This is an optimization exercise on Yosys and OpenROAD, whose aim is small area, not a production implementation.
The RTL was checked by simulation tests, not by an equivalence proof against the original design.
Some runs may be left out. An edit can pass the tests and still lose a function that they never use.

==> design.v <==
module hex2seg (
   input [3:0] number,            
   output reg [6:0] pattern );    
   always @ (number)
      case(number)
         4'h0:  pattern = 7'b0000001;   
         4'h1:  pattern = 7'b1001111;   
         4'h2:  pattern = 7'b0010010;
         4'h3:  pattern = 7'b0000110;
         4'h4:  pattern = 7'b1001100;
         4'h5:  pattern = 7'b0100100;
         4'h6:  pattern = 7'b0100000;
         4'h7:  pattern = 7'b0001111;
         4'h8:  pattern = 7'b0000000;
         4'h9:  pattern = 7'b0000100;
         4'hA:  pattern = 7'b0001000;
         4'hB:  pattern = 7'b1100000;
         4'hC:  pattern = 7'b0110001;
         4'hD:  pattern = 7'b1000010;
         4'hE:  pattern = 7'b0110000;
         4'hF:  pattern = 7'b0111000;   
      endcase   
endmodule 
module DisplayInterface(
    input [15:0] value,
    input [9:0] count10,
    input [1:0] count2,
    output [9:0] next10,
    output at_zero,
    output [7:0] digit,
    output [7:0] segment
    );
    wire low_zero = ~|count10[8:0];
    assign at_zero = low_zero & ~count10[9];
    assign next10 = {count10[8:0], count10[9] ^ count10[6] ^ low_zero};
    reg [3:0] hex_value;
    always @*
        case (count2)
          2'b00: hex_value = value[3:0];
          2'b01: hex_value = value[7:4];
          2'b10: hex_value = value[11:8];
          2'b11: hex_value = value[15:12];
        endcase
    assign digit = {4'b1111, ~(count2 == 2'b11), ~(count2 == 2'b10),
                    ~(count2 == 2'b01), ~(count2 == 2'b00)};
    wire [6:0] hex_pattern;
    hex2seg part_seg(.number(hex_value), .pattern(hex_pattern));
    assign segment = {hex_pattern, 1'b1};
endmodule
module myCalc(
    input [16:0] X,
    input [16:0] Y,
    input [1:0] OP,
    input [4:0] keycode,
    input newkey,
    input rst,
    output reg [16:0] nextX,
    output [16:0] nextY,
    output [1:0] nextOP,
    output OVW
    );
    wire sub = ~(OP[1] & OP[0]);
    wire b1 = Y[0] | OP[1];
    wire b2 = Y[1] & ~Y[0] & ~OP[1];
    wire b3 = Y[1] | OP[1];
    wire l4 = X[0] & b1;
    wire l5 = b3 & ~l4;
    wire p6 = ((X[1] & b1) | (X[0] & b2)) ^ b3;
    wire p7 = ((X[2] & b1) | (X[1] & b2)) ^ b3;
    wire p8 = ((X[3] & b1) | (X[2] & b2)) ^ b3;
    wire p9 = ((X[4] & b1) | (X[3] & b2)) ^ b3;
    wire p10 = ((X[5] & b1) | (X[4] & b2)) ^ b3;
    wire p11 = ((X[6] & b1) | (X[5] & b2)) ^ b3;
    wire p12 = ((X[7] & b1) | (X[6] & b2)) ^ b3;
    wire p13 = ((X[8] & b1) | (X[7] & b2)) ^ b3;
    wire p14 = ((X[9] & b1) | (X[8] & b2)) ^ b3;
    wire p15 = ((X[10] & b1) | (X[9] & b2)) ^ b3;
    wire p16 = ((X[11] & b1) | (X[10] & b2)) ^ b3;
    wire p17 = ((X[12] & b1) | (X[11] & b2)) ^ b3;
    wire p18 = ((X[13] & b1) | (X[12] & b2)) ^ b3;
    wire p19 = ((X[14] & b1) | (X[13] & b2)) ^ b3;
    wire p20 = ((X[15] & b1) | (X[14] & b2)) ^ b3;
    wire p21 = ((X[16] & b1) | (X[15] & b2)) ^ b3;
    wire p22 = ((X[16] & b1) | (X[16] & b2)) ^ b3;
    wire b23 = (Y[2] ^ Y[1]) & ~OP[1];
    wire b24 = ((Y[3] & ~Y[2] & ~Y[1]) | (~Y[3] & Y[2] & Y[1])) & ~OP[1];
    wire l25 = X[0] & b23;
    wire l26 = Y[3] & ~l25;
    wire p27 = ((X[1] & b23) | (X[0] & b24)) ^ Y[3];
    wire p28 = ((X[2] & b23) | (X[1] & b24)) ^ Y[3];
    wire p29 = ((X[3] & b23) | (X[2] & b24)) ^ Y[3];
    wire p30 = ((X[4] & b23) | (X[3] & b24)) ^ Y[3];
    wire p31 = ((X[5] & b23) | (X[4] & b24)) ^ Y[3];
    wire p32 = ((X[6] & b23) | (X[5] & b24)) ^ Y[3];
    wire p33 = ((X[7] & b23) | (X[6] & b24)) ^ Y[3];
    wire p34 = ((X[8] & b23) | (X[7] & b24)) ^ Y[3];
    wire p35 = ((X[9] & b23) | (X[8] & b24)) ^ Y[3];
    wire p36 = ((X[10] & b23) | (X[9] & b24)) ^ Y[3];
    wire p37 = ((X[11] & b23) | (X[10] & b24)) ^ Y[3];
    wire p38 = ((X[12] & b23) | (X[11] & b24)) ^ Y[3];
    wire p39 = ((X[13] & b23) | (X[12] & b24)) ^ Y[3];
    wire p40 = ((X[14] & b23) | (X[13] & b24)) ^ Y[3];
    wire p41 = ((X[15] & b23) | (X[14] & b24)) ^ Y[3];
    wire b42 = (Y[4] ^ Y[3]) & ~OP[1];
    wire b43 = ((Y[5] & ~Y[4] & ~Y[3]) | (~Y[5] & Y[4] & Y[3])) & ~OP[1];
    wire l44 = X[0] & b42;
    wire l45 = Y[5] & ~l44;
    wire p46 = ((X[1] & b42) | (X[0] & b43)) ^ Y[5];
    wire p47 = ((X[2] & b42) | (X[1] & b43)) ^ Y[5];
    wire p48 = ((X[3] & b42) | (X[2] & b43)) ^ Y[5];
    wire p49 = ((X[4] & b42) | (X[3] & b43)) ^ Y[5];
    wire p50 = ((X[5] & b42) | (X[4] & b43)) ^ Y[5];
    wire p51 = ((X[6] & b42) | (X[5] & b43)) ^ Y[5];
    wire p52 = ((X[7] & b42) | (X[6] & b43)) ^ Y[5];
    wire p53 = ((X[8] & b42) | (X[7] & b43)) ^ Y[5];
    wire p54 = ((X[9] & b42) | (X[8] & b43)) ^ Y[5];
    wire p55 = ((X[10] & b42) | (X[9] & b43)) ^ Y[5];
    wire p56 = ((X[11] & b42) | (X[10] & b43)) ^ Y[5];
    wire p57 = ((X[12] & b42) | (X[11] & b43)) ^ Y[5];
    wire p58 = ((X[13] & b42) | (X[12] & b43)) ^ Y[5];
    wire b59 = (Y[6] ^ Y[5]) & ~OP[1];
    wire b60 = ((Y[7] & ~Y[6] & ~Y[5]) | (~Y[7] & Y[6] & Y[5])) & ~OP[1];
    wire l61 = X[0] & b59;
    wire l62 = Y[7] & ~l61;
    wire p63 = ((X[1] & b59) | (X[0] & b60)) ^ Y[7];
    wire p64 = ((X[2] & b59) | (X[1] & b60)) ^ Y[7];
    wire p65 = ((X[3] & b59) | (X[2] & b60)) ^ Y[7];
    wire p66 = ((X[4] & b59) | (X[3] & b60)) ^ Y[7];
    wire p67 = ((X[5] & b59) | (X[4] & b60)) ^ Y[7];
    wire p68 = ((X[6] & b59) | (X[5] & b60)) ^ Y[7];
    wire p69 = ((X[7] & b59) | (X[6] & b60)) ^ Y[7];
    wire p70 = ((X[8] & b59) | (X[7] & b60)) ^ Y[7];
    wire p71 = ((X[9] & b59) | (X[8] & b60)) ^ Y[7];
    wire p72 = ((X[10] & b59) | (X[9] & b60)) ^ Y[7];
    wire p73 = ((X[11] & b59) | (X[10] & b60)) ^ Y[7];
    wire b74 = (Y[8] ^ Y[7]) & ~OP[1];
    wire b75 = ((Y[9] & ~Y[8] & ~Y[7]) | (~Y[9] & Y[8] & Y[7])) & ~OP[1];
    wire l76 = X[0] & b74;
    wire l77 = Y[9] & ~l76;
    wire p78 = ((X[1] & b74) | (X[0] & b75)) ^ Y[9];
    wire p79 = ((X[2] & b74) | (X[1] & b75)) ^ Y[9];
    wire p80 = ((X[3] & b74) | (X[2] & b75)) ^ Y[9];
    wire p81 = ((X[4] & b74) | (X[3] & b75)) ^ Y[9];
    wire p82 = ((X[5] & b74) | (X[4] & b75)) ^ Y[9];
    wire p83 = ((X[6] & b74) | (X[5] & b75)) ^ Y[9];
    wire p84 = ((X[7] & b74) | (X[6] & b75)) ^ Y[9];
    wire p85 = ((X[8] & b74) | (X[7] & b75)) ^ Y[9];
    wire p86 = ((X[9] & b74) | (X[8] & b75)) ^ Y[9];
    wire b87 = (Y[10] ^ Y[9]) & ~OP[1];
    wire b88 = ((Y[11] & ~Y[10] & ~Y[9]) | (~Y[11] & Y[10] & Y[9])) & ~OP[1];
    wire l89 = X[0] & b87;
    wire l90 = Y[11] & ~l89;
    wire p91 = ((X[1] & b87) | (X[0] & b88)) ^ Y[11];
    wire p92 = ((X[2] & b87) | (X[1] & b88)) ^ Y[11];
    wire p93 = ((X[3] & b87) | (X[2] & b88)) ^ Y[11];
    wire p94 = ((X[4] & b87) | (X[3] & b88)) ^ Y[11];
    wire p95 = ((X[5] & b87) | (X[4] & b88)) ^ Y[11];
    wire p96 = ((X[6] & b87) | (X[5] & b88)) ^ Y[11];
    wire p97 = ((X[7] & b87) | (X[6] & b88)) ^ Y[11];
    wire b98 = (Y[12] ^ Y[11]) & ~OP[1];
    wire b99 = ((Y[13] & ~Y[12] & ~Y[11]) | (~Y[13] & Y[12] & Y[11])) & ~OP[1];
    wire l100 = X[0] & b98;
    wire l101 = Y[13] & ~l100;
    wire p102 = ((X[1] & b98) | (X[0] & b99)) ^ Y[13];
    wire p103 = ((X[2] & b98) | (X[1] & b99)) ^ Y[13];
    wire p104 = ((X[3] & b98) | (X[2] & b99)) ^ Y[13];
    wire p105 = ((X[4] & b98) | (X[3] & b99)) ^ Y[13];
    wire p106 = ((X[5] & b98) | (X[4] & b99)) ^ Y[13];
    wire b107 = (Y[14] ^ Y[13]) & ~OP[1];
    wire b108 = ((Y[15] & ~Y[14] & ~Y[13]) | (~Y[15] & Y[14] & Y[13])) & ~OP[1];
    wire l109 = X[0] & b107;
    wire l110 = Y[15] & ~l109;
    wire p111 = ((X[1] & b107) | (X[0] & b108)) ^ Y[15];
    wire p112 = ((X[2] & b107) | (X[1] & b108)) ^ Y[15];
    wire p113 = ((X[3] & b107) | (X[2] & b108)) ^ Y[15];
    wire b114 = (Y[16] ^ Y[15]) & ~OP[1];
    wire b115 = ((Y[16] & ~Y[16] & ~Y[15]) | (~Y[16] & Y[16] & Y[15])) & ~OP[1];
    wire l116 = X[0] & b114;
    wire l117 = Y[16] & ~l116;
    wire p118 = ((X[1] & b114) | (X[0] & b115)) ^ Y[16];
    wire ha119_0, ha119_1;
    ha u119 (l5, p6, ha119_0, ha119_1);
    wire fa120_0, fa120_1;
    fa u120 (l25, p7, ha119_1, fa120_0, fa120_1);
    wire fa121_0, fa121_1;
    fa u121 (l26, p8, p27, fa121_0, fa121_1);
    wire ha122_0, ha122_1;
    ha u122 (fa120_1, fa121_0, ha122_0, ha122_1);
    wire fa123_0, fa123_1;
    fa u123 (l44, p9, p28, fa123_0, fa123_1);
    wire fa124_0, fa124_1;
    fa u124 (fa121_1, fa123_0, ha122_1, fa124_0, fa124_1);
    wire fa125_0, fa125_1;
    fa u125 (l45, p10, p29, fa125_0, fa125_1);
    wire fa126_0, fa126_1;
    fa u126 (p46, fa123_1, fa125_0, fa126_0, fa126_1);
    wire ha127_0, ha127_1;
    ha u127 (fa124_1, fa126_0, ha127_0, ha127_1);
    wire fa128_0, fa128_1;
    fa u128 (l61, p11, p30, fa128_0, fa128_1);
    wire fa129_0, fa129_1;
    fa u129 (p47, fa125_1, fa128_0, fa129_0, fa129_1);
    wire fa130_0, fa130_1;
    fa u130 (fa126_1, fa129_0, ha127_1, fa130_0, fa130_1);
    wire fa131_0, fa131_1;
    fa u131 (l62, p12, p31, fa131_0, fa131_1);
    wire fa132_0, fa132_1;
    fa u132 (p48, p63, fa128_1, fa132_0, fa132_1);
    wire fa133_0, fa133_1;
    fa u133 (fa131_0, fa132_0, fa129_1, fa133_0, fa133_1);
    wire ha134_0, ha134_1;
    ha u134 (fa130_1, fa133_0, ha134_0, ha134_1);
    wire fa135_0, fa135_1;
    fa u135 (l76, p13, p32, fa135_0, fa135_1);
    wire fa136_0, fa136_1;
    fa u136 (p49, p64, fa131_1, fa136_0, fa136_1);
    wire fa137_0, fa137_1;
    fa u137 (fa135_0, fa132_1, fa136_0, fa137_0, fa137_1);
    wire fa138_0, fa138_1;
    fa u138 (fa133_1, fa137_0, ha134_1, fa138_0, fa138_1);
    wire fa139_0, fa139_1;
    fa u139 (l77, p14, p33, fa139_0, fa139_1);
    wire fa140_0, fa140_1;
    fa u140 (p50, p65, p78, fa140_0, fa140_1);
    wire fa141_0, fa141_1;
    fa u141 (fa135_1, fa139_0, fa140_0, fa141_0, fa141_1);
    wire fa142_0, fa142_1;
    fa u142 (fa136_1, fa141_0, fa137_1, fa142_0, fa142_1);
    wire ha143_0, ha143_1;
    ha u143 (fa138_1, fa142_0, ha143_0, ha143_1);
    wire fa144_0, fa144_1;
    fa u144 (l89, p15, p34, fa144_0, fa144_1);
    wire fa145_0, fa145_1;
    fa u145 (p51, p66, p79, fa145_0, fa145_1);
    wire fa146_0, fa146_1;
    fa u146 (fa139_1, fa140_1, fa144_0, fa146_0, fa146_1);
    wire fa147_0, fa147_1;
    fa u147 (fa145_0, fa141_1, fa146_0, fa147_0, fa147_1);
    wire fa148_0, fa148_1;
    fa u148 (fa147_0, fa142_1, ha143_1, fa148_0, fa148_1);
    wire fa149_0, fa149_1;
    fa u149 (l90, p16, p35, fa149_0, fa149_1);
    wire fa150_0, fa150_1;
    fa u150 (p52, p67, p80, fa150_0, fa150_1);
    wire fa151_0, fa151_1;
    fa u151 (p91, fa144_1, fa145_1, fa151_0, fa151_1);
    wire fa152_0, fa152_1;
    fa u152 (fa149_0, fa150_0, fa151_0, fa152_0, fa152_1);
    wire fa153_0, fa153_1;
    fa u153 (fa146_1, fa147_1, fa152_0, fa153_0, fa153_1);
    wire ha154_0, ha154_1;
    ha u154 (fa148_1, fa153_0, ha154_0, ha154_1);
    wire fa155_0, fa155_1;
    fa u155 (l100, p17, p36, fa155_0, fa155_1);
    wire fa156_0, fa156_1;
    fa u156 (p53, p68, p81, fa156_0, fa156_1);
    wire fa157_0, fa157_1;
    fa u157 (p92, fa149_1, fa150_1, fa157_0, fa157_1);
    wire fa158_0, fa158_1;
    fa u158 (fa155_0, fa156_0, fa151_1, fa158_0, fa158_1);
    wire fa159_0, fa159_1;
    fa u159 (fa157_0, fa152_1, fa158_0, fa159_0, fa159_1);
    wire fa160_0, fa160_1;
    fa u160 (fa153_1, fa159_0, ha154_1, fa160_0, fa160_1);
    wire fa161_0, fa161_1;
    fa u161 (l101, p18, p37, fa161_0, fa161_1);
    wire fa162_0, fa162_1;
    fa u162 (p54, p69, p82, fa162_0, fa162_1);
    wire fa163_0, fa163_1;
    fa u163 (p93, p102, fa155_1, fa163_0, fa163_1);
    wire fa164_0, fa164_1;
    fa u164 (fa156_1, fa161_0, fa162_0, fa164_0, fa164_1);
    wire fa165_0, fa165_1;
    fa u165 (fa157_1, fa163_0, fa164_0, fa165_0, fa165_1);
    wire fa166_0, fa166_1;
    fa u166 (fa158_1, fa165_0, fa159_1, fa166_0, fa166_1);
    wire ha167_0, ha167_1;
    ha u167 (fa160_1, fa166_0, ha167_0, ha167_1);
    wire fa168_0, fa168_1;
    fa u168 (l109, p19, p38, fa168_0, fa168_1);
    wire fa169_0, fa169_1;
    fa u169 (p55, p70, p83, fa169_0, fa169_1);
    wire fa170_0, fa170_1;
    fa u170 (p94, p103, fa161_1, fa170_0, fa170_1);
    wire fa171_0, fa171_1;
    fa u171 (fa162_1, fa168_0, fa169_0, fa171_0, fa171_1);
    wire fa172_0, fa172_1;
    fa u172 (fa163_1, fa170_0, fa164_1, fa172_0, fa172_1);
    wire fa173_0, fa173_1;
    fa u173 (fa171_0, fa165_1, fa172_0, fa173_0, fa173_1);
    wire fa174_0, fa174_1;
    fa u174 (fa173_0, fa166_1, ha167_1, fa174_0, fa174_1);
    wire fa175_0, fa175_1;
    fa u175 (l110, p20, p39, fa175_0, fa175_1);
    wire fa176_0, fa176_1;
    fa u176 (p56, p71, p84, fa176_0, fa176_1);
    wire fa177_0, fa177_1;
    fa u177 (p95, p104, p111, fa177_0, fa177_1);
    wire fa178_0, fa178_1;
    fa u178 (fa168_1, fa169_1, fa175_0, fa178_0, fa178_1);
    wire fa179_0, fa179_1;
    fa u179 (fa176_0, fa177_0, fa170_1, fa179_0, fa179_1);
    wire fa180_0, fa180_1;
    fa u180 (fa171_1, fa178_0, fa172_1, fa180_0, fa180_1);
    wire fa181_0, fa181_1;
    fa u181 (fa179_0, fa173_1, fa180_0, fa181_0, fa181_1);
    wire ha182_0, ha182_1;
    ha u182 (fa174_1, fa181_0, ha182_0, ha182_1);
    wire fa183_0, fa183_1;
    fa u183 (l116, p21, p40, fa183_0, fa183_1);
    wire fa184_0, fa184_1;
    fa u184 (p57, p72, p85, fa184_0, fa184_1);
    wire fa185_0, fa185_1;
    fa u185 (p96, p105, p112, fa185_0, fa185_1);
    wire fa186_0, fa186_1;
    fa u186 (fa175_1, fa176_1, fa177_1, fa186_0, fa186_1);
    wire fa187_0, fa187_1;
    fa u187 (fa183_0, fa184_0, fa185_0, fa187_0, fa187_1);
    wire fa188_0, fa188_1;
    fa u188 (fa186_0, fa178_1, fa187_0, fa188_0, fa188_1);
    wire fa189_0, fa189_1;
    fa u189 (fa179_1, fa188_0, fa180_1, fa189_0, fa189_1);
    wire fa190_0, fa190_1;
    fa u190 (fa181_1, fa189_0, ha182_1, fa190_0, fa190_1);
    wire x191 = l117 ^ p22;
    wire x192 = p41 ^ p58;
    wire x193 = p73 ^ p86;
    wire x194 = p97 ^ p106;
    wire x195 = p113 ^ p118;
    wire x196 = x191 ^ x192;
    wire x197 = x193 ^ x194;
    wire x198 = x195 ^ fa183_1;
    wire x199 = fa184_1 ^ fa185_1;
    wire x200 = x196 ^ x197;
    wire x201 = x198 ^ x199;
    wire x202 = x200 ^ fa186_1;
    wire x203 = fa187_1 ^ x201;
    wire x204 = x202 ^ x203;
    wire x205 = fa188_1 ^ x204;
    wire x206 = x205 ^ fa189_1;
    wire x207 = x206 ^ fa190_1;
    wire d208 = ~(X[1] & ~X[0]);
    wire q209 = ~(X[0] & X[1]);
    wire q210 = ~(X[0] & X[2]);
    wire d211 = ~(X[2] & ~X[1]);
    wire q212 = ~(X[1] & X[2]);
    wire q213 = ~(X[0] & X[3]);
    wire q214 = ~(X[0] & X[4]);
    wire q215 = ~(X[1] & X[3]);
    wire d216 = ~(X[3] & ~X[2]);
    wire q217 = ~(X[2] & X[3]);
    wire q218 = ~(X[0] & X[5]);
    wire q219 = ~(X[1] & X[4]);
    wire q220 = ~(X[0] & X[6]);
    wire q221 = ~(X[1] & X[5]);
    wire q222 = ~(X[2] & X[4]);
    wire d223 = ~(X[4] & ~X[3]);
    wire q224 = ~(X[3] & X[4]);
    wire q225 = ~(X[0] & X[7]);
    wire q226 = ~(X[1] & X[6]);
    wire q227 = ~(X[2] & X[5]);
    wire q228 = ~(X[0] & X[8]);
    wire q229 = ~(X[1] & X[7]);
    wire q230 = ~(X[2] & X[6]);
    wire q231 = ~(X[3] & X[5]);
    wire d232 = ~(X[5] & ~X[4]);
    wire q233 = ~(X[4] & X[5]);
    wire q234 = ~(X[0] & X[9]);
    wire q235 = ~(X[1] & X[8]);
    wire q236 = ~(X[2] & X[7]);
    wire q237 = ~(X[3] & X[6]);
    wire q238 = ~(X[0] & X[10]);
    wire q239 = ~(X[1] & X[9]);
    wire q240 = ~(X[2] & X[8]);
    wire q241 = ~(X[3] & X[7]);
    wire q242 = ~(X[4] & X[6]);
    wire d243 = ~(X[6] & ~X[5]);
    wire q244 = ~(X[5] & X[6]);
    wire q245 = ~(X[0] & X[11]);
    wire q246 = ~(X[1] & X[10]);
    wire q247 = ~(X[2] & X[9]);
    wire q248 = ~(X[3] & X[8]);
    wire q249 = ~(X[4] & X[7]);
    wire q250 = ~(X[0] & X[12]);
    wire q251 = ~(X[1] & X[11]);
    wire q252 = ~(X[2] & X[10]);
    wire q253 = ~(X[3] & X[9]);
    wire q254 = ~(X[4] & X[8]);
    wire q255 = ~(X[5] & X[7]);
    wire d256 = ~(X[7] & ~X[6]);
    wire q257 = ~(X[6] & X[7]);
    wire q258 = ~(X[0] & X[13]);
    wire q259 = ~(X[1] & X[12]);
    wire q260 = ~(X[2] & X[11]);
    wire q261 = ~(X[3] & X[10]);
    wire q262 = ~(X[4] & X[9]);
    wire q263 = ~(X[5] & X[8]);
    wire q264 = ~(X[0] & X[14]);
    wire q265 = ~(X[1] & X[13]);
    wire q266 = ~(X[2] & X[12]);
    wire q267 = ~(X[3] & X[11]);
    wire q268 = ~(X[4] & X[10]);
    wire q269 = ~(X[5] & X[9]);
    wire q270 = ~(X[6] & X[8]);
    wire d271 = ~(X[8] & ~X[7]);
    wire q272 = ~(X[7] & X[8]);
    wire q273 = ~(X[0] & X[15]);
    wire q274 = ~(X[1] & X[14]);
    wire q275 = ~(X[2] & X[13]);
    wire q276 = ~(X[3] & X[12]);
    wire q277 = ~(X[4] & X[11]);
    wire q278 = ~(X[5] & X[10]);
    wire q279 = ~(X[6] & X[9]);
    wire q280 = ~(X[0] & X[16]);
    wire q281 = ~(X[1] & X[15]);
    wire q282 = ~(X[2] & X[14]);
    wire q283 = ~(X[3] & X[13]);
    wire q284 = ~(X[4] & X[12]);
    wire q285 = ~(X[5] & X[11]);
    wire q286 = ~(X[6] & X[10]);
    wire q287 = ~(X[7] & X[9]);
    wire xor2m288_0;
    xor2m u288 (q209, q210, xor2m288_0);
    wire nor2m289_0;
    nor2m u289 (q209, q210, nor2m289_0);
    wire i290 = ~nor2m289_0;
    wire fa291_0, fa291_1;
    fa u291 (d211, q213, i290, fa291_0, fa291_1);
    wire fa292_0, fa292_1;
    fa u292 (q212, q214, q215, fa292_0, fa292_1);
    wire xor2m293_0;
    xor2m u293 (fa291_1, fa292_0, xor2m293_0);
    wire nor2m294_0;
    nor2m u294 (fa291_1, fa292_0, nor2m294_0);
    wire fa295_0, fa295_1;
    fa u295 (d216, q218, q219, fa295_0, fa295_1);
    wire i296 = ~nor2m294_0;
    wire fa297_0, fa297_1;
    fa u297 (fa292_1, fa295_0, i296, fa297_0, fa297_1);
    wire fa298_0, fa298_1;
    fa u298 (q217, q220, q221, fa298_0, fa298_1);
    wire fa299_0, fa299_1;
    fa u299 (q222, fa295_1, fa298_0, fa299_0, fa299_1);
    wire xor2m300_0;
    xor2m u300 (fa297_1, fa299_0, xor2m300_0);
    wire nor2m301_0;
    nor2m u301 (fa297_1, fa299_0, nor2m301_0);
    wire fa302_0, fa302_1;
    fa u302 (d223, q225, q226, fa302_0, fa302_1);
    wire fa303_0, fa303_1;
    fa u303 (q227, fa298_1, fa302_0, fa303_0, fa303_1);
    wire i304 = ~nor2m301_0;
    wire fa305_0, fa305_1;
    fa u305 (fa299_1, fa303_0, i304, fa305_0, fa305_1);
    wire fa306_0, fa306_1;
    fa u306 (q224, q228, q229, fa306_0, fa306_1);
    wire fa307_0, fa307_1;
    fa u307 (q230, q231, fa302_1, fa307_0, fa307_1);
    wire fa308_0, fa308_1;
    fa u308 (fa306_0, fa303_1, fa307_0, fa308_0, fa308_1);
    wire xor2m309_0;
    xor2m u309 (fa305_1, fa308_0, xor2m309_0);
    wire nor2m310_0;
    nor2m u310 (fa305_1, fa308_0, nor2m310_0);
    wire fa311_0, fa311_1;
    fa u311 (d232, q234, q235, fa311_0, fa311_1);
    wire fa312_0, fa312_1;
    fa u312 (q236, q237, fa306_1, fa312_0, fa312_1);
    wire fa313_0, fa313_1;
    fa u313 (fa311_0, fa307_1, fa312_0, fa313_0, fa313_1);
    wire i314 = ~nor2m310_0;
    wire fa315_0, fa315_1;
    fa u315 (fa308_1, fa313_0, i314, fa315_0, fa315_1);
    wire fa316_0, fa316_1;
    fa u316 (q233, q238, q239, fa316_0, fa316_1);
    wire fa317_0, fa317_1;
    fa u317 (q240, q241, q242, fa317_0, fa317_1);
    wire fa318_0, fa318_1;
    fa u318 (fa311_1, fa316_0, fa317_0, fa318_0, fa318_1);
    wire fa319_0, fa319_1;
    fa u319 (fa312_1, fa318_0, fa313_1, fa319_0, fa319_1);
    wire xor2m320_0;
    xor2m u320 (fa315_1, fa319_0, xor2m320_0);
    wire nor2m321_0;
    nor2m u321 (fa315_1, fa319_0, nor2m321_0);
    wire fa322_0, fa322_1;
    fa u322 (d243, q245, q246, fa322_0, fa322_1);
    wire fa323_0, fa323_1;
    fa u323 (q247, q248, q249, fa323_0, fa323_1);
    wire fa324_0, fa324_1;
    fa u324 (fa316_1, fa317_1, fa322_0, fa324_0, fa324_1);
    wire fa325_0, fa325_1;
    fa u325 (fa323_0, fa318_1, fa324_0, fa325_0, fa325_1);
    wire i326 = ~nor2m321_0;
    wire fa327_0, fa327_1;
    fa u327 (fa325_0, fa319_1, i326, fa327_0, fa327_1);
    wire fa328_0, fa328_1;
    fa u328 (q244, q250, q251, fa328_0, fa328_1);
    wire fa329_0, fa329_1;
    fa u329 (q252, q253, q254, fa329_0, fa329_1);
    wire fa330_0, fa330_1;
    fa u330 (q255, fa322_1, fa323_1, fa330_0, fa330_1);
    wire fa331_0, fa331_1;
    fa u331 (fa328_0, fa329_0, fa324_1, fa331_0, fa331_1);
    wire fa332_0, fa332_1;
    fa u332 (fa330_0, fa325_1, fa331_0, fa332_0, fa332_1);
    wire xor2m333_0;
    xor2m u333 (fa327_1, fa332_0, xor2m333_0);
    wire nor2m334_0;
    nor2m u334 (fa327_1, fa332_0, nor2m334_0);
    wire fa335_0, fa335_1;
    fa u335 (d256, q258, q259, fa335_0, fa335_1);
    wire fa336_0, fa336_1;
    fa u336 (q260, q261, q262, fa336_0, fa336_1);
    wire fa337_0, fa337_1;
    fa u337 (q263, fa328_1, fa329_1, fa337_0, fa337_1);
    wire fa338_0, fa338_1;
    fa u338 (fa335_0, fa336_0, fa330_1, fa338_0, fa338_1);
    wire fa339_0, fa339_1;
    fa u339 (fa337_0, fa331_1, fa338_0, fa339_0, fa339_1);
    wire i340 = ~nor2m334_0;
    wire fa341_0, fa341_1;
    fa u341 (fa332_1, fa339_0, i340, fa341_0, fa341_1);
    wire fa342_0, fa342_1;
    fa u342 (q257, q264, q265, fa342_0, fa342_1);
    wire fa343_0, fa343_1;
    fa u343 (q266, q267, q268, fa343_0, fa343_1);
    wire fa344_0, fa344_1;
    fa u344 (q269, q270, fa335_1, fa344_0, fa344_1);
    wire fa345_0, fa345_1;
    fa u345 (fa336_1, fa342_0, fa343_0, fa345_0, fa345_1);
    wire fa346_0, fa346_1;
    fa u346 (fa337_1, fa344_0, fa345_0, fa346_0, fa346_1);
    wire fa347_0, fa347_1;
    fa u347 (fa338_1, fa346_0, fa339_1, fa347_0, fa347_1);
    wire xor2m348_0;
    xor2m u348 (fa341_1, fa347_0, xor2m348_0);
    wire nor2m349_0;
    nor2m u349 (fa341_1, fa347_0, nor2m349_0);
    wire fa350_0, fa350_1;
    fa u350 (d271, q273, q274, fa350_0, fa350_1);
    wire fa351_0, fa351_1;
    fa u351 (q275, q276, q277, fa351_0, fa351_1);
    wire fa352_0, fa352_1;
    fa u352 (q278, q279, fa342_1, fa352_0, fa352_1);
    wire fa353_0, fa353_1;
    fa u353 (fa343_1, fa350_0, fa351_0, fa353_0, fa353_1);
    wire fa354_0, fa354_1;
    fa u354 (fa344_1, fa345_1, fa352_0, fa354_0, fa354_1);
    wire fa355_0, fa355_1;
    fa u355 (fa353_0, fa346_1, fa354_0, fa355_0, fa355_1);
    wire i356 = ~nor2m349_0;
    wire fa357_0, fa357_1;
    fa u357 (fa355_0, fa347_1, i356, fa357_0, fa357_1);
    wire x358 = q272 ^ q280;
    wire x359 = q281 ^ q282;
    wire x360 = q283 ^ q284;
    wire x361 = q285 ^ q286;
    wire x362 = q287 ^ x358;
    wire x363 = x359 ^ x360;
    wire x364 = x361 ^ fa350_1;
    wire x365 = fa351_1 ^ x362;
    wire x366 = x363 ^ x364;
    wire x367 = x365 ^ fa352_1;
    wire x368 = fa353_1 ^ x366;
    wire x369 = x367 ^ x368;
    wire x370 = fa354_1 ^ x369;
    wire x371 = x370 ^ fa355_1;
    wire x372 = x371 ^ fa357_1;
    wire a373 = Y[0] & OP[1];
    wire a374 = X[0] ^ sub;
    wire a375 = Y[1] & OP[1];
    wire a376 = X[1] ^ sub;
    wire a377 = Y[2] & OP[1];
    wire a378 = X[2] ^ sub;
    wire a379 = Y[3] & OP[1];
    wire a380 = X[3] ^ sub;
    wire a381 = Y[4] & OP[1];
    wire a382 = X[4] ^ sub;
    wire a383 = Y[5] & OP[1];
    wire a384 = X[5] ^ sub;
    wire a385 = Y[6] & OP[1];
    wire a386 = X[6] ^ sub;
    wire a387 = Y[7] & OP[1];
    wire a388 = X[7] ^ sub;
    wire a389 = Y[8] & OP[1];
    wire a390 = X[8] ^ sub;
    wire a391 = Y[9] & OP[1];
    wire a392 = X[9] ^ sub;
    wire a393 = Y[10] & OP[1];
    wire a394 = X[10] ^ sub;
    wire a395 = Y[11] & OP[1];
    wire a396 = X[11] ^ sub;
    wire a397 = Y[12] & OP[1];
    wire a398 = X[12] ^ sub;
    wire a399 = Y[13] & OP[1];
    wire a400 = X[13] ^ sub;
    wire a401 = Y[14] & OP[1];
    wire a402 = X[14] ^ sub;
    wire a403 = Y[15] & OP[1];
    wire a404 = X[15] ^ sub;
    wire a405 = Y[16] & OP[1];
    wire a406 = X[16] ^ sub;
    wire a407 = Y[16] & OP[1];
    wire a408 = X[16] ^ sub;
    wire fa409_0, fa409_1;
    fa u409 (sub, a373, a374, fa409_0, fa409_1);
    wire fa410_0, fa410_1;
    fa u410 (a375, a376, fa409_1, fa410_0, fa410_1);
    wire fa411_0, fa411_1;
    fa u411 (a377, a378, fa410_1, fa411_0, fa411_1);
    wire fa412_0, fa412_1;
    fa u412 (a379, a380, fa411_1, fa412_0, fa412_1);
    wire fa413_0, fa413_1;
    fa u413 (a381, a382, fa412_1, fa413_0, fa413_1);
    wire fa414_0, fa414_1;
    fa u414 (a383, a384, fa413_1, fa414_0, fa414_1);
    wire fa415_0, fa415_1;
    fa u415 (a385, a386, fa414_1, fa415_0, fa415_1);
    wire fa416_0, fa416_1;
    fa u416 (a387, a388, fa415_1, fa416_0, fa416_1);
    wire fa417_0, fa417_1;
    fa u417 (a389, a390, fa416_1, fa417_0, fa417_1);
    wire fa418_0, fa418_1;
    fa u418 (a391, a392, fa417_1, fa418_0, fa418_1);
    wire fa419_0, fa419_1;
    fa u419 (a393, a394, fa418_1, fa419_0, fa419_1);
    wire fa420_0, fa420_1;
    fa u420 (a395, a396, fa419_1, fa420_0, fa420_1);
    wire fa421_0, fa421_1;
    fa u421 (a397, a398, fa420_1, fa421_0, fa421_1);
    wire fa422_0, fa422_1;
    fa u422 (a399, a400, fa421_1, fa422_0, fa422_1);
    wire fa423_0, fa423_1;
    fa u423 (a401, a402, fa422_1, fa423_0, fa423_1);
    wire fa424_0, fa424_1;
    fa u424 (a403, a404, fa423_1, fa424_0, fa424_1);
    wire fa425_0, fa425_1;
    fa u425 (a405, a406, fa424_1, fa425_0, fa425_1);
    wire x426 = a407 ^ a408;
    wire x427 = x426 ^ fa425_1;
    wire [17:0] P = {x207, fa190_0, ha182_0, fa174_0, ha167_0, fa160_0, ha154_0, fa148_0, ha143_0, fa138_0, ha134_0, fa130_0, ha127_0, fa124_0, ha122_0, fa120_0, ha119_0, l4};    
    wire [17:0] S = {x372, ~fa357_0, xor2m348_0, ~fa341_0, xor2m333_0, ~fa327_0, xor2m320_0, ~fa315_0, xor2m309_0, ~fa305_0, xor2m300_0, ~fa297_0, xor2m293_0, ~fa291_0, xor2m288_0, ~d208, 1'b0, X[0]};    
    wire [17:0] A = {x427, fa425_0, fa424_0, fa423_0, fa422_0, fa421_0, fa420_0, fa419_0, fa418_0, fa417_0, fa416_0, fa415_0, fa414_0, fa413_0, fa412_0, fa411_0, fa410_0, fa409_0};    
    wire key     = newkey & ~rst;
    wire k_digit = key & keycode[4];
    wire k_op    = key & (keycode[4:2] == 3'b010);
    wire k_ce    = key & (keycode == 5'b01100);
    wire k_ca    = key & (keycode == 5'b00100);
    wire k_eq    = key & (keycode == 5'b00011);
    wire k_sqr   = key & (keycode == 5'b00001);
    wire k_neg   = key & (keycode == 5'b00010);
    wire op_mul = (OP == 2'b01);
    wire sel_shift = k_digit;
    wire sel_a = (k_eq & OP[1]) | (k_neg & ~OP[1]);
    wire sel_p = (k_eq & op_mul) | (k_neg & OP[1]);
    wire sel_s = k_sqr;
    wire sel_x = ~(rst | k_digit | k_op | k_ce | k_ca | k_sqr | k_neg | (k_eq & (OP != 2'b00)));
    wire [16:0] shifted = {X[12:0], keycode[3:0]};
    wire [16:0] pick3_n, pick2_n;
    genvar b;
    generate for (b = 0; b < 17; b = b + 1) begin : pick
        ao222_n p3 (sel_shift, shifted[b], sel_a, A[b], sel_p, P[b], pick3_n[b]);
        ao22_n p2 (sel_s, S[b], sel_x, X[b], pick2_n[b]);
    end endgenerate
    always @* nextX = ~(pick3_n & pick2_n);
    wire hold_y = ~(rst | k_op | k_ca);
    assign nextY = ({17{k_op}} & X) | ({17{hold_y}} & Y);
    assign nextOP = ({2{k_op}} & keycode[1:0]) | ({2{hold_y}} & OP);
    assign OVW = (OP[1] & A[17]) | (op_mul & P[17]) | (k_sqr & S[17]);
endmodule
module fa(input a, input b, input c, output s, output co);
    assign s = a ^ b ^ c;
    assign co = (a & b) | (a & c) | (b & c);
endmodule
module ha(input a, input b, output s, output co);
    assign s = a ^ b;
    assign co = a & b;
endmodule
module xor2m(input a, input b, output y);
    assign y = a ^ b;
endmodule
module nor2m(input a, input b, output y);
    assign y = ~(a | b);
endmodule
module xnor2m(input a, input b, output y);
    assign y = ~(a ^ b);
endmodule
module or2m(input a, input b, output y);
    assign y = a | b;
endmodule
module ornm(input a, input b, output y);
    assign y = a | ~b;
endmodule
module andnm(input a, input b, output y);
    assign y = a & ~b;
endmodule
module ao222_n(input a1, input b1, input a2, input b2, input a3, input b3, output y);
    assign y = ~((a1 & b1) | (a2 & b2) | (a3 & b3));
endmodule
module ao22_n(input a1, input b1, input a2, input b2, output y);
    assign y = ~((a1 & b1) | (a2 & b2));
endmodule
module calc_top(
        input clk,               
        input rst,               
        input [4:0] keycode,     
        input newkey,            
        output [15:0] calcOut,   
        output [7:0] digit,      
        output [7:0] segment,    
        output NEG_LED,
        output OVW_LED
        );
    reg [16:0] X, Y;         
    reg [1:0] OP;            
    reg [9:0] count10;       
    reg [1:0] count2;        
    wire [16:0] nextX, nextY;
    wire [1:0] nextOP;
    myCalc calculator (
        .X(X), .Y(Y), .OP(OP),
        .keycode(keycode), .newkey(newkey), .rst(rst),
        .nextX(nextX), .nextY(nextY), .nextOP(nextOP),
        .OVW(OVW_LED)
        );
    always @(posedge clk) begin
        X <= nextX;
        Y <= nextY;
        OP <= nextOP;
    end
    assign calcOut = X[15:0];
    assign NEG_LED = X[16];
    wire [9:0] next10;
    wire at_zero;
    DisplayInterface display (
        .value(X[15:0]), .count10(count10), .count2(count2),
        .next10(next10), .at_zero(at_zero),
        .digit(digit), .segment(segment)
        );
    always @(posedge clk or posedge rst)
        if (rst) count10 <= 10'b0;
        else count10 <= next10;
    always @(posedge clk or posedge rst)
        if (rst) count2 <= 2'b0;
        else if (at_zero) count2 <= count2 + 2'b1;
endmodule
==> flow/run.sh <==
#!/bin/bash
# The standard synthesis (kept as std_synth.v for reference), the same
# synthesis without its final flatten (hier/), the combinational logic mapped
# again for area by flow/post.ys, a check that the registers are the standard
# synthesis's, then the standard layout from floorplan to finish.
set -euo pipefail
W=$(pwd)
P=$FLOW_PLATFORM
R=$W/orfs/results/$P/calc_top/base
H=$W/hier/results/$P/calc_top/base
LIB=$FLOW_HOME/platforms/$P/lib/sky130_fd_sc_hd__tt_025C_1v80.lib
bash standard.sh synth > $W/synth.log 2>&1
cp $R/1_2_yosys.v $W/std_synth.v
sed -e "s#WORK_HOME=[^ ]*#WORK_HOME=$W/hier#" -e "s#SYNTH_SCRIPT=[^ ]*#SYNTH_SCRIPT=$W/flow/hier_synth.tcl#" \
    -e '/^if \[\[/,$d' standard.sh > $W/hier.sh
bash $W/hier.sh $H/1_2_yosys.v > $W/hier_synth.log 2>&1
sed -e "s#@LIB@#$LIB#g" -e "s#@IN@#$H/1_2_yosys.v#" -e "s#@OUT@#$R/1_2_yosys.v#" -e "s#@W@#$W#" \
    -e "s#@CELLS@#$W/flow/cells.v#" flow/post.ys > $W/post_run.ys
yosys -s $W/post_run.ys > $W/post_yosys.log 2>&1
python3 flow/check_regs.py $W/std_synth.v $R/1_2_yosys.v > $W/check_regs.log 2>&1
bash standard.sh BUFFER_PORTS_ARGS="-buffer_cell sky130_fd_sc_hd__buf_1" finish > $W/layout.log 2>&1
==> flow/cells.v <==
// The design's ao222_n and ao22_n modules, each as the one library cell
// with that function.
module ao222_n(input a1, input b1, input a2, input b2, input a3, input b3, output y);
    (* keep_hierarchy *) sky130_fd_sc_hd__a222oi_1 cell (.A1(a1), .A2(b1), .B1(a2), .B2(b2), .C1(a3), .C2(b3), .Y(y));
endmodule

module ao22_n(input a1, input b1, input a2, input b2, output y);
    (* keep_hierarchy *) sky130_fd_sc_hd__a22oi_1 cell (.A1(a1), .A2(b1), .B1(a2), .B2(b2), .Y(y));
endmodule
==> flow/check_regs.py <==
#!/usr/bin/env python3
"""Checks that two netlists have the same registers: the same instance names,
each in the same cell type (drive strength aside)."""
import re, sys

def regs(path):
    t = open(path).read()
    out = {}
    for typ, name in re.findall(r'\b(sky130_fd_sc_hd__(?:df|edf|sdf|dl)\w*?)_\d+\s+(\S+)\s*\(', t):
        out[name.lstrip('\\')] = typ
    return out

a, b = regs(sys.argv[1]), regs(sys.argv[2])
print(f'{len(a)} registers in {sys.argv[1]}, {len(b)} in {sys.argv[2]}')
bad = sorted(set(a) ^ set(b)) + sorted(n for n in set(a) & set(b) if a[n] != b[n])
for n in bad:
    print('mismatch:', n, a.get(n), b.get(n))
sys.exit(1 if bad else 0)
==> flow/hier_synth.tcl <==
# synth_recipe.tcl (the standard synthesis) without its final flatten: the
# netlist keeps the design's modules, so post.ys can map some of them itself.
proc synth {args} { yosys synth -nofsm -noshare {*}$args }
source $::env(SCRIPTS_DIR)/synth.tcl
# left out here: clear keep_hierarchy, clean up, hide names made inside functions, write 1_2_yosys.v
==> flow/post.ys <==
# Re-map the synthesis netlist (the standard synthesis without its final
# flatten). The modules ao222_n and ao22_n become their library cells
# (flow/cells.v); registers, full adders and tie cells are kept as they are;
# every other cell is turned back into logic and mapped again by ABC for
# area, as one flat netlist.
read_liberty -ignore_miss_func -ignore_miss_dir @LIB@
read_verilog @IN@
delete ao222_n ao22_n
read_verilog @CELLS@
hierarchy -top calc_top
setattr -mod -set keep_hierarchy 1 sky130_fd_sc_hd__fa_* sky130_fd_sc_hd__df* sky130_fd_sc_hd__edf* sky130_fd_sc_hd__sdf* sky130_fd_sc_hd__dl* sky130_fd_sc_hd__conb_1
flatten
select -module calc_top
techmap
opt -fast
abc -liberty @LIB@ -dont_use sky130_fd_sc_hd__lpflow_bleeder_1 -dont_use sky130_fd_sc_hd__lpflow_clkbufkapwr_1 -dont_use sky130_fd_sc_hd__lpflow_clkbufkapwr_16 -dont_use sky130_fd_sc_hd__lpflow_clkbufkapwr_2 -dont_use sky130_fd_sc_hd__lpflow_clkbufkapwr_4 -dont_use sky130_fd_sc_hd__lpflow_clkbufkapwr_8 -dont_use sky130_fd_sc_hd__lpflow_clkinvkapwr_1 -dont_use sky130_fd_sc_hd__lpflow_clkinvkapwr_16 -dont_use sky130_fd_sc_hd__lpflow_clkinvkapwr_2 -dont_use sky130_fd_sc_hd__lpflow_clkinvkapwr_4 -dont_use sky130_fd_sc_hd__lpflow_clkinvkapwr_8 -dont_use sky130_fd_sc_hd__lpflow_decapkapwr_12 -dont_use sky130_fd_sc_hd__lpflow_decapkapwr_3 -dont_use sky130_fd_sc_hd__lpflow_decapkapwr_4 -dont_use sky130_fd_sc_hd__lpflow_decapkapwr_6 -dont_use sky130_fd_sc_hd__lpflow_decapkapwr_8 -dont_use sky130_fd_sc_hd__lpflow_inputiso0n_1 -dont_use sky130_fd_sc_hd__lpflow_inputiso0p_1 -dont_use sky130_fd_sc_hd__lpflow_inputiso1n_1 -dont_use sky130_fd_sc_hd__lpflow_inputiso1p_1 -dont_use sky130_fd_sc_hd__lpflow_inputisolatch_1 -dont_use sky130_fd_sc_hd__lpflow_isobufsrc_1 -dont_use sky130_fd_sc_hd__lpflow_isobufsrc_16 -dont_use sky130_fd_sc_hd__lpflow_isobufsrc_2 -dont_use sky130_fd_sc_hd__lpflow_isobufsrc_4 -dont_use sky130_fd_sc_hd__lpflow_isobufsrc_8 -dont_use sky130_fd_sc_hd__lpflow_isobufsrckapwr_16 -dont_use sky130_fd_sc_hd__lpflow_lsbuf_lh_hl_isowell_tap_1 -dont_use sky130_fd_sc_hd__lpflow_lsbuf_lh_hl_isowell_tap_2 -dont_use sky130_fd_sc_hd__lpflow_lsbuf_lh_hl_isowell_tap_4 -dont_use sky130_fd_sc_hd__lpflow_lsbuf_lh_isowell_4 -dont_use sky130_fd_sc_hd__lpflow_lsbuf_lh_isowell_tap_1 -dont_use sky130_fd_sc_hd__lpflow_lsbuf_lh_isowell_tap_2 -dont_use sky130_fd_sc_hd__lpflow_lsbuf_lh_isowell_tap_4 -dont_use sky130_fd_sc_hd__probe_p_8 -dont_use sky130_fd_sc_hd__probec_p_8  -script "+strash; dch -f; amap; topo"
opt_clean -purge
hilomap -singleton -hicell sky130_fd_sc_hd__conb_1 HI -locell sky130_fd_sc_hd__conb_1 LO
splitnets
opt_clean -purge
select -clear
tee -o @W@/post_stat.txt stat -liberty @LIB@
select calc_top
write_verilog -noattr -noexpr -nohex -nodec -selected @OUT@
==> standard.sh <==
#!/bin/bash
# synth_recipe.tcl (not shown) runs the flow's synth.tcl, then flattens the netlist and writes it again
# the make line also repeats each setting of config.mk as NAME=value (left out here)
make -C /OpenROAD-flow-scripts/flow DESIGN_CONFIG=/design/flow/config.mk WORK_HOME=/design/flow/orfs CLKGATE_MAP_FILE= SYNTH_SCRIPT=/design/flow/synth_recipe.tcl "${@:-finish}"
==> config.mk <==
export PLATFORM = sky130hd
export DESIGN_NAME = calc_top
export DESIGN_NICKNAME = calc_top
export VERILOG_FILES = /design/flow/design.v
export SDC_FILE = /design/flow/constraint.sdc
export NUM_CORES = 4
export LEC_CHECK = 0
export ABC_AREA = 1
export CAP_MARGIN = 20
export CORE_MARGIN = 2
export CORE_UTILIZATION = 55
export CTS_BUF_LIST = sky130_fd_sc_hd__clkbuf_8
export GPL_TIMING_DRIVEN = 0
export SLEW_MARGIN = 20
export SYNTH_HIERARCHICAL = 1
==> constraint.sdc <==
create_clock -name core_clock -period 12.0 [get_ports {clk}]
set_input_delay 2.4000 -clock core_clock [delete_from_list [all_inputs] [get_ports {clk}]]
set_output_delay 2.4000 -clock core_clock [all_outputs]
set_load 0.01 [all_outputs]
Figure 1. The whole layout, all layers (run 1).
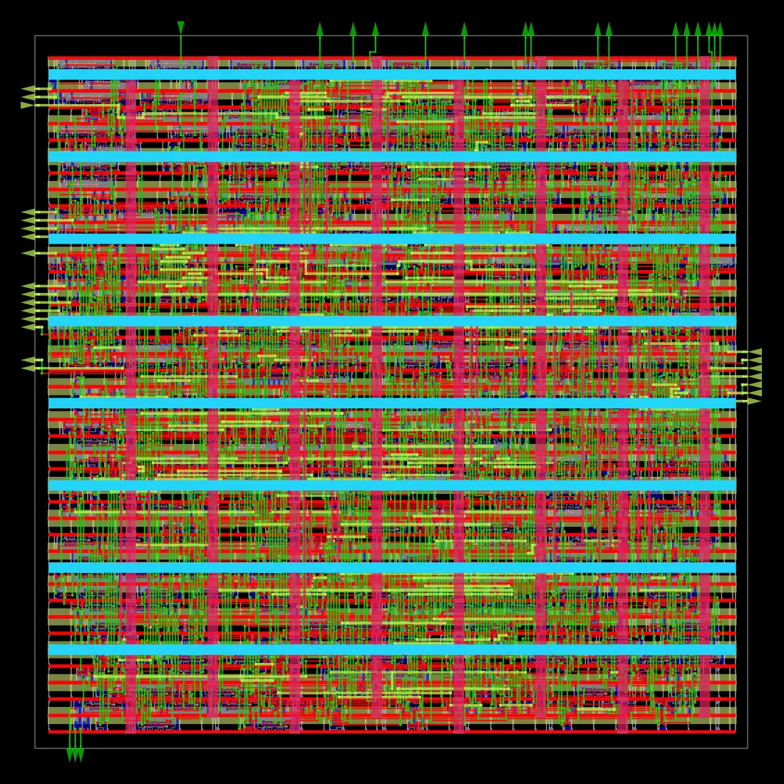
Die Ht: 118 microns
routed wire length: 22800 microns
area of the die: 0.0139 sq mm

Figure 2. Nets reached from selected ports (run 1).
Bar = 20 microns.
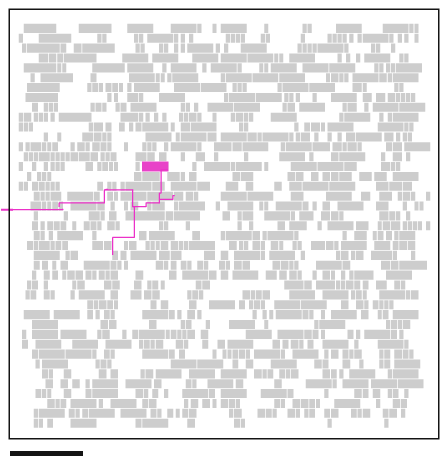
magenta -> `NEG_LED`  # bits 1, direction output, end cells 1, wire 89.0 microns
io pins: 42
Buffers on Ports: 36

Figure 3. Sequential cells colored by netlist name (run 1).
Other sequential cells in the stronger gray, the rest of the logic in the fainter gray.
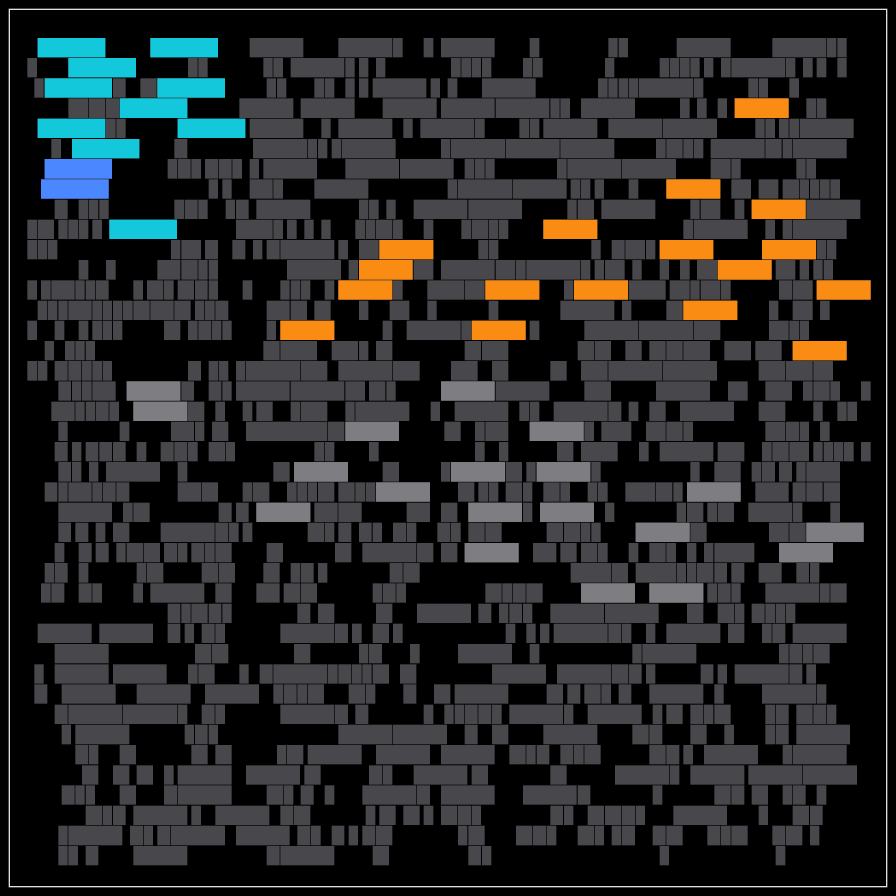
blue -> `count2`  # sequential cells 2
cyan -> `count10`  # sequential cells 10, where north-west
orange -> `X`  # sequential cells 17
not colored = 19
Post-Route Utilization: 0.611
register area: 0.00102 sq mm
Seq/total area: 0.132

==> impl_results.md, run 1 <==
* Status: timing/DRC/antenna clean
* Setup slack at placement at -1.54 ns
* H-tree levels at 2
* TritonCTS clock tree: done
* Via count at 7306
* Fmax at 85.9 MHz
* Slew HR at 0.172
* Critical path's slowest cell: clkinv_1
* CTS clock-pin slew for the worst setup and hold paths at 0.09 ns
* Final hold vios at 0
* Reg-to-reg critical path startpoint: X[0]$_DFF_P_
* Global-route wire length before repair at 37000 microns
* Crit path launch type: flop
* Number of global-route vias before repair at 7217
* Cell repeated most along the worst path: fa_1
* Wire per inst at 20.3 microns
* Area delta synth->final at 8.39%
* Yosys warning total at 10
* Commonest non-fill, non-tap cell in the layout: nand2_1
* First-pass DRT Iterations at 6
* Nature of the critical path endpoint: output port
* Tightest Pin Transition at 1.24 ns
* CP startpoint: X[0]$_DFF_P_
* RSZ-0062 raised after global routing: false
* Worst Setup EP: OVW_LED
* Clock Latency Late Sink at 0.31 ns
* Share of layout cells above drive strength 1 at 0.0283
* Worst r2r dst: X[16]$_DFF_P_
* Worst-path fanout max at 22
* Die X at 118 microns
* CTS Buffer Depth at 2
* Crit path depth at 25
* R2r setup slk at 3.20 ns
* Arrival time at the worst endpoint at 9.24 ns
* Largest net degree at the start of global routing at 35
* Hold Buf Count CTS at 0
* Post-DP HPWL at 16200 microns
* Gate Count Post-Synth at 897
* Hold Path Class: reg2reg
* Vias per cell at 6.49
* Most frequent cells in the layout: nand2_1 (184), o22ai_1 (132), fa_1 (130), nor2_1 (109), o21ai_0 (85)
* Root buf cell: clkbuf_8
* Max Cap Viol at 0
* Post CTS Setup Buffer Count at 0
* GR Overflow Total at 0
* Hold worst-path end: count10[5]$_DFF_PP0_
* Final WS setup at 0.359 ns
* Initial antenna violation count at 0
* Fin crit period at 11.64 ns
* Cell depth of the worst hold path at 0
* Hold path startpoint: count10[4]$_DFF_PP0_
* Clk sink count at 48
* Post-route DRC at 0
* WP data required at 9.60 ns
* CP Class: reg2out
* Inserted Clock Buffers at 5
* Num rows at 41
* Fin crit share at 0.970
* Initial Util at 0.564
[run 1: area by class of cell]
class | instances | area, sq um | area share
inverters | 86 | 329 | 0.0425
repair buffers | 45 | 209 | 0.0270
well taps | 172 | 215 | 0.0278
flip-flops and latches | 48 | 1020 | 0.132
clock buffers | 5 | 68.8 | 0.00889
clock inverters | 2 | 33.8 | 0.00436
multi-input cells | 767 | 5860 | 0.757
[run 1: sequential cells by signal (all words and copies together), names as in the netlist]
register / count
OP: 2
X: 17
Y: 17
count10: 10
count2: 2
[run 1: stage by stage]
step	cell area (sq um)	instances	hold WS (ns)	setup TNS [ns]
6_report	7740	1125	0.383	0
5_1_grt	7740	1125	0.401	0
4_1_cts	7720	1123	0.387	0
3_5_place_dp	7600	1116	0.365	-1.54
3_3_place_gp	7510	1109	0.362	-1.21
2_1_floorplan	7160	901	0.354	0
[run 1: layer usage]
layer  routed length (microns)  GRT usage
met1                      9300      0.460
met2                     10900      0.540
met3                      2000     0.0518
met4                       591      0.108
met5                         0          0
==> inputs of run 2 (changes only) <==
--- a/config.mk
+++ b/config.mk
@@ -6,10 +6,10 @@
 export NUM_CORES = 4
 export LEC_CHECK = 0
 export ABC_AREA = 1
-export CAP_MARGIN = 20
+export CAP_MARGIN = 5
 export CORE_MARGIN = 2
 export CORE_UTILIZATION = 55
 export CTS_BUF_LIST = sky130_fd_sc_hd__clkbuf_8
 export GPL_TIMING_DRIVEN = 0
-export SLEW_MARGIN = 20
+export SLEW_MARGIN = 5
 export SYNTH_HIERARCHICAL = 1
Figure 4. Placed cells, one color a class (run 2).
Bar = 20 microns. Fill, decap, tap and diode cells in gray.
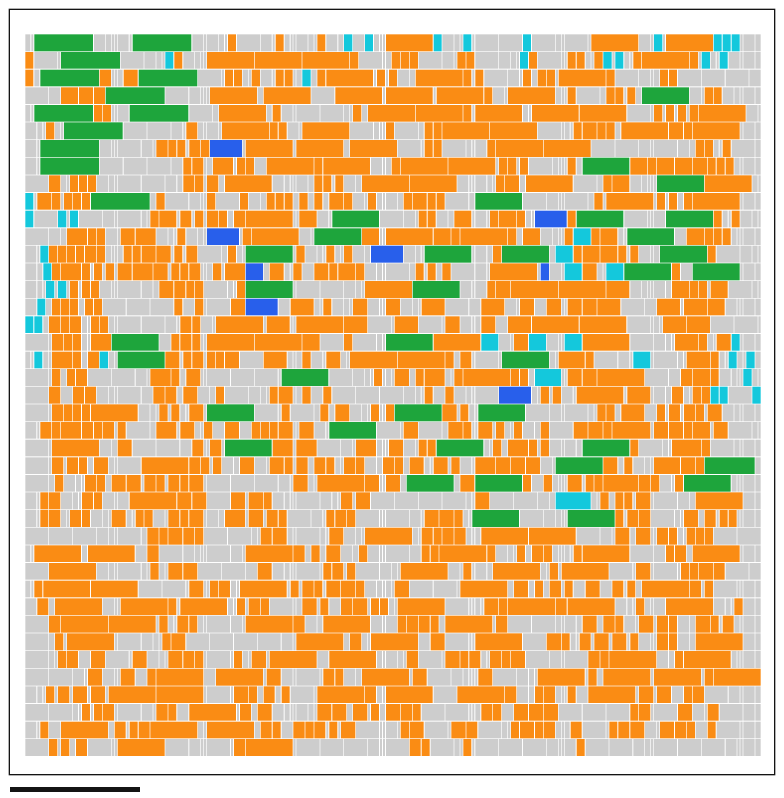
blue -> clock drivers and dummy loads  # cells 8
orange -> remaining logic cells  # cells 853
green -> registers  # cells 48
cyan -> remaining buffers and delay cells  # cells 46
num rows: 41
post-route cell area: 0.00773 sq mm
Seq/total area: 0.132
Post-Route Utilization: 0.610
core area: 0.0127 sq mm

==> run 2 against run 1 <==
  * Still clean
  * Cell area about the same
  * Clock skew up 0.0040 ns
  * Sequential cell count unchanged
  * Via count down 0.38%
  * Critical endpoint unchanged
  * Highest routed layer unchanged
==> impl_results.md, run 2 <==
* Status: timing/DRC/antenna clean (unchanged)
* Post-route DRC at 0 (unchanged)
* Fmax at 86.0 MHz (was 85.9 MHz)
* Critical path's slowest cell: dfxtp_1 (was clkinv_1)
* Initial antenna violation count at 0 (unchanged)
* Top flop regs: X (17), Y (17), count10 (10) (unchanged)
* Hold worst-path end: count10[1]$_DFF_PP0_ (was count10[5]$_DFF_PP0_)
* Clk sink count at 48 (unchanged)
* Post-DP HPWL at 16200 microns (about the same)
* Yosys warning total at 10 (unchanged)
* Commonest non-fill, non-tap cell in the layout: nand2_1 (unchanged)
* Area delta synth->final at 8.32% (was 8.39%)
* Most frequent cells in the layout: nand2_1 (184), o22ai_1 (133), fa_1 (130), nor2_1 (110), o21ai_0 (85) (was nand2_1 (184), o22ai_1 (132), fa_1 (130), nor2_1 (109), o21ai_0 (85))
* Hold Path Class: reg2reg (unchanged)
* Setup slack at placement at -1.59 ns (was -1.54 ns)
* TritonCTS clock tree: done (unchanged)
* Crit path depth at 25 (unchanged)
* Area of the die at 0.0139 sq mm (unchanged)
* Post CTS Setup Buffer Count at 0 (unchanged)
* H-tree levels at 2 (unchanged)
* Reg-to-reg critical path startpoint: X[0]$_DFF_P_ (unchanged)
* Gate Count Post-Synth at 897 (unchanged)
* Worst-path fanout max at 22 (unchanged)
* Register area at 0.00102 sq mm (unchanged)
* Global-route wire length before repair at 37000 microns (about the same)
* Clock Latency Late Sink at 0.32 ns (was 0.31 ns)
* Worst Setup EP: OVW_LED (unchanged)
* Largest net degree at the start of global routing at 35 (unchanged)
* Max Cap Viol at 0 (unchanged)
* WP data required at 9.60 ns (about the same)
* Io pins at 42 (unchanged)
* Vias per cell at 6.46 (was 6.49)
* Routed wire length at 22800 microns (about the same)
* Final WS setup at 0.372 ns (was 0.359 ns)
* Via count at 7278 (was 7306)
* Inserted Clock Buffers at 5 (unchanged)
* Final hold vios at 0 (unchanged)
* CTS clock-pin slew for the worst setup and hold paths at 0.09 ns (about the same)
* Arrival time at the worst endpoint at 9.23 ns (was 9.24 ns)
* Hold Buf Count CTS at 0 (unchanged)
* CP Class: reg2out (unchanged)
* Initial Util at 0.564 (unchanged)
* Root buf cell: clkbuf_8 (unchanged)
* Wire per inst at 20.2 microns (was 20.3 microns)
* R2r setup slk at 3.24 ns (was 3.20 ns)
* Fin crit period at 11.63 ns (was 11.64 ns)
* Crit path launch type: flop (unchanged)
* Area after DPL at 0.00758 sq mm (was 0.00760 sq mm)
Figure 5. The whole layout, all layers (run 2).
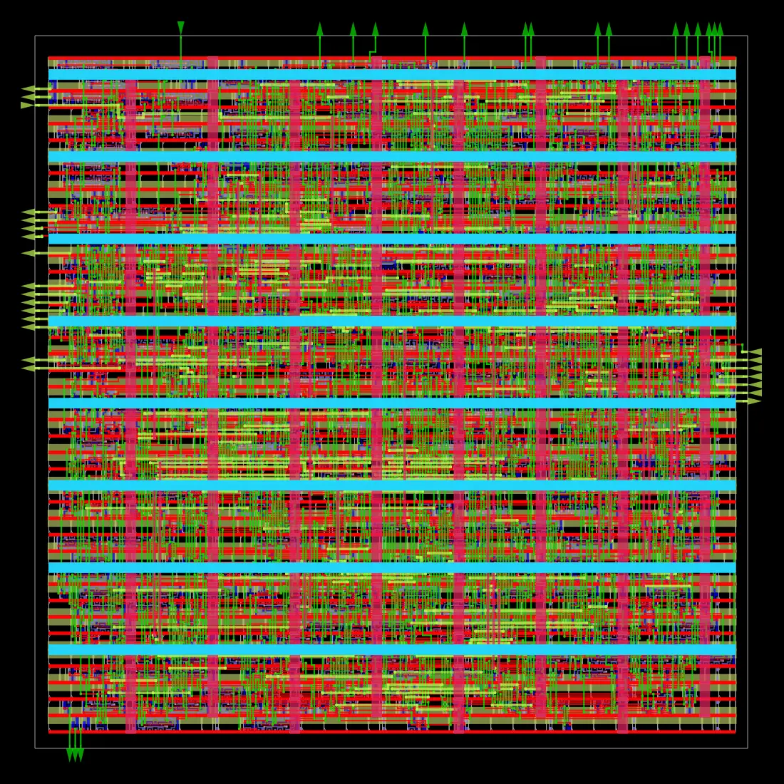
Die X: 118 microns
Non-Filler Instances: 1127

==> run 2: through the flow <==
stage / std cells / hold slack, ns / TNS [ns]
floorplan: 901 / 0.354 / 0
global placement: 1109 / 0.362 / -1.21
detailed placement: 1114 / 0.365 / -1.59
CTS: 1122 / 0.386 / 0
global route: 1127 / 0.400 / 0
finish: 1127 / 0.386 / 0
==> run 2: final cells by class <==
cell class / instances / share of cell area
Multi-Input combinational cell: 767 / 0.756
Timing Repair Buffer: 46 / 0.0286
Clock buffer: 6 / 0.0107
Inverter: 86 / 0.0434
Sequential cell: 48 / 0.132
Clock inverter: 2 / 0.00146
Tap cell: 172 / 0.0278
==> run 2: routing by layer <==
layer  wire, microns  vias up  global-route usage  part of all wire
met4             716        0               0.116             0.031
met3            1950       59              0.0494             0.086
li1                -     3329                   -                 -
met2           10800      393               0.548              0.47
met1            9290     3497               0.452              0.41
met5               0        -                   0                 0
## Run 3: large edit since run 2, in outline
design.v: 747 -> 748 lines; modules unchanged: 13
  myCalc: edited, 622 -> 623 lines
Figure 6. Nets reached from selected ports (run 3).
Bar = 20 microns.
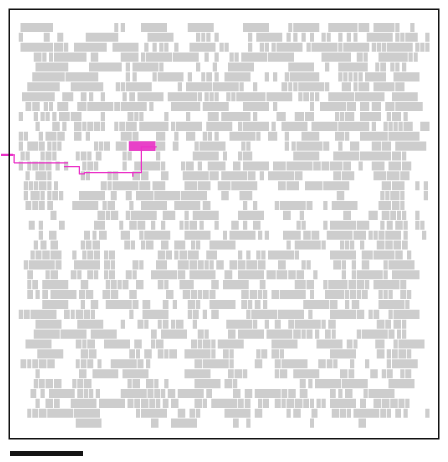
magenta -> `NEG_LED`  # bits 1, direction output, end cells 1, wire 54.1 microns

==> run 3 against run 2 <==
  * Now fails the layout checks on setup timing
  * Synthesized cell count fell by 1.1%
  * Critical path depth rose by 10
  * Final cell count fell by 0.53%
  * Cell area rose by 1.5%
==> impl_results.md, run 3 <==
* Top flop regs: X (17), Y (17), count10 (10) (unchanged)
* Fin crit share at 1.01 (was 0.969)
* Routed wire length at 24200 microns (was 22800 microns)
* Area after DPL at 0.00756 sq mm (was 0.00758 sq mm)
* Clk tree area frac at 0.0123 (was 0.0121)
* Clk sink count at 48 (unchanged)
* Worst-path fanout max at 3 (was 22)
* Largest net degree at the start of global routing at 35 (unchanged)
* Hold Buf Count CTS at 0 (unchanged)
* Via count at 7413 (was 7278)
* Met3 WL at 2420 microns (was 1950 microns)
* Crit path launch type: flop (unchanged)
* Status: complete, but fails checks (was timing/DRC/antenna clean)
* Post-route DRC at 0 (unchanged)
* Final hold vios at 0 (unchanged)
* Buffering overhead at 0.0288 (was 0.0286)
* Layout violations: setup timing
* Clock Latency Late Sink at 0.33 ns (was 0.32 ns)
* RSZ-0062 raised after global routing: true (was false)
* Top cell category: multi-input gates (unchanged)
* Max layer used: met4 (unchanged)
* Met1 Usage GRT at 0.455 (was 0.452)
* Inserted Clock Buffers at 5 (unchanged)
* Initial Util at 0.563 (was 0.564)
* Buffers on Ports at 36 (unchanged)
* Commonest non-fill, non-tap cell in the layout: nor2_1 (was nand2_1)
* Nature of the critical path endpoint: output port (unchanged)
* Fin crit period at 12.07 ns (was 11.63 ns)
* Hold Path Class: reg2reg (unchanged)
* Wire per inst at 21.6 microns (was 20.2 microns)
* Root buf cell: clkbuf_8 (unchanged)
* Vias per cell at 6.61 (was 6.46)
* Bufs w/o clock at 47 (was 46)
* Met2 usage at 0.592 (was 0.548)
* H-tree levels at 2 (unchanged)
* Gate Count Post-Synth at 887 (was 897)
* CTS clock-pin slew for the worst setup and hold paths at 0.10 ns (was 0.09 ns)
* CTS Buffer Depth at 2 (unchanged)
* CLK BUF at 6 (unchanged)
* Register area at 0.00104 sq mm (was 0.00102 sq mm)
* N_taps at 172 (unchanged)
* Area of the multi-input gates at 0.00588 sq mm (was 0.00585 sq mm)
* CP Class: reg2out (unchanged)
* Post CTS Setup Buffer Count at 4 (was 0)
* Share of layout cells above drive strength 1 at 0.0632 (was 0.0283)
* Io pins at 42 (unchanged)
* Critical path's slowest cell: fa_1 (was dfxtp_1)
* Worst hold slack at 0.385 ns (was 0.386 ns)
* Fraction of area in multi-input gates at 0.749 (was 0.756)
* WP data required at 9.60 ns (about the same)
* Fmax at 82.9 MHz (was 86.0 MHz)
* Global-route wire length before repair at 39400 microns (was 37000 microns)
* Final WS setup at -0.0682 ns (was 0.372 ns)
* Setup slack at placement at -1.64 ns (was -1.59 ns)
* Final setup viols at 1 (was 0)
* Tightest Pin Transition at 1.40 ns (was 1.39 ns)
* Most used routing layer: met2 (unchanged)
Figure 7. Placed cells, one color a class (run 3).
Bar = 20 microns. Fill, decap, tap and diode cells in gray.
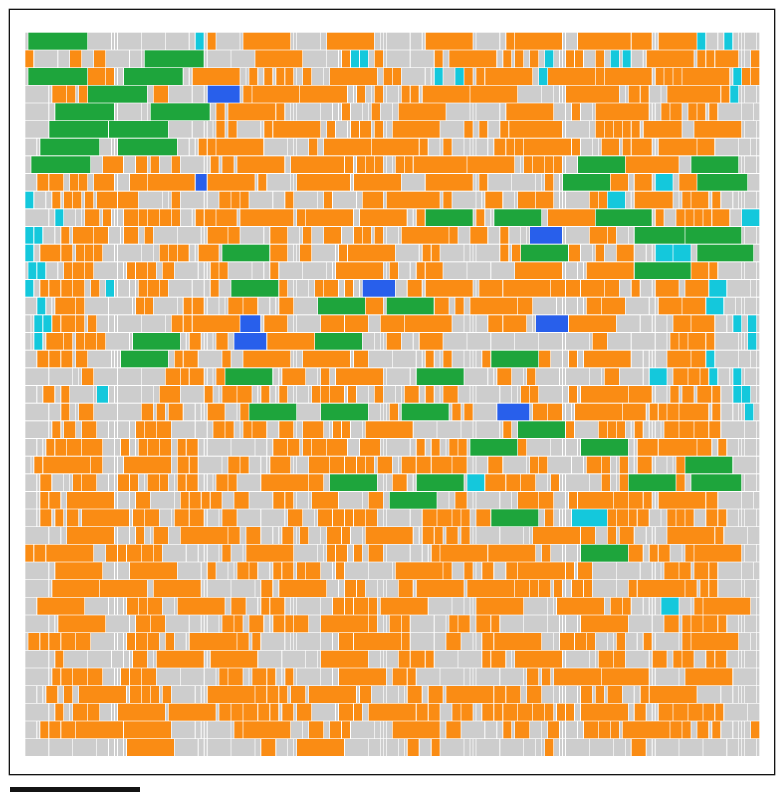
orange -> remaining logic cells  # cells 846
cyan -> remaining buffers and delay cells  # cells 47
blue -> clock drivers and dummy loads  # cells 8
green -> registers  # cells 48
Post-Route Utilization: 0.622
core area: 0.0126 sq mm
post-route cell area: 0.00785 sq mm
Seq/total area: 0.132

==> run 3: critical path, delay by kind of cell, from the launching register on <==
family,cells,cell delay [ns]
AO/OA/AOI/OAI,5,0.64
adder cells (fa/ha/maj),18,7.15
buffers and inverters,6,0.63
XOR/XNOR,1,0.17
flip-flops,1,0.40
AND/OR/NAND/NOR,5,0.31
==> run 3: final timing paths <==
kind | cells past startpoint | from | endpoint | slack [ns]
setup / recovery | 35 | X[1]$_DFF_P_ | OVW_LED | -0.07
hold / removal | 0 | count10[4]$_DFF_PP0_ | count10[5]$_DFF_PP0_ | 0.39
setup reg to reg | 22 | OP[1]$_DFF_P_ | X[16]$_DFF_P_ | 2.86
hold reg to reg | 0 | count10[4]$_DFF_PP0_ | count10[5]$_DFF_PP0_ | 0.39
max in group asynchronous | 2 | rst | count10[5]$_DFF_PP0_ | 9.66
min in group asynchronous | 2 | rst | count10[6]$_DFF_PP0_ | 2.04
## Run 4: large edit since run 3, in outline
design.v: 748 -> 726 lines; modules unchanged: 13
  myCalc: edited, 623 -> 601 lines
Figure 8. Sizing map (run 4).
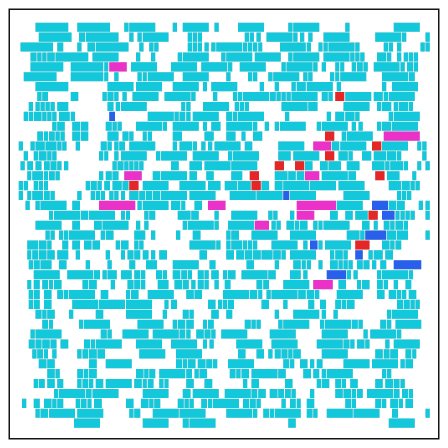
magenta -> x6 and larger  # cells 11, share 1.2%
red -> x3 and x4  # cells 12, share 1.3%
cyan -> x1 and smaller  # cells 915, share 97%
blue -> x2  # cells 9, share 0.95%
area delta synth->final: 9.59%
post-route cell area: 0.00778 sq mm
Final WS setup: 0.292 ns
bufs w/o clock: 50

==> run 4 against run 3 <==
  * Synthesized area about the same
  * Critical endpoint unchanged
  * Register-to-register slack better by 0.30 ns
  * The run now finishes clean
==> impl_results.md, run 4 <==
* Status: timing/DRC/antenna clean (was complete, but fails checks)
* Critical path's slowest cell: dfxtp_2 (was fa_1)
* Initial Util at 0.563 (about the same)
* Worst hold slack at 0.382 ns (was 0.385 ns)
* Vias per cell at 6.50 (was 6.61)
* Largest net degree at the start of global routing at 38 (was 35)
* Dpl cells at 1102 (was 1104)
* Area of the die at 0.0138 sq mm (about the same)
* CLK BUF at 5 (was 6)
* Sequential cell count at 48 (unchanged)
* Met1 Usage GRT at 0.450 (was 0.455)
* Crit path launch type: flop (unchanged)
* Post CTS Setup Buffer Count at 0 (was 4)
* Buffering overhead at 0.0375 (was 0.0288)
* Buffers on Ports at 36 (unchanged)
* Worst path bufs/invs at 3 (was 6)
* RSZ-0062 raised after global routing: false (was true)
* Slew HR at 0.125 (was 0.0672)
* Clock Latency Late Sink at 0.32 ns (was 0.33 ns)
* Register area at 0.00102 sq mm (was 0.00104 sq mm)
* Cell repeated most along the worst path: fa_1 (was fa_2)
* Logic inverters at 77 (was 82)
* CP Class: reg2out (unchanged)
* Final setup viols at 0 (was 1)
* Number of global-route vias before repair at 7056 (was 7657)
* Commonest non-fill, non-tap cell in the layout: nor2_1 (unchanged)
* Top cell category: multi-input gates (unchanged)
* Non-Filler Instances at 1119 (was 1121)
* Arrival time at the worst endpoint at 9.31 ns (was 9.67 ns)
* Clk sink count at 48 (unchanged)
* Setup TNS at 0 ns (was -0.0682 ns)
* Fraction of area in multi-input gates at 0.751 (was 0.749)
* Met2 usage at 0.554 (was 0.592)
* Num rows at 41 (unchanged)
* CTS clock-pin slew for the worst setup and hold paths at 0.10 ns (about the same)
* GR Overflow Total at 0 (unchanged)
* Max Cap Viol at 0 (unchanged)
* Io pins at 42 (unchanged)
* Root buf cell: clkbuf_8 (unchanged)
* Fmax at 85.4 MHz (was 82.9 MHz)
* Post-route DRC at 0 (unchanged)
* Setup slack at placement at -1.60 ns (was -1.64 ns)
* Initial antenna violation count at 0 (unchanged)
* Clk tree area frac at 0.0143 (was 0.0123)
* Gate Count Post-Synth at 885 (was 887)
* Die X at 118 microns (about the same)
Figure 9. Nets reached from selected ports (run 4).
Bar = 20 microns.
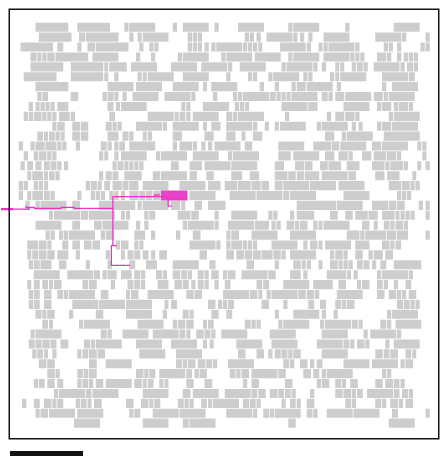

run 4: routing by layer:
layer  part of all wire  up-vias
met2               0.47      405
met3              0.088       72
li1                   -     3299
met1               0.40     3493
met5                  0        -
met4              0.035        0
run 4: final timing paths:
path                                       from                   end  slack (ns)  cells past startpoint
max                               OP[1]$_DFF_P_               OVW_LED        0.29                     26
min                        count10[0]$_DFF_PP0_  count10[1]$_DFF_PP0_        0.38                      0
max reg2reg                       OP[1]$_DFF_P_         X[16]$_DFF_P_        3.16                     22
min reg2reg                count10[0]$_DFF_PP0_  count10[1]$_DFF_PP0_        0.38                      0
max in group asynchronous                   rst  count10[6]$_DFF_PP0_        9.62                      2
min in group asynchronous                   rst  count10[2]$_DFF_PP0_        2.06                      2
run 4: worst register-to-register path: stages (launching register included):
cell and delay (ns):
dfxtp_2 0.60, inv_8 0.17, nor2_4 0.29, clkinv_2 0.32, fa_1 0.52, fa_1 0.40, fa_1 0.39, fa_1 0.39
fa_1 0.40, fa_1 0.40, fa_1 0.41, fa_1 0.43, fa_1 0.42, fa_1 0.39, fa_1 0.40, fa_1 0.41
fa_1 0.39, fa_1 0.38, fa_1 0.38, fa_1 0.39, fa_1 0.44, a222oi_1 0.32, nand2_1 0.09
==> inputs of run 5 (changes only) <==
--- a/design.v
+++ b/design.v
@@ -610,17 +610,23 @@
     fa u407 (a383, a384, fa406_1, fa407_0, fa407_1);
     wire fa408_0, fa408_1;
     fa u408 (a385, a386, fa407_1, fa408_0, fa408_1);
-    wire fa409_0, fa409_1;
-    fa u409 (a387, a388, fa408_1, fa409_0, fa409_1);
-    wire fa410_0, fa410_1;
-    fa u410 (a389, a390, fa409_1, fa410_0, fa410_1);
-    wire fa411_0, fa411_1;
-    fa u411 (a391, a392, fa410_1, fa411_0, fa411_1);
-    wire x412 = a393 ^ a394;
-    wire x413 = x412 ^ fa411_1;
+    wire ha409_0, ha409_1;
+    ha u409 (a387, a388, ha409_0, ha409_1);
+    wire f410 = ha409_0 ^ fa408_1;
+    wire f411 = ha409_1 | (ha409_0 & fa408_1);
+    wire ha412_0, ha412_1;
+    ha u412 (a389, a390, ha412_0, ha412_1);
+    wire f413 = ha412_0 ^ f411;
+    wire f414 = ha412_1 | (ha412_0 & f411);
+    wire ha415_0, ha415_1;
+    ha u415 (a391, a392, ha415_0, ha415_1);
+    wire f416 = ha415_0 ^ f414;
+    wire f417 = ha415_1 | (ha415_0 & f414);
+    wire x418 = a393 ^ a394;
+    wire x419 = x418 ^ f417;
     wire [17:0] P = {x207, fa190_0, ha182_0, fa174_0, ha167_0, fa160_0, ha154_0, fa148_0, ha143_0, fa138_0, ha134_0, fa130_0, ha127_0, fa124_0, ha122_0, fa120_0, ha119_0, l4};    
     wire [17:0] S = {x358, fa343_0, ha336_0, fa329_0, ha323_0, fa317_0, ha312_0, fa307_0, ha303_0, fa299_0, ha296_0, fa293_0, ha291_0, fa289_0, ha288_0, d208, 1'b0, X[0]};    
-    wire [17:0] A = {x413, fa411_0, fa410_0, fa409_0, fa408_0, fa407_0, fa406_0, fa405_0, fa404_0, fa403_0, fa402_0, fa401_0, fa400_0, fa399_0, fa398_0, fa397_0, fa396_0, fa395_0};    
+    wire [17:0] A = {x419, f416, f413, f410, fa408_0, fa407_0, fa406_0, fa405_0, fa404_0, fa403_0, fa402_0, fa401_0, fa400_0, fa399_0, fa398_0, fa397_0, fa396_0, fa395_0};    
     wire key     = newkey & ~rst;
     wire k_digit = key & keycode[4];
     wire k_op    = key & (keycode[4:2] == 3'b010);
Figure 10. Sequential cells colored by netlist name (run 5).
Other sequential cells in the stronger gray, the rest of the logic in the fainter gray.
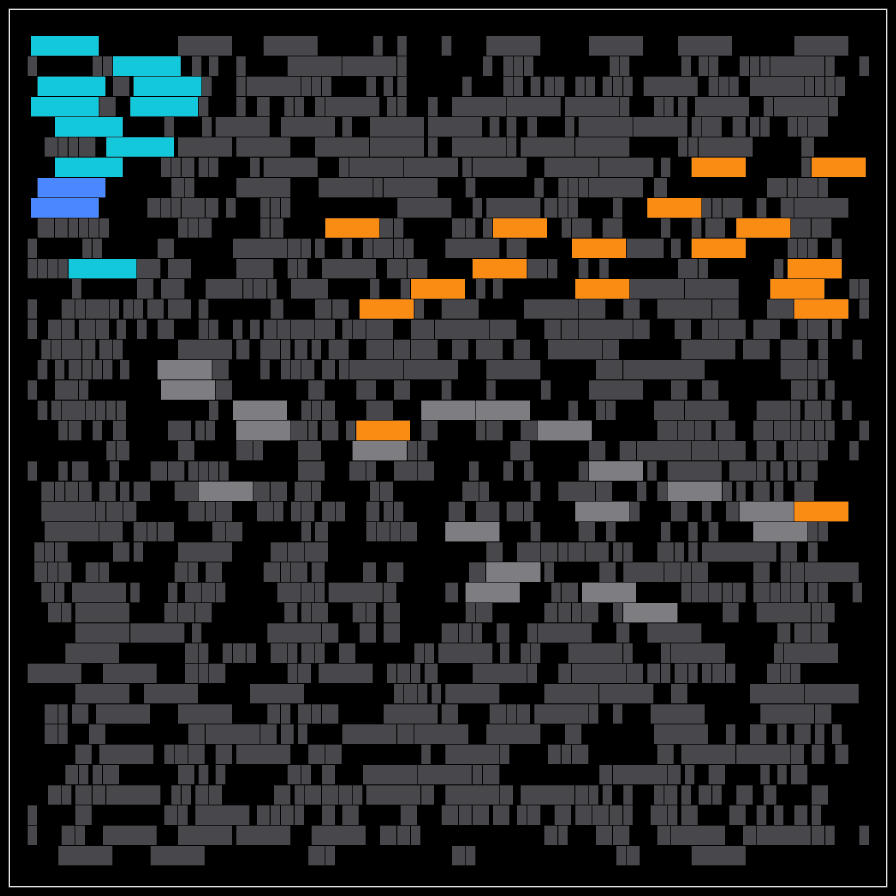
cyan -> `count10`  # sequential cells 10, where north-west
orange -> `X`  # sequential cells 17
blue -> `count2`  # sequential cells 2
not colored = 19
register area: 0.00102 sq mm
Seq/total area: 0.133

==> run 5 against run 4 <==
  * Clock skew grew 0.0055 ns
  * Routed wire length up 2.2%
  * Clock-buffer cell count grew 1
  * Maximum frequency up 0.64%
  * Non-clock buffer count shrank 9
  * Critical path depth shrank 2
  * Via count rose by 1.4%
  * Final cell count barely moved
==> impl_results.md, run 5 <==
* Crit path launch type: flop (unchanged)
* Die Ht at 118 microns (about the same)
* Area delta synth->final at 8.27% (was 9.59%)
* Met1 WL at 9290 microns (was 9210 microns)
* First-pass DRT Iterations at 6 (was 9)
* Vias per cell at 6.59 (was 6.50)
* Most used routing layer: met2 (unchanged)
* Met1 Usage GRT at 0.448 (was 0.450)
* Status: timing/DRC/antenna clean (unchanged)
* Yosys warning total at 10 (unchanged)
* Gate Count Post-Synth at 893 (was 885)
* Final setup viols at 0 (unchanged)
* Largest net degree at the start of global routing at 38 (unchanged)
* WP data required at 9.60 ns (about the same)
* RSZ-0062 raised after global routing: false (unchanged)
* CP startpoint: OP[1]$_DFF_P_ (unchanged)
* Num rows at 41 (unchanged)
* Slew HR at 0.0709 (was 0.125)
* CTS clock-pin slew for the worst setup and hold paths at 0.10 ns (about the same)
* Nature of the critical path endpoint: output port (unchanged)
* Post CTS Setup Buffer Count at 0 (unchanged)
* Non-Filler Instances at 1118 (was 1119)
* CP Class: reg2out (unchanged)
* Share of layout cells above drive strength 1 at 0.0243 (was 0.0338)
* R2r setup slk at 3.13 ns (was 3.16 ns)
* Post-route DRC at 0 (unchanged)
* Max Cap Viol at 0 (unchanged)
* Die X at 118 microns (about the same)
* Worst reg-to-reg path cell count at 24 (was 22)
* Met3 WL at 2250 microns (was 2010 microns)
* Io pins at 42 (unchanged)
* Fmax at 86.0 MHz (was 85.4 MHz)
* Routed wire length at 23300 microns (was 22800 microns)
* Met2 usage at 0.548 (was 0.554)
* Worst hold slack at 0.387 ns (was 0.382 ns)
* Setup slack at placement at -0.771 ns (was -1.60 ns)
* Root buf cell: clkbuf_8 (unchanged)
* Dpl cells at 1110 (was 1102)
* Core area at 0.0126 sq mm (unchanged)
* Hold Path Class: reg2reg (unchanged)
* Met3 Use GR at 0.0654 (was 0.0606)
* Max layer used: met4 (unchanged)
* Hold Buf Count CTS at 0 (unchanged)
* Post-Route Utilization at 0.610 (was 0.617)
* Hold path startpoint: count10[2]$_DFF_PP0_ (was count10[0]$_DFF_PP0_)
* Clk sink count at 48 (unchanged)
* Area of the die at 0.0139 sq mm (was 0.0138 sq mm)
* Fin crit period at 11.63 ns (was 11.71 ns)
* Final hold vios at 0 (unchanged)
* CTS Buffer Depth at 2 (unchanged)
* Final WS setup at 0.366 ns (was 0.292 ns)
* Area after DPL at 0.00756 sq mm (was 0.00754 sq mm)
* Global-route wire length before repair at 37100 microns (was 36800 microns)
* Reg-to-reg critical path startpoint: OP[1]$_DFF_P_ (unchanged)
* Initial Util at 0.563 (about the same)
* H-tree levels at 2 (unchanged)
* Met2 routed WL at 11000 microns (was 10800 microns)
* Number of global-route vias before repair at 7156 (was 7056)
* Via count at 7373 (was 7269)
* Hold worst-path end: count10[3]$_DFF_PP0_ (was count10[1]$_DFF_PP0_)
* Post-route cell area at 0.00770 sq mm (was 0.00778 sq mm)
* Buffers on Ports at 36 (unchanged)
* Worst r2r dst: X[16]$_DFF_P_ (unchanged)
Figure 11. Nets reached from selected ports (run 5).
Bar = 20 microns.
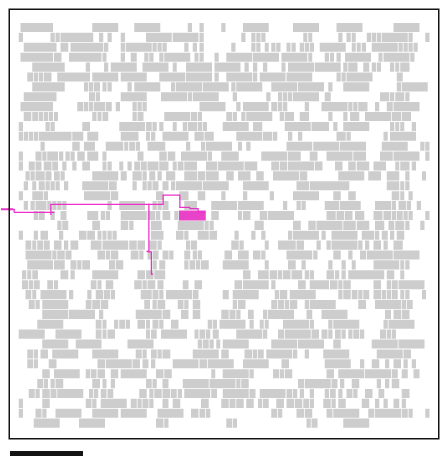
magenta -> `NEG_LED`  # bits 1, direction output, end cells 1, wire 85.9 microns

==> run 5: layout make-up <==
class / instances / area, sq um
clock inverter: 2 / 38.8
fill: 1179 / 4920
timing repair buffer: 41 / 193
multi-input combinational: 768 / 5840
inverter: 81 / 310
tap: 172 / 215
clock buffer: 6 / 82.6
sequential: 48 / 1020
==> run 5: worst max-delay path, cell delays in order (launching register included) <==
cell	delay [ns]
dfxtp_1	0.82
inv_4	0.30
nor2_4	0.46
clkinvlp_4	0.45
fa_1	0.54
fa_1	0.42
fa_1	0.41
fa_1	0.40
fa_1	0.39
fa_1	0.42
fa_1	0.40
fa_1	0.39
fa_1	0.39
fa_1	0.40
fa_1	0.39
fa_1	0.39
fa_1	0.38
fa_1	0.42
a21o_1	0.19
nand2_1	0.08
o21ai_0	0.13
nor2b_1	0.16
o32ai_1	0.26
a41o_1	0.17
buf_1	0.16
==> inputs of run 6 (changes only) <==
--- a/config.mk
+++ b/config.mk
@@ -8,7 +8,7 @@
 export ABC_AREA = 1
 export CAP_MARGIN = 5
 export CORE_MARGIN = 2
-export CORE_UTILIZATION = 55
+export CORE_UTILIZATION = 65
 export CTS_BUF_LIST = sky130_fd_sc_hd__clkbuf_8
 export GPL_TIMING_DRIVEN = 0
 export SLEW_MARGIN = 5
Figure 12. Sequential cells colored by netlist name (run 6).
Other sequential cells in the stronger gray, the rest of the logic in the fainter gray.
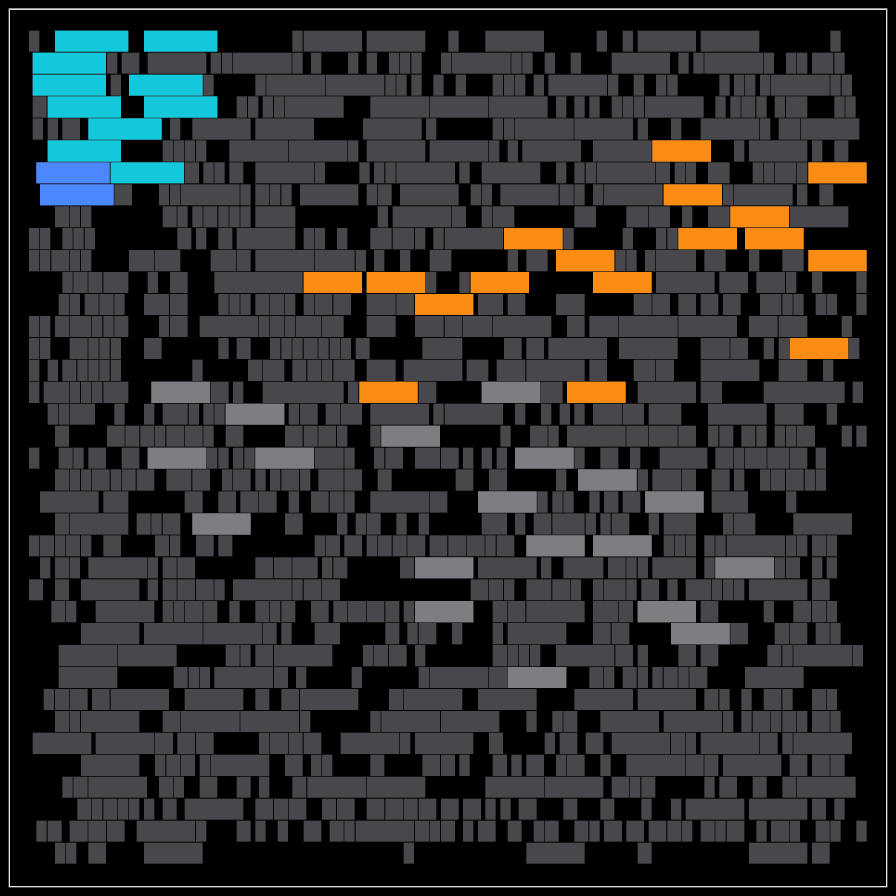
cyan -> `count10`  # sequential cells 10, where north-west
blue -> `count2`  # sequential cells 2
orange -> `X`  # sequential cells 17
Post-Route Utilization: 0.719
Seq/total area: 0.132

==> run 6 against run 5 <==
  * Still clean on timing, DRC and antenna
  * Final cell count is 2.3% lower
  * Synthesized area stayed put
  * Synthesized cell count stayed put
  * Clock-buffer cell count is 1 lower
  * Register-to-register slack hardly changed
  * Worst setup slack worse by 0.055 ns
  * Global-route usage is 8.3 points higher
  * Non-clock buffer count is 6 higher
  * Maximum frequency is 0.47% lower
  * Critical path type unchanged
  * Critical endpoint unchanged
  * Highest routed layer unchanged
==> impl_results.md, run 6 <==
* Worst reg-to-reg path cell count at 24 (unchanged)
* First-pass DRT Iterations at 11 (was 6)
* Dpl cells at 1081 (was 1110)
* Area delta synth->final at 8.62% (was 8.27%)
* Fin nets at 1086 (was 1080)
* Nature of the critical path endpoint: output port (unchanged)
* Crit path launch type: flop (unchanged)
* CP Class: reg2out (unchanged)
* WP data required at 9.60 ns (about the same)
* CP startpoint: OP[1]$_DFF_P_ (unchanged)
* Crit path cell chain: inv_4 -> nor2_4 -> clkinvlp_4 -> fa_1 -> fa_1 -> fa_1 -> fa_1 -> fa_1 -> fa_1 -> fa_1 -> fa_1 -> fa_1 -> fa_1 -> fa_1 -> fa_1 -> fa_1 -> fa_1 -> a21o_1 -> nand2_1 -> o21ai_0 -> nor2b_1 -> o32ai_1 -> a41o_1 -> buf_1 (unchanged)
* Vias per cell at 7.03 (was 6.59)
* Slowest stage delay, CP at 0.83 ns (was 0.82 ns)
* Number of global-route vias before repair at 7557 (was 7156)
* R2r setup slk at 3.13 ns (about the same)
* Worst Setup EP: OVW_LED (unchanged)
* Routed wire length at 23400 microns (was 23300 microns)
* Yosys warning total at 10 (unchanged)
* Worst path bufs/invs at 3 (unchanged)
* Delay-heaviest family, CP: adder cells (unchanged)
* Buffers on Ports at 36 (unchanged)
* Tightest Pin Transition at 1.36 ns (was 1.39 ns)
* Area after DPL at 0.00753 sq mm (was 0.00756 sq mm)
* Synth Cell Area at 0.00711 sq mm (unchanged)
* Post-route cell area at 0.00772 sq mm (was 0.00770 sq mm)
* Inserted Clock Buffers at 5 (unchanged)
* Clock Latency Late Sink at 0.34 ns (was 0.31 ns)
* Hold Path Class: reg2reg (unchanged)
* Critical path's slowest cell: dfxtp_1 (unchanged)
* Slew HR at 0.0922 (was 0.0709)
* Wire per inst at 21.4 microns (was 20.8 microns)
* ANT cells at 0 (unchanged)
* Syn_area_per_cell at 7.96 sq um (unchanged)
* Max Slew Vio Count at 0 (unchanged)
* Hold worst-path end: count10[2]$_DFF_PP0_ (was count10[3]$_DFF_PP0_)
* Most frequent cells in the layout: nor2_1 (177), o22ai_1 (128), fa_1 (127), nand2_1 (107), o21ai_0 (84) (was nor2_1 (176), o22ai_1 (128), fa_1 (127), nand2_1 (107), o21ai_0 (84))
* Final hold vios at 0 (unchanged)
* Largest net degree at the start of global routing at 38 (unchanged)
* Post-DP HPWL at 15900 microns (was 16100 microns)
* Commonest non-fill, non-tap cell in the layout: nor2_1 (unchanged)
* Placer Congestion at 0.974 (was 0.881)
* Final Skew at 0.0195 ns (was 0.0108 ns)
* Via count at 7681 (was 7373)
* Cell depth of the worst hold path at 0 (unchanged)
* CTS Buffer Depth at 2 (unchanged)
* Gr usage total at 0.418 (was 0.335)
* Worst-path fanout max at 30 (unchanged)
* Initial antenna violation count at 0 (unchanged)
* Final setup viols at 0 (unchanged)
* H-tree levels at 2 (unchanged)
* Share of layout cells above drive strength 1 at 0.0273 (was 0.0243)
* Root buf cell: clkbuf_8 (unchanged)
* Clk sink count at 48 (unchanged)
* Status: timing/DRC/antenna clean (unchanged)
* GR Overflow Total at 0 (unchanged)
* Worst r2r dst: X[16]$_DFF_P_ (unchanged)
* Area of the die at 0.0118 sq mm (was 0.0139 sq mm)
* Max Cap Viol at 0 (unchanged)
* Crit path depth at 24 (unchanged)
* Hold path startpoint: count10[1]$_DFF_PP0_ (was count10[2]$_DFF_PP0_)
* Drt first-iter violations at 1235 (was 930)
* Initial Util at 0.662 (was 0.563)
* TritonCTS clock tree: done (unchanged)
* Io pins at 42 (unchanged)
* Reg-to-reg critical path startpoint: OP[1]$_DFF_P_ (unchanged)
* Global-route wire length before repair at 37900 microns (was 37100 microns)
* DRT antenna net count at 0 (unchanged)
* Fmax at 85.5 MHz (was 86.0 MHz)
* Post-route DRC at 0 (unchanged)
* Arrival time at the worst endpoint at 9.29 ns (was 9.23 ns)
* CTS clock-pin slew for the worst setup and hold paths at 0.12 ns (was 0.10 ns)
* Fin crit share at 0.974 (was 0.970)
* Core area at 0.0107 sq mm (was 0.0126 sq mm)
* Top flop regs: X (17), Y (17), count10 (10) (unchanged)
* Cell repeated most along the worst path: fa_1 (unchanged)
* Gate Count Post-Synth at 893 (unchanged)
* RSZ-0062 raised after global routing: false (unchanged)
* Fin crit period at 11.69 ns (was 11.63 ns)
Figure 13. The whole layout, all layers (run 6).
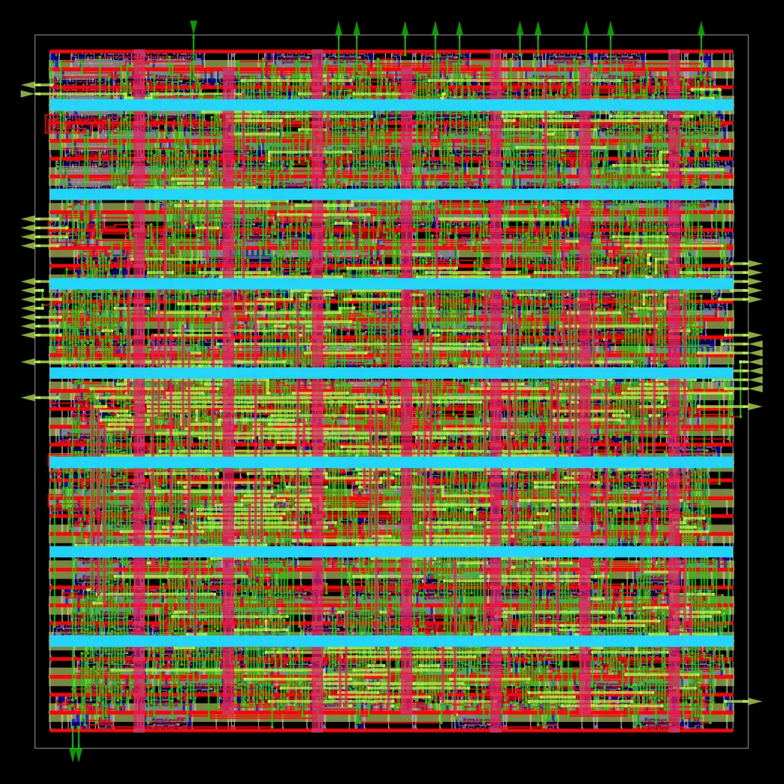
Non-Filler Instances: 1092
num rows: 38
Die X: 109 microns

run 6: repair_timing:
item	in CTS	in global routing
buffers inserted	0	0
hold buffers	0	0
resized for setup	3	2
endpoints found under the setup margin	1	1
run 6: through the flow:
stage                     hold WS, ns  TNS (ns)  setup WS (ns)
after floorplan                 0.354         0          0.815
after global placement          0.361    -0.622         -0.622
after detailed placement        0.364    -0.774         -0.774
after CTS                       0.386         0         0.0500
after global routing            0.397         0         0.0684
final                           0.386         0          0.310
run 6: layout make-up:
cell class	instances	area (sq um)
multi-input cells	768	5830
fillers	881	3020
flip-flops and latches	48	1020
inverters	81	310
repair buffers	47	273
well taps	140	175
clock buffers	5	68.8
clock inverters	3	46.3
run 6: routing by layer:
| metal | part of all wire | global-route usage | vias to the layer above |
|---|---|---|---|
| met5 | 0 | 0 | - |
| met2 | 0.46 | 0.655 | 624 |
| met1 | 0.36 | 0.546 | 3605 |
| met3 | 0.12 | 0.0880 | 115 |
| li1 | - | - | 3337 |
| met4 | 0.052 | 0.223 | 0 |
==> inputs of run 7 (changes only) <==
--- a/design.v
+++ b/design.v
@@ -646,7 +646,11 @@
     genvar b;
     generate for (b = 0; b < 17; b = b + 1) begin : pick
         ao222_n p3 (sel_shift, shifted[b], sel_a, A[b], sel_p, P[b], pick3_n[b]);
-        ao22_n p2 (sel_s, S[b], sel_x, X[b], pick2_n[b]);
+        if (b == 1) begin : s_zero
+            assign pick2_n[b] = ~(sel_x & X[b]);
+        end else begin : s_bit
+            ao22_n p2 (sel_s, S[b], sel_x, X[b], pick2_n[b]);
+        end
     end endgenerate
     always @* nextX = ~(pick3_n & pick2_n);
     wire hold_y = ~(rst | k_op | k_ca);
--- a/config.mk
+++ b/config.mk
@@ -8,7 +8,7 @@
 export ABC_AREA = 1
 export CAP_MARGIN = 5
 export CORE_MARGIN = 2
-export CORE_UTILIZATION = 65
+export CORE_UTILIZATION = 55
 export CTS_BUF_LIST = sky130_fd_sc_hd__clkbuf_8
 export GPL_TIMING_DRIVEN = 0
 export SLEW_MARGIN = 5
Figure 14. Placed cells, one color a class (run 7).
Bar = 20 microns. Fill, decap, tap and diode cells in gray.
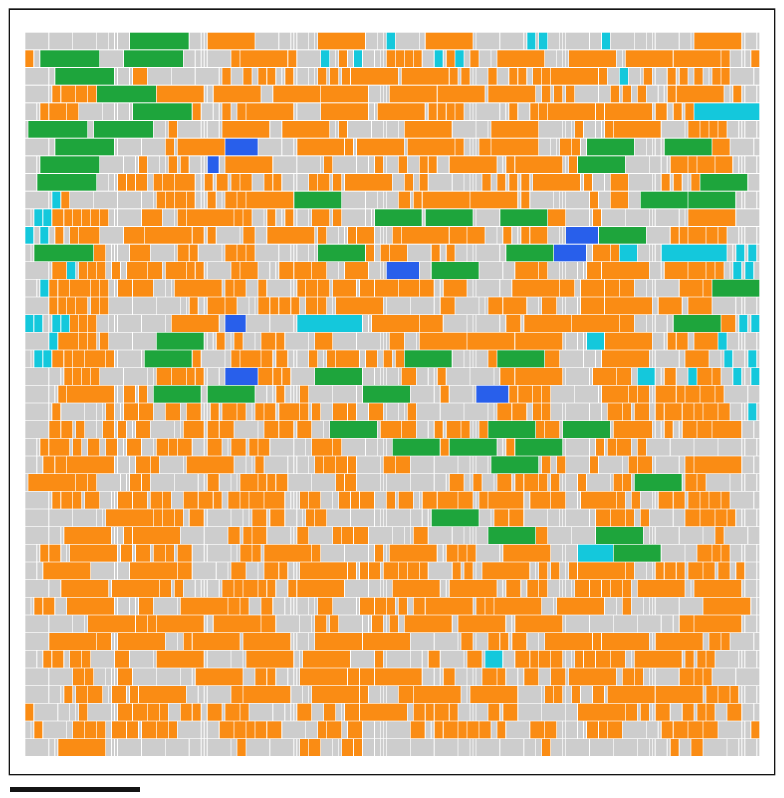
cyan -> remaining buffers and delay cells  # cells 44
green -> registers  # cells 48
orange -> remaining logic cells  # cells 849
blue -> clock drivers and dummy loads  # cells 8
Seq/total area: 0.132
Post-Route Utilization: 0.613
num rows: 41
post-route cell area: 0.00774 sq mm

==> run 7 against run 6 <==
  * Critical endpoint unchanged
  * Global-route usage down 7.8 points
  * Critical path depth fell by 2
  * Via count shrank 4.4%
  * Synthesized area about the same
  * Final cell count up 2.7%
  * Cell area is 0.16% higher
  * Sequential share of layout area about the same
  * Still clean
  * Utilization shrank 11 points
==> impl_results.md, run 7 <==
* Worst path bufs/invs at 3 (unchanged)
* Max Slew Vio Count at 0 (unchanged)
* Share of layout cells above drive strength 1 at 0.0263 (was 0.0273)
* Yosys warning total at 10 (unchanged)
* Register area at 0.00102 sq mm (unchanged)
* Reg-to-reg critical path startpoint: OP[1]$_DFF_P_ (unchanged)
* Crit path launch type: flop (unchanged)
* CTS Buffer Depth at 2 (unchanged)
* TritonCTS clock tree: done (unchanged)
* Worst r2r dst: X[16]$_DFF_P_ (unchanged)
* First-pass DRT Iterations at 8 (was 11)
* GR Overflow Total at 0 (unchanged)
* Nature of the critical path endpoint: output port (unchanged)
* Global-route wire length before repair at 37500 microns (was 37900 microns)
* Final WS setup at 0.428 ns (was 0.310 ns)
* Drt first-iter violations at 924 (was 1235)
* Tightest Pin Transition at 1.28 ns (was 1.36 ns)
* Most frequent cells in the layout: nor2_1 (179), fa_1 (127), o22ai_1 (121), nand2_1 (113), o21ai_0 (87) (was nor2_1 (177), o22ai_1 (128), fa_1 (127), nand2_1 (107), o21ai_0 (84))
* Non-Filler Instances at 1121 (was 1092)
* Io pins at 42 (unchanged)
* Hold path startpoint: count10[2]$_DFF_PP0_ (was count10[1]$_DFF_PP0_)
* Fmax at 86.4 MHz (was 85.5 MHz)
* Met3 WL at 1900 microns (was 2920 microns)
* Core area at 0.0126 sq mm (was 0.0107 sq mm)
* CP Class: reg2out (unchanged)
* Met1 WL at 9440 microns (was 8420 microns)
* Gate Count Post-Synth at 893 (unchanged)
* Syn_area_per_cell at 7.96 sq um (about the same)
* Arrival time at the worst endpoint at 9.17 ns (was 9.29 ns)
* Max Cap Viol at 0 (unchanged)
* Cell repeated most along the worst path: fa_1 (unchanged)
* Dpl cells at 1110 (was 1081)
* RSZ-0062 raised after global routing: false (unchanged)
* Wire per inst at 20.6 microns (was 21.4 microns)
* Fin crit share at 0.964 (was 0.974)
* Final hold vios at 0 (unchanged)
* Post-DP HPWL at 15800 microns (was 15900 microns)
* Area of the multi-input gates at 0.00585 sq mm (was 0.00583 sq mm)
* Via count at 7340 (was 7681)
* Area delta synth->final at 8.89% (was 8.62%)
* Root buf cell: clkbuf_8 (unchanged)
* Area after DPL at 0.00754 sq mm (was 0.00753 sq mm)
* Clock Latency Late Sink at 0.32 ns (was 0.34 ns)
* Post CTS Setup Buffer Count at 0 (unchanged)
* Clk sink count at 48 (unchanged)
* Setup TNS at 0 ns (unchanged)
* Routed wire length at 23100 microns (was 23400 microns)
* Initial antenna violation count at 0 (unchanged)
* Buffers on Ports at 36 (unchanged)
* Setup slack at placement at -0.884 ns (was -0.774 ns)
* Synth Cell Area at 0.00710 sq mm (was 0.00711 sq mm)
* ANT cells at 0 (unchanged)
* Fin nets at 1083 (was 1086)
* Cell depth of the worst hold path at 0 (unchanged)
* Worst-path fanout max at 29 (was 30)
* Die Ht at 118 microns (was 109 microns)
* DRT antenna net count at 0 (unchanged)
* Filler instances at 1172 (was 881)
* Slew HR at 0.142 (was 0.0922)
* Top flop regs: X (17), Y (17), count10 (10) (unchanged)
* Final setup viols at 0 (unchanged)
* Worst reg-to-reg path cell count at 22 (was 24)
* Post-route DRC at 0 (unchanged)
* Inserted Clock Buffers at 5 (unchanged)
* Hold worst-path end: count10[3]$_DFF_PP0_ (was count10[2]$_DFF_PP0_)
* Die X at 118 microns (was 109 microns)
* Worst hold slack at 0.385 ns (was 0.386 ns)
* Crit path cell chain: inv_4 -> nor2_4 -> clkinv_2 -> fa_1 -> fa_1 -> fa_1 -> fa_1 -> fa_1 -> fa_1 -> fa_1 -> fa_1 -> fa_1 -> fa_1 -> fa_1 -> fa_1 -> fa_1 -> fa_1 -> a21o_1 -> a21oi_1 -> nor2_1 -> o311ai_0 -> buf_1 (was inv_4 -> nor2_4 -> clkinvlp_4 -> fa_1 -> fa_1 -> fa_1 -> fa_1 -> fa_1 -> fa_1 -> fa_1 -> fa_1 -> fa_1 -> fa_1 -> fa_1 -> fa_1 -> fa_1 -> fa_1 -> a21o_1 -> nand2_1 -> o21ai_0 -> nor2b_1 -> o32ai_1 -> a41o_1 -> buf_1)
* Commonest non-fill, non-tap cell in the layout: nor2_1 (unchanged)
* Placer Congestion at 0.887 (was 0.974)
* Crit path depth at 22 (was 24)
* Critical path's slowest cell: dfxtp_1 (unchanged)
* CTS clock-pin slew for the worst setup and hold paths at 0.10 ns (was 0.12 ns)
* Fin crit period at 11.57 ns (was 11.69 ns)
* Area of the die at 0.0138 sq mm (was 0.0118 sq mm)
* Gr usage total at 0.340 (was 0.418)
* Largest net degree at the start of global routing at 39 (was 38)
* Hold Path Class: reg2reg (unchanged)
* Status: timing/DRC/antenna clean (unchanged)
* Max layer used: met4 (unchanged)
* Slowest stage delay, CP at 0.81 ns (was 0.83 ns)
* R2r setup slk at 3.30 ns (was 3.13 ns)
* Met2 routed WL at 11200 microns (was 10900 microns)
* Final Skew at 0.00903 ns (was 0.0195 ns)
* Initial Util at 0.563 (was 0.662)
* H-tree levels at 2 (unchanged)
* Vias per cell at 6.55 (was 7.03)
* Delay-heaviest family, CP: adder cells (unchanged)
* Number of global-route vias before repair at 7272 (was 7557)
* WP data required at 9.60 ns (about the same)
Figure 15. Nets reached from selected ports (run 7).
Bar = 20 microns.
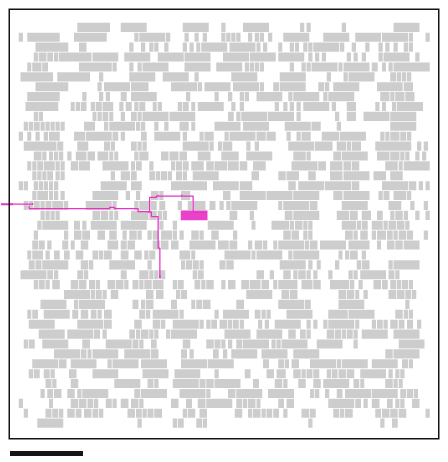
magenta -> `NEG_LED`  # bits 1, direction output, end cells 1, wire 88.3 microns

## run 7: timing repair
item,4_1_cts,5_1_grt
cloned,0,0
hold buffers,0,0
endpoints found under the setup margin,1,1
gates resized for setup,4,1
## run 7: how the worst max path moves through the flow
stage                   from  endpoint  slack [ns]
2_1_floorplan  OP[1]$_DFF_P_   OVW_LED        0.78
3_3_place_gp   OP[1]$_DFF_P_   OVW_LED       -0.66
3_5_place_dp   OP[1]$_DFF_P_   OVW_LED       -0.88
4_1_cts        OP[1]$_DFF_P_   OVW_LED        0.24
5_1_grt        OP[1]$_DFF_P_   OVW_LED        0.06
6_report       OP[1]$_DFF_P_   OVW_LED        0.43
## run 7: metal layers
layer / vias up / global-route usage
met2: 366 / 0.568
li1: 3312 / -
met5: - / 0
met1: 3610 / 0.457
met3: 52 / 0.0567
met4: 0 / 0.104
## run 7: area by class of cell
type | instances | area share
clock buffer | 6 | 0.0107
clock inverter | 2 | 0.00178
inverter | 77 | 0.0378
multi-input combinational | 772 | 0.756
sequential | 48 | 0.132
tap | 172 | 0.0278
timing repair buffer | 44 | 0.0340
==> inputs of run 8 (changes only) <==
--- a/flow/run.sh
+++ b/flow/run.sh
@@ -18,4 +18,5 @@
     -e "s#@CELLS@#$W/flow/cells.v#" flow/post.ys > $W/post_run.ys
 yosys -s $W/post_run.ys > $W/post_yosys.log 2>&1
 python3 flow/check_regs.py $W/std_synth.v $R/1_2_yosys.v > $W/check_regs.log 2>&1
-bash standard.sh BUFFER_PORTS_ARGS="-buffer_cell sky130_fd_sc_hd__buf_1" finish > $W/layout.log 2>&1
+bash standard.sh BUFFER_PORTS_ARGS="-buffer_cell sky130_fd_sc_hd__buf_1" \
+    CTS_ARGS="-sink_clustering_enable -repair_clock_nets -buf_list sky130_fd_sc_hd__clkbuf_8 -dont_use_dummy_load" finish > $W/layout.log 2>&1
Figure 16. Sequential cells colored by netlist name (run 8).
Other sequential cells in the stronger gray, the rest of the logic in the fainter gray.
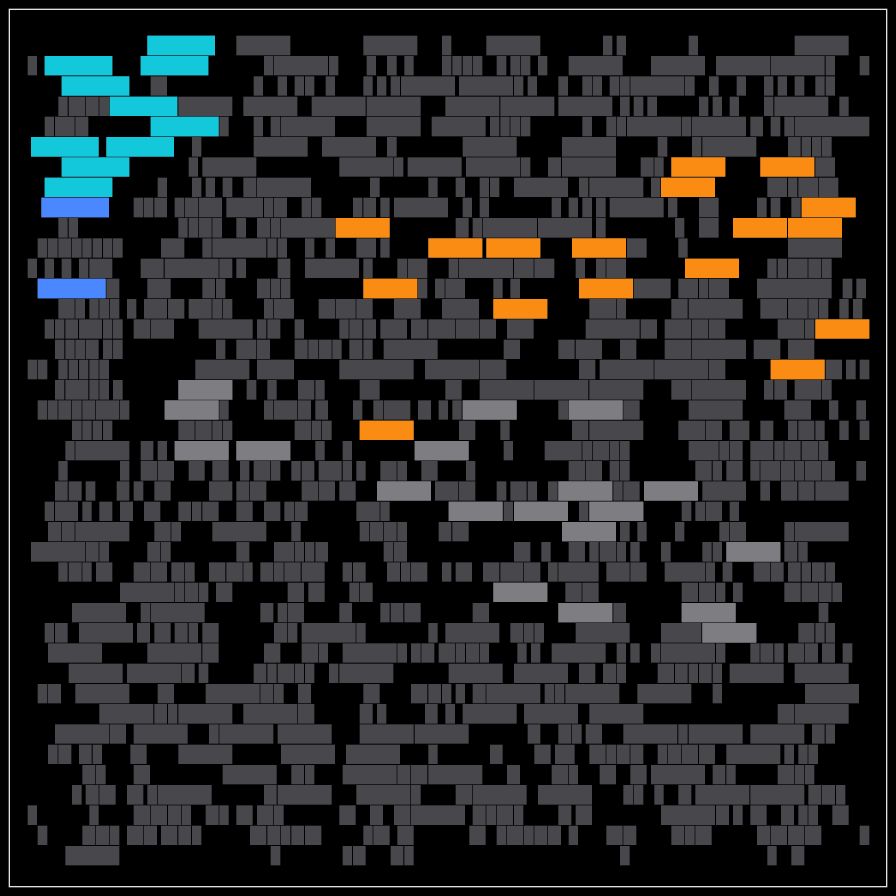
cyan -> `count10`  # sequential cells 10, where north-west
blue -> `count2`  # sequential cells 2
orange -> `X`  # sequential cells 17
Post-Route Utilization: 0.611
Seq/total area: 0.132

==> run 8 against run 7 <==
  * Routed wire length increased by 0.19%
  * Register-to-register slack got worse by 0.03 ns
  * Sequential cell count unchanged
  * Synthesized area unchanged
  * Sequential share of layout area about the same
==> impl_results.md, run 8 <==
* Status: timing/DRC/antenna clean (unchanged)
* Bufs w/o clock at 44 (unchanged)
* TritonCTS clock tree: done (unchanged)
* Area of the die at 0.0138 sq mm (unchanged)
* Gr usage total at 0.340 (about the same)
* Hold Path Class: reg2reg (unchanged)
* Fin crit share at 0.966 (was 0.964)
* Syn_area_per_cell at 7.96 sq um (unchanged)
* Die Ht at 118 microns (unchanged)
* Non-Filler Instances at 1118 (was 1121)
* CTS Buffer Depth at 2 (unchanged)
* Fmax at 86.2 MHz (was 86.4 MHz)
* Buffers on Ports at 36 (unchanged)
* Slew HR at 0.144 (was 0.142)
* Met1 WL at 9310 microns (was 9440 microns)
* Fraction of area in multi-input gates at 0.759 (was 0.756)
* Vias per cell at 6.56 (was 6.55)
* Fin crit period at 11.60 ns (was 11.57 ns)
* Top flop regs: X (17), Y (17), count10 (10) (unchanged)
* Setup slack at placement at -0.884 ns (unchanged)
* Largest net degree at the start of global routing at 39 (unchanged)
* Wire per inst at 20.7 microns (was 20.6 microns)
* Nature of the critical path endpoint: output port (unchanged)
* Buffering overhead at 0.0341 (was 0.0340)
* Hold Buf Count CTS at 0 (unchanged)
* Max Cap Viol at 0 (unchanged)
* First-pass DRT Iterations at 7 (was 8)
* Register area at 0.00102 sq mm (unchanged)
* Met3 Use GR at 0.0567 (unchanged)
* Global-route wire length before repair at 37500 microns (about the same)
* CLK BUF at 5 (was 6)
* Max layer used: met4 (unchanged)
* H-tree levels at 2 (unchanged)
* Worst hold slack at 0.383 ns (was 0.385 ns)
* Logic inverters at 77 (unchanged)
* Synth Cell Area at 0.00710 sq mm (unchanged)
* Crit path launch type: flop (unchanged)
* Inserted Clock Buffers at 5 (unchanged)
* Setup TNS at 0 ns (unchanged)
* N_taps at 172 (unchanged)
* Met1 Usage GRT at 0.456 (was 0.457)
* Fin nets at 1083 (unchanged)
* WP data required at 9.60 ns (about the same)
* Clock Latency Late Sink at 0.32 ns (about the same)
* Most used routing layer: met2 (unchanged)
* Root buf cell: clkbuf_8 (unchanged)
* Final setup viols at 0 (unchanged)
* Post-DP HPWL at 15800 microns (unchanged)
* Most frequent cells in the layout: nor2_1 (179), fa_1 (127), o22ai_1 (121), nand2_1 (113), o21ai_0 (87) (unchanged)
* Multi-input gates at 772 (unchanged)
* Final hold vios at 0 (unchanged)
* ANT cells at 0 (unchanged)
* Clk tree area frac at 0.00893 (was 0.0125)
* Met2 usage at 0.568 (about the same)
* Core area at 0.0126 sq mm (unchanged)
* Arrival time at the worst endpoint at 9.20 ns (was 9.17 ns)
* Gate Count Post-Synth at 893 (unchanged)
* Num rows at 41 (unchanged)
* Dpl cells at 1110 (unchanged)
* Die X at 118 microns (unchanged)
* Tightest Pin Transition at 1.28 ns (about the same)
* Number of global-route vias before repair at 7263 (was 7272)
* Area delta synth->final at 8.51% (was 8.89%)
* CTS clock-pin slew for the worst setup and hold paths at 0.10 ns (about the same)
* Max Slew Vio Count at 0 (unchanged)
* Sequential cell count at 48 (unchanged)
* Top cell category: multi-input gates (unchanged)
Figure 17. Sizing map (run 8).
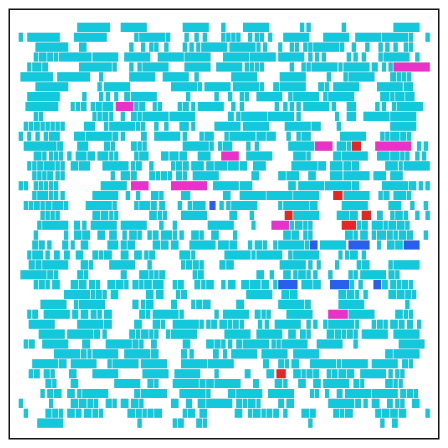
Final WS setup: 0.405 ns
post-route cell area: 0.00771 sq mm

## run 8: worst paths after layout
check	start	slack (ns)	to	depth (start not counted)
setup / recovery	OP[1]$_DFF_P_	0.40	OVW_LED	22
hold / removal	count10[2]$_DFF_PP0_	0.38	count10[3]$_DFF_PP0_	0
setup reg to reg	OP[1]$_DFF_P_	3.27	X[16]$_DFF_P_	22
hold reg to reg	count10[2]$_DFF_PP0_	0.38	count10[3]$_DFF_PP0_	0
max in group asynchronous	rst	9.64	count2[1]$_DFFE_PP0P_	2
min in group asynchronous	rst	2.05	count2[0]$_DFFE_PP0P_	2
## run 8: critical path, stage by stage (launching register included)
cell and delay, ns:
dfxtp_1 0.81, inv_4 0.29, nor2_4 0.46, clkinv_2 0.37
fa_1 0.54, fa_1 0.41, fa_1 0.40, fa_1 0.40
fa_1 0.40, fa_1 0.38, fa_1 0.39, fa_1 0.40
fa_1 0.39, fa_1 0.38, fa_1 0.40, fa_1 0.41
fa_1 0.39, fa_1 0.42, a21o_1 0.20, a21oi_1 0.22
nor2_1 0.07, o311ai_0 0.51, buf_1 0.21
## run 8: repair_timing
action,4_1_cts,5_1_grt
buffers inserted,0,0
gates cloned,0,0
endpoints found under the setup margin,1,1
resized for setup,4,1
==> inputs of run 9 (changes only) <==
--- a/design.v
+++ b/design.v
@@ -646,11 +646,7 @@
     genvar b;
     generate for (b = 0; b < 17; b = b + 1) begin : pick
         ao222_n p3 (sel_shift, shifted[b], sel_a, A[b], sel_p, P[b], pick3_n[b]);
-        if (b == 1) begin : s_zero
-            assign pick2_n[b] = ~(sel_x & X[b]);
-        end else begin : s_bit
-            ao22_n p2 (sel_s, S[b], sel_x, X[b], pick2_n[b]);
-        end
+        ao22_n p2 (sel_s, S[b], sel_x, X[b], pick2_n[b]);
     end endgenerate
     always @* nextX = ~(pick3_n & pick2_n);
     wire hold_y = ~(rst | k_op | k_ca);
Figure 18. Sizing map (run 9).
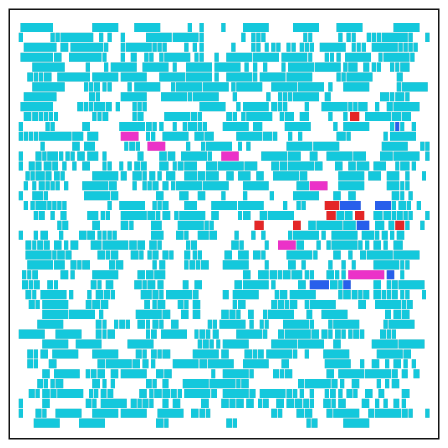
Final WS setup: 0.410 ns
bufs w/o clock: 41

==> run 9 against run 8 <==
  * Still clean on timing, DRC and antenna
  * Via count shrank 0.61%
  * Critical path depth increased by 2
  * Non-clock buffer count is 3 lower
  * Worst setup slack gained 0.0057 ns
  * Critical path type unchanged
==> impl_results.md, run 9 <==
* Io pins at 42 (unchanged)
* Initial antenna violation count at 0 (unchanged)
* Root buf cell: clkbuf_8 (unchanged)
* GR Overflow Total at 0 (unchanged)
* Most used routing layer: met2 (unchanged)
* Hold path startpoint: count10[2]$_DFF_PP0_ (unchanged)
* Crit path launch type: flop (unchanged)
* Yosys warning total at 10 (unchanged)
* DRT antenna net count at 0 (unchanged)
* Final Skew at 0.0244 ns (was 0.0201 ns)
* Core area at 0.0126 sq mm (unchanged)
* Clock Latency Late Sink at 0.31 ns (was 0.32 ns)
* CP Class: reg2out (unchanged)
* Fmax at 86.3 MHz (was 86.2 MHz)
* Setup TNS at 0 ns (unchanged)
* Cell repeated most along the worst path: fa_1 (unchanged)
* Status: timing/DRC/antenna clean (unchanged)
* Buffers on Ports at 36 (unchanged)
* Largest net degree at the start of global routing at 38 (was 39)
* Area delta synth->final at 7.53% (was 8.51%)
* Crit path cell chain: inv_4 -> nor2_4 -> clkinvlp_4 -> fa_1 -> fa_1 -> fa_1 -> fa_1 -> fa_1 -> fa_1 -> fa_1 -> fa_1 -> fa_1 -> fa_1 -> fa_1 -> fa_1 -> fa_1 -> fa_1 -> a21o_1 -> nand2_1 -> o21ai_0 -> nor2b_1 -> o32ai_1 -> a41o_1 -> buf_1 (was inv_4 -> nor2_4 -> clkinv_2 -> fa_1 -> fa_1 -> fa_1 -> fa_1 -> fa_1 -> fa_1 -> fa_1 -> fa_1 -> fa_1 -> fa_1 -> fa_1 -> fa_1 -> fa_1 -> fa_1 -> a21o_1 -> a21oi_1 -> nor2_1 -> o311ai_0 -> buf_1)
* Slowest stage delay, CP at 0.82 ns (was 0.81 ns)
* Syn_area_per_cell at 7.96 sq um (about the same)
* Post-Route Utilization at 0.606 (was 0.611)
* Nature of the critical path endpoint: output port (unchanged)
* H-tree levels at 2 (unchanged)
* Global-route wire length before repair at 37000 microns (was 37500 microns)
* Worst path bufs/invs at 3 (unchanged)
* WP data required at 9.60 ns (about the same)
* Top flop regs: X (17), Y (17), count10 (10) (unchanged)
* Cell depth of the worst hold path at 0 (unchanged)
* Met1 Usage GRT at 0.449 (was 0.456)
* Number of global-route vias before repair at 7148 (was 7263)
* Final hold vios at 0 (unchanged)
* Fin crit period at 11.59 ns (was 11.60 ns)
* Max Slew Vio Count at 0 (unchanged)
* Wire per inst at 20.8 microns (was 20.7 microns)
* Slew HR at 0.0645 (was 0.144)
* Post CTS Setup Buffer Count at 0 (unchanged)
* Worst reg-to-reg path cell count at 24 (was 22)
* Met2 usage at 0.547 (was 0.568)
* Arrival time at the worst endpoint at 9.19 ns (was 9.20 ns)
* Tightest Pin Transition at 1.40 ns (was 1.28 ns)
* RSZ-0062 raised after global routing: false (unchanged)
* Post-DP HPWL at 16100 microns (was 15800 microns)
* CP startpoint: OP[1]$_DFF_P_ (unchanged)
* Drt first-iter violations at 997 (was 869)
* TritonCTS clock tree: done (unchanged)
* Vias per cell at 6.54 (was 6.56)
* Critical path's slowest cell: dfxtp_1 (unchanged)
* ANT cells at 0 (unchanged)
* Most frequent cells in the layout: nor2_1 (176), o22ai_1 (128), fa_1 (127), nand2_1 (107), o21ai_0 (84) (was nor2_1 (179), fa_1 (127), o22ai_1 (121), nand2_1 (113), o21ai_0 (87))
* Gate Count Post-Synth at 893 (unchanged)
* Die X at 118 microns (about the same)
* First-pass DRT Iterations at 9 (was 7)
* Area after DPL at 0.00756 sq mm (was 0.00754 sq mm)
* Initial Util at 0.563 (about the same)
* Worst Setup EP: OVW_LED (unchanged)
* Dpl cells at 1110 (unchanged)
* Hold worst-path end: count10[3]$_DFF_PP0_ (unchanged)
* CTS Buffer Depth at 2 (unchanged)
* Worst r2r dst: X[16]$_DFF_P_ (unchanged)
* Met3 Use GR at 0.0640 (was 0.0567)
* Post-route DRC at 0 (unchanged)
Figure 19. The whole layout, all layers (run 9).
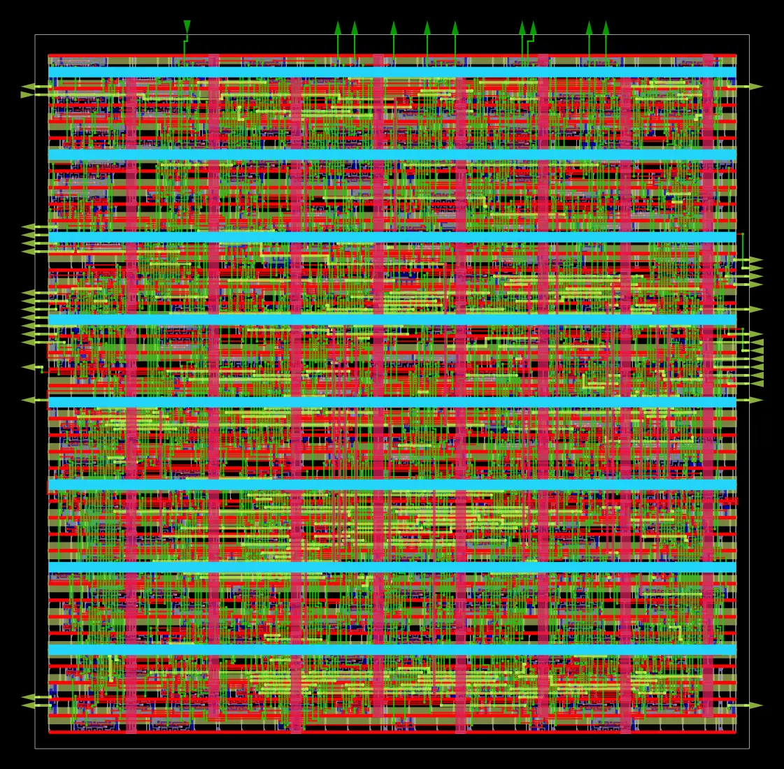
area of the die: 0.0139 sq mm
post-route cell area: 0.00765 sq mm
Die Ht: 118 microns
routed wire length: 23200 microns

[run 9: cell type report]
| cell class | instances | area (sq um) | area share |
|---|---|---|---|
| inverters | 81 | 310 | 0.0406 |
| repair buffers | 41 | 193 | 0.0252 |
| well taps | 172 | 215 | 0.0281 |
| clock buffers | 5 | 68.8 | 0.00900 |
| multi-input cells | 768 | 5840 | 0.764 |
| flip-flops and latches | 48 | 1020 | 0.134 |
[run 9: what timing repair did]
action,CTS,global route
resized for setup,3,2
hold buffers,0,0
setup endpoints to repair,1,1
[run 9: layer usage]
metal / vias to the layer above / routed length (microns) / share of wire
met3: 40 / 2090 / 0.090
met4: 0 / 648 / 0.028
met2: 405 / 11100 / 0.48
met1: 3526 / 9410 / 0.41
li1: 3320 / - / -
met5: - / 0 / 0

==> gallery <==
Sizing map.
panel A
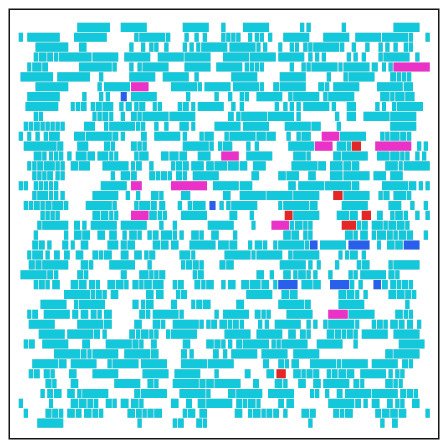
panel B
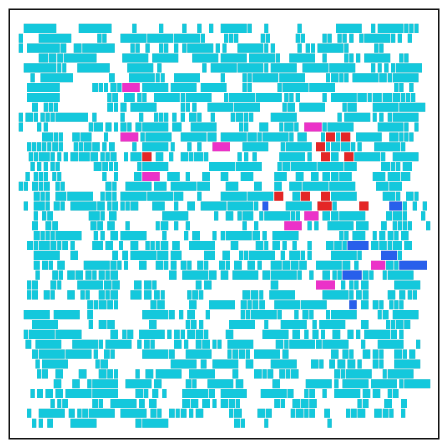
panel C
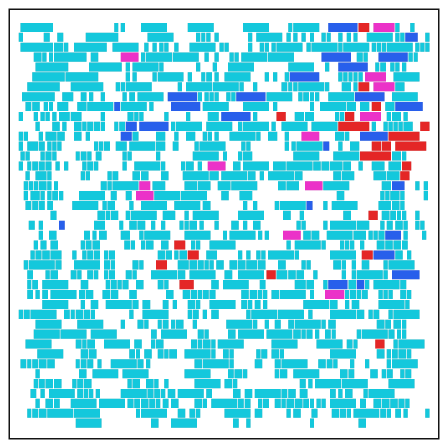
panel D
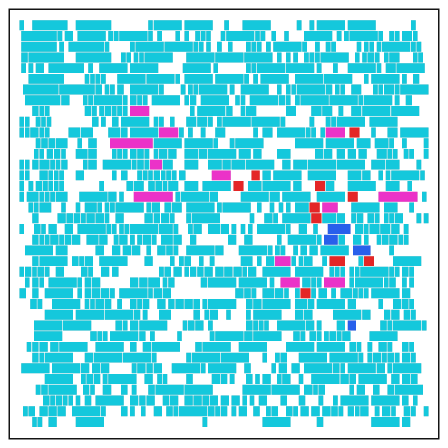
run 2: panel B
run 6: panel D
run 3: panel C
run 7: panel A

==> re-timing with driven ports <==
No port has a modelled driver above. Below, the same layouts with a new extraction and two added sets of constraints.
Step 1 (the two cells are an assumption about what drives the block):
set clk [get_ports {clk}]
set_driving_cell -lib_cell sky130_fd_sc_hd__clkbuf_16 $clk
set_driving_cell -lib_cell sky130_fd_sc_hd__buf_2 [delete_from_list [all_inputs] $clk]
Step 2 adds t to the input delays and takes it off the output delays; t is the mean of the earliest and latest rising clock arrival at the registers after step 1. Input paths then give back, and output paths get back, about the clock's delay inside the block.
Slacks: no drivers / after step 1 / after step 2; pairs: no drivers / after step 1.
run | shift t [ns] | slack for setup (ns) | worst setup path at the end
run 1 | 0.341 | 0.359 / 0.327 / 0.668 | register to output
run 2 | 0.350 | 0.372 / 0.339 / 0.689 | register to output
run 3 | 0.358 | -0.068 / -0.103 / 0.256 | register to output
run 4 | 0.351 | 0.292 / 0.254 / 0.606 | register to output
run 5 | 0.345 | 0.366 / 0.331 / 0.675 | register to output
run 6 | 0.363 | 0.310 / 0.276 / 0.639 | register to output
run 7 | 0.351 | 0.428 / 0.393 / 0.745 | register to output
run 8 | 0.343 | 0.405 / 0.370 / 0.713 | register to output
run 9 | 0.335 | 0.410 / 0.376 / 0.711 | register to output
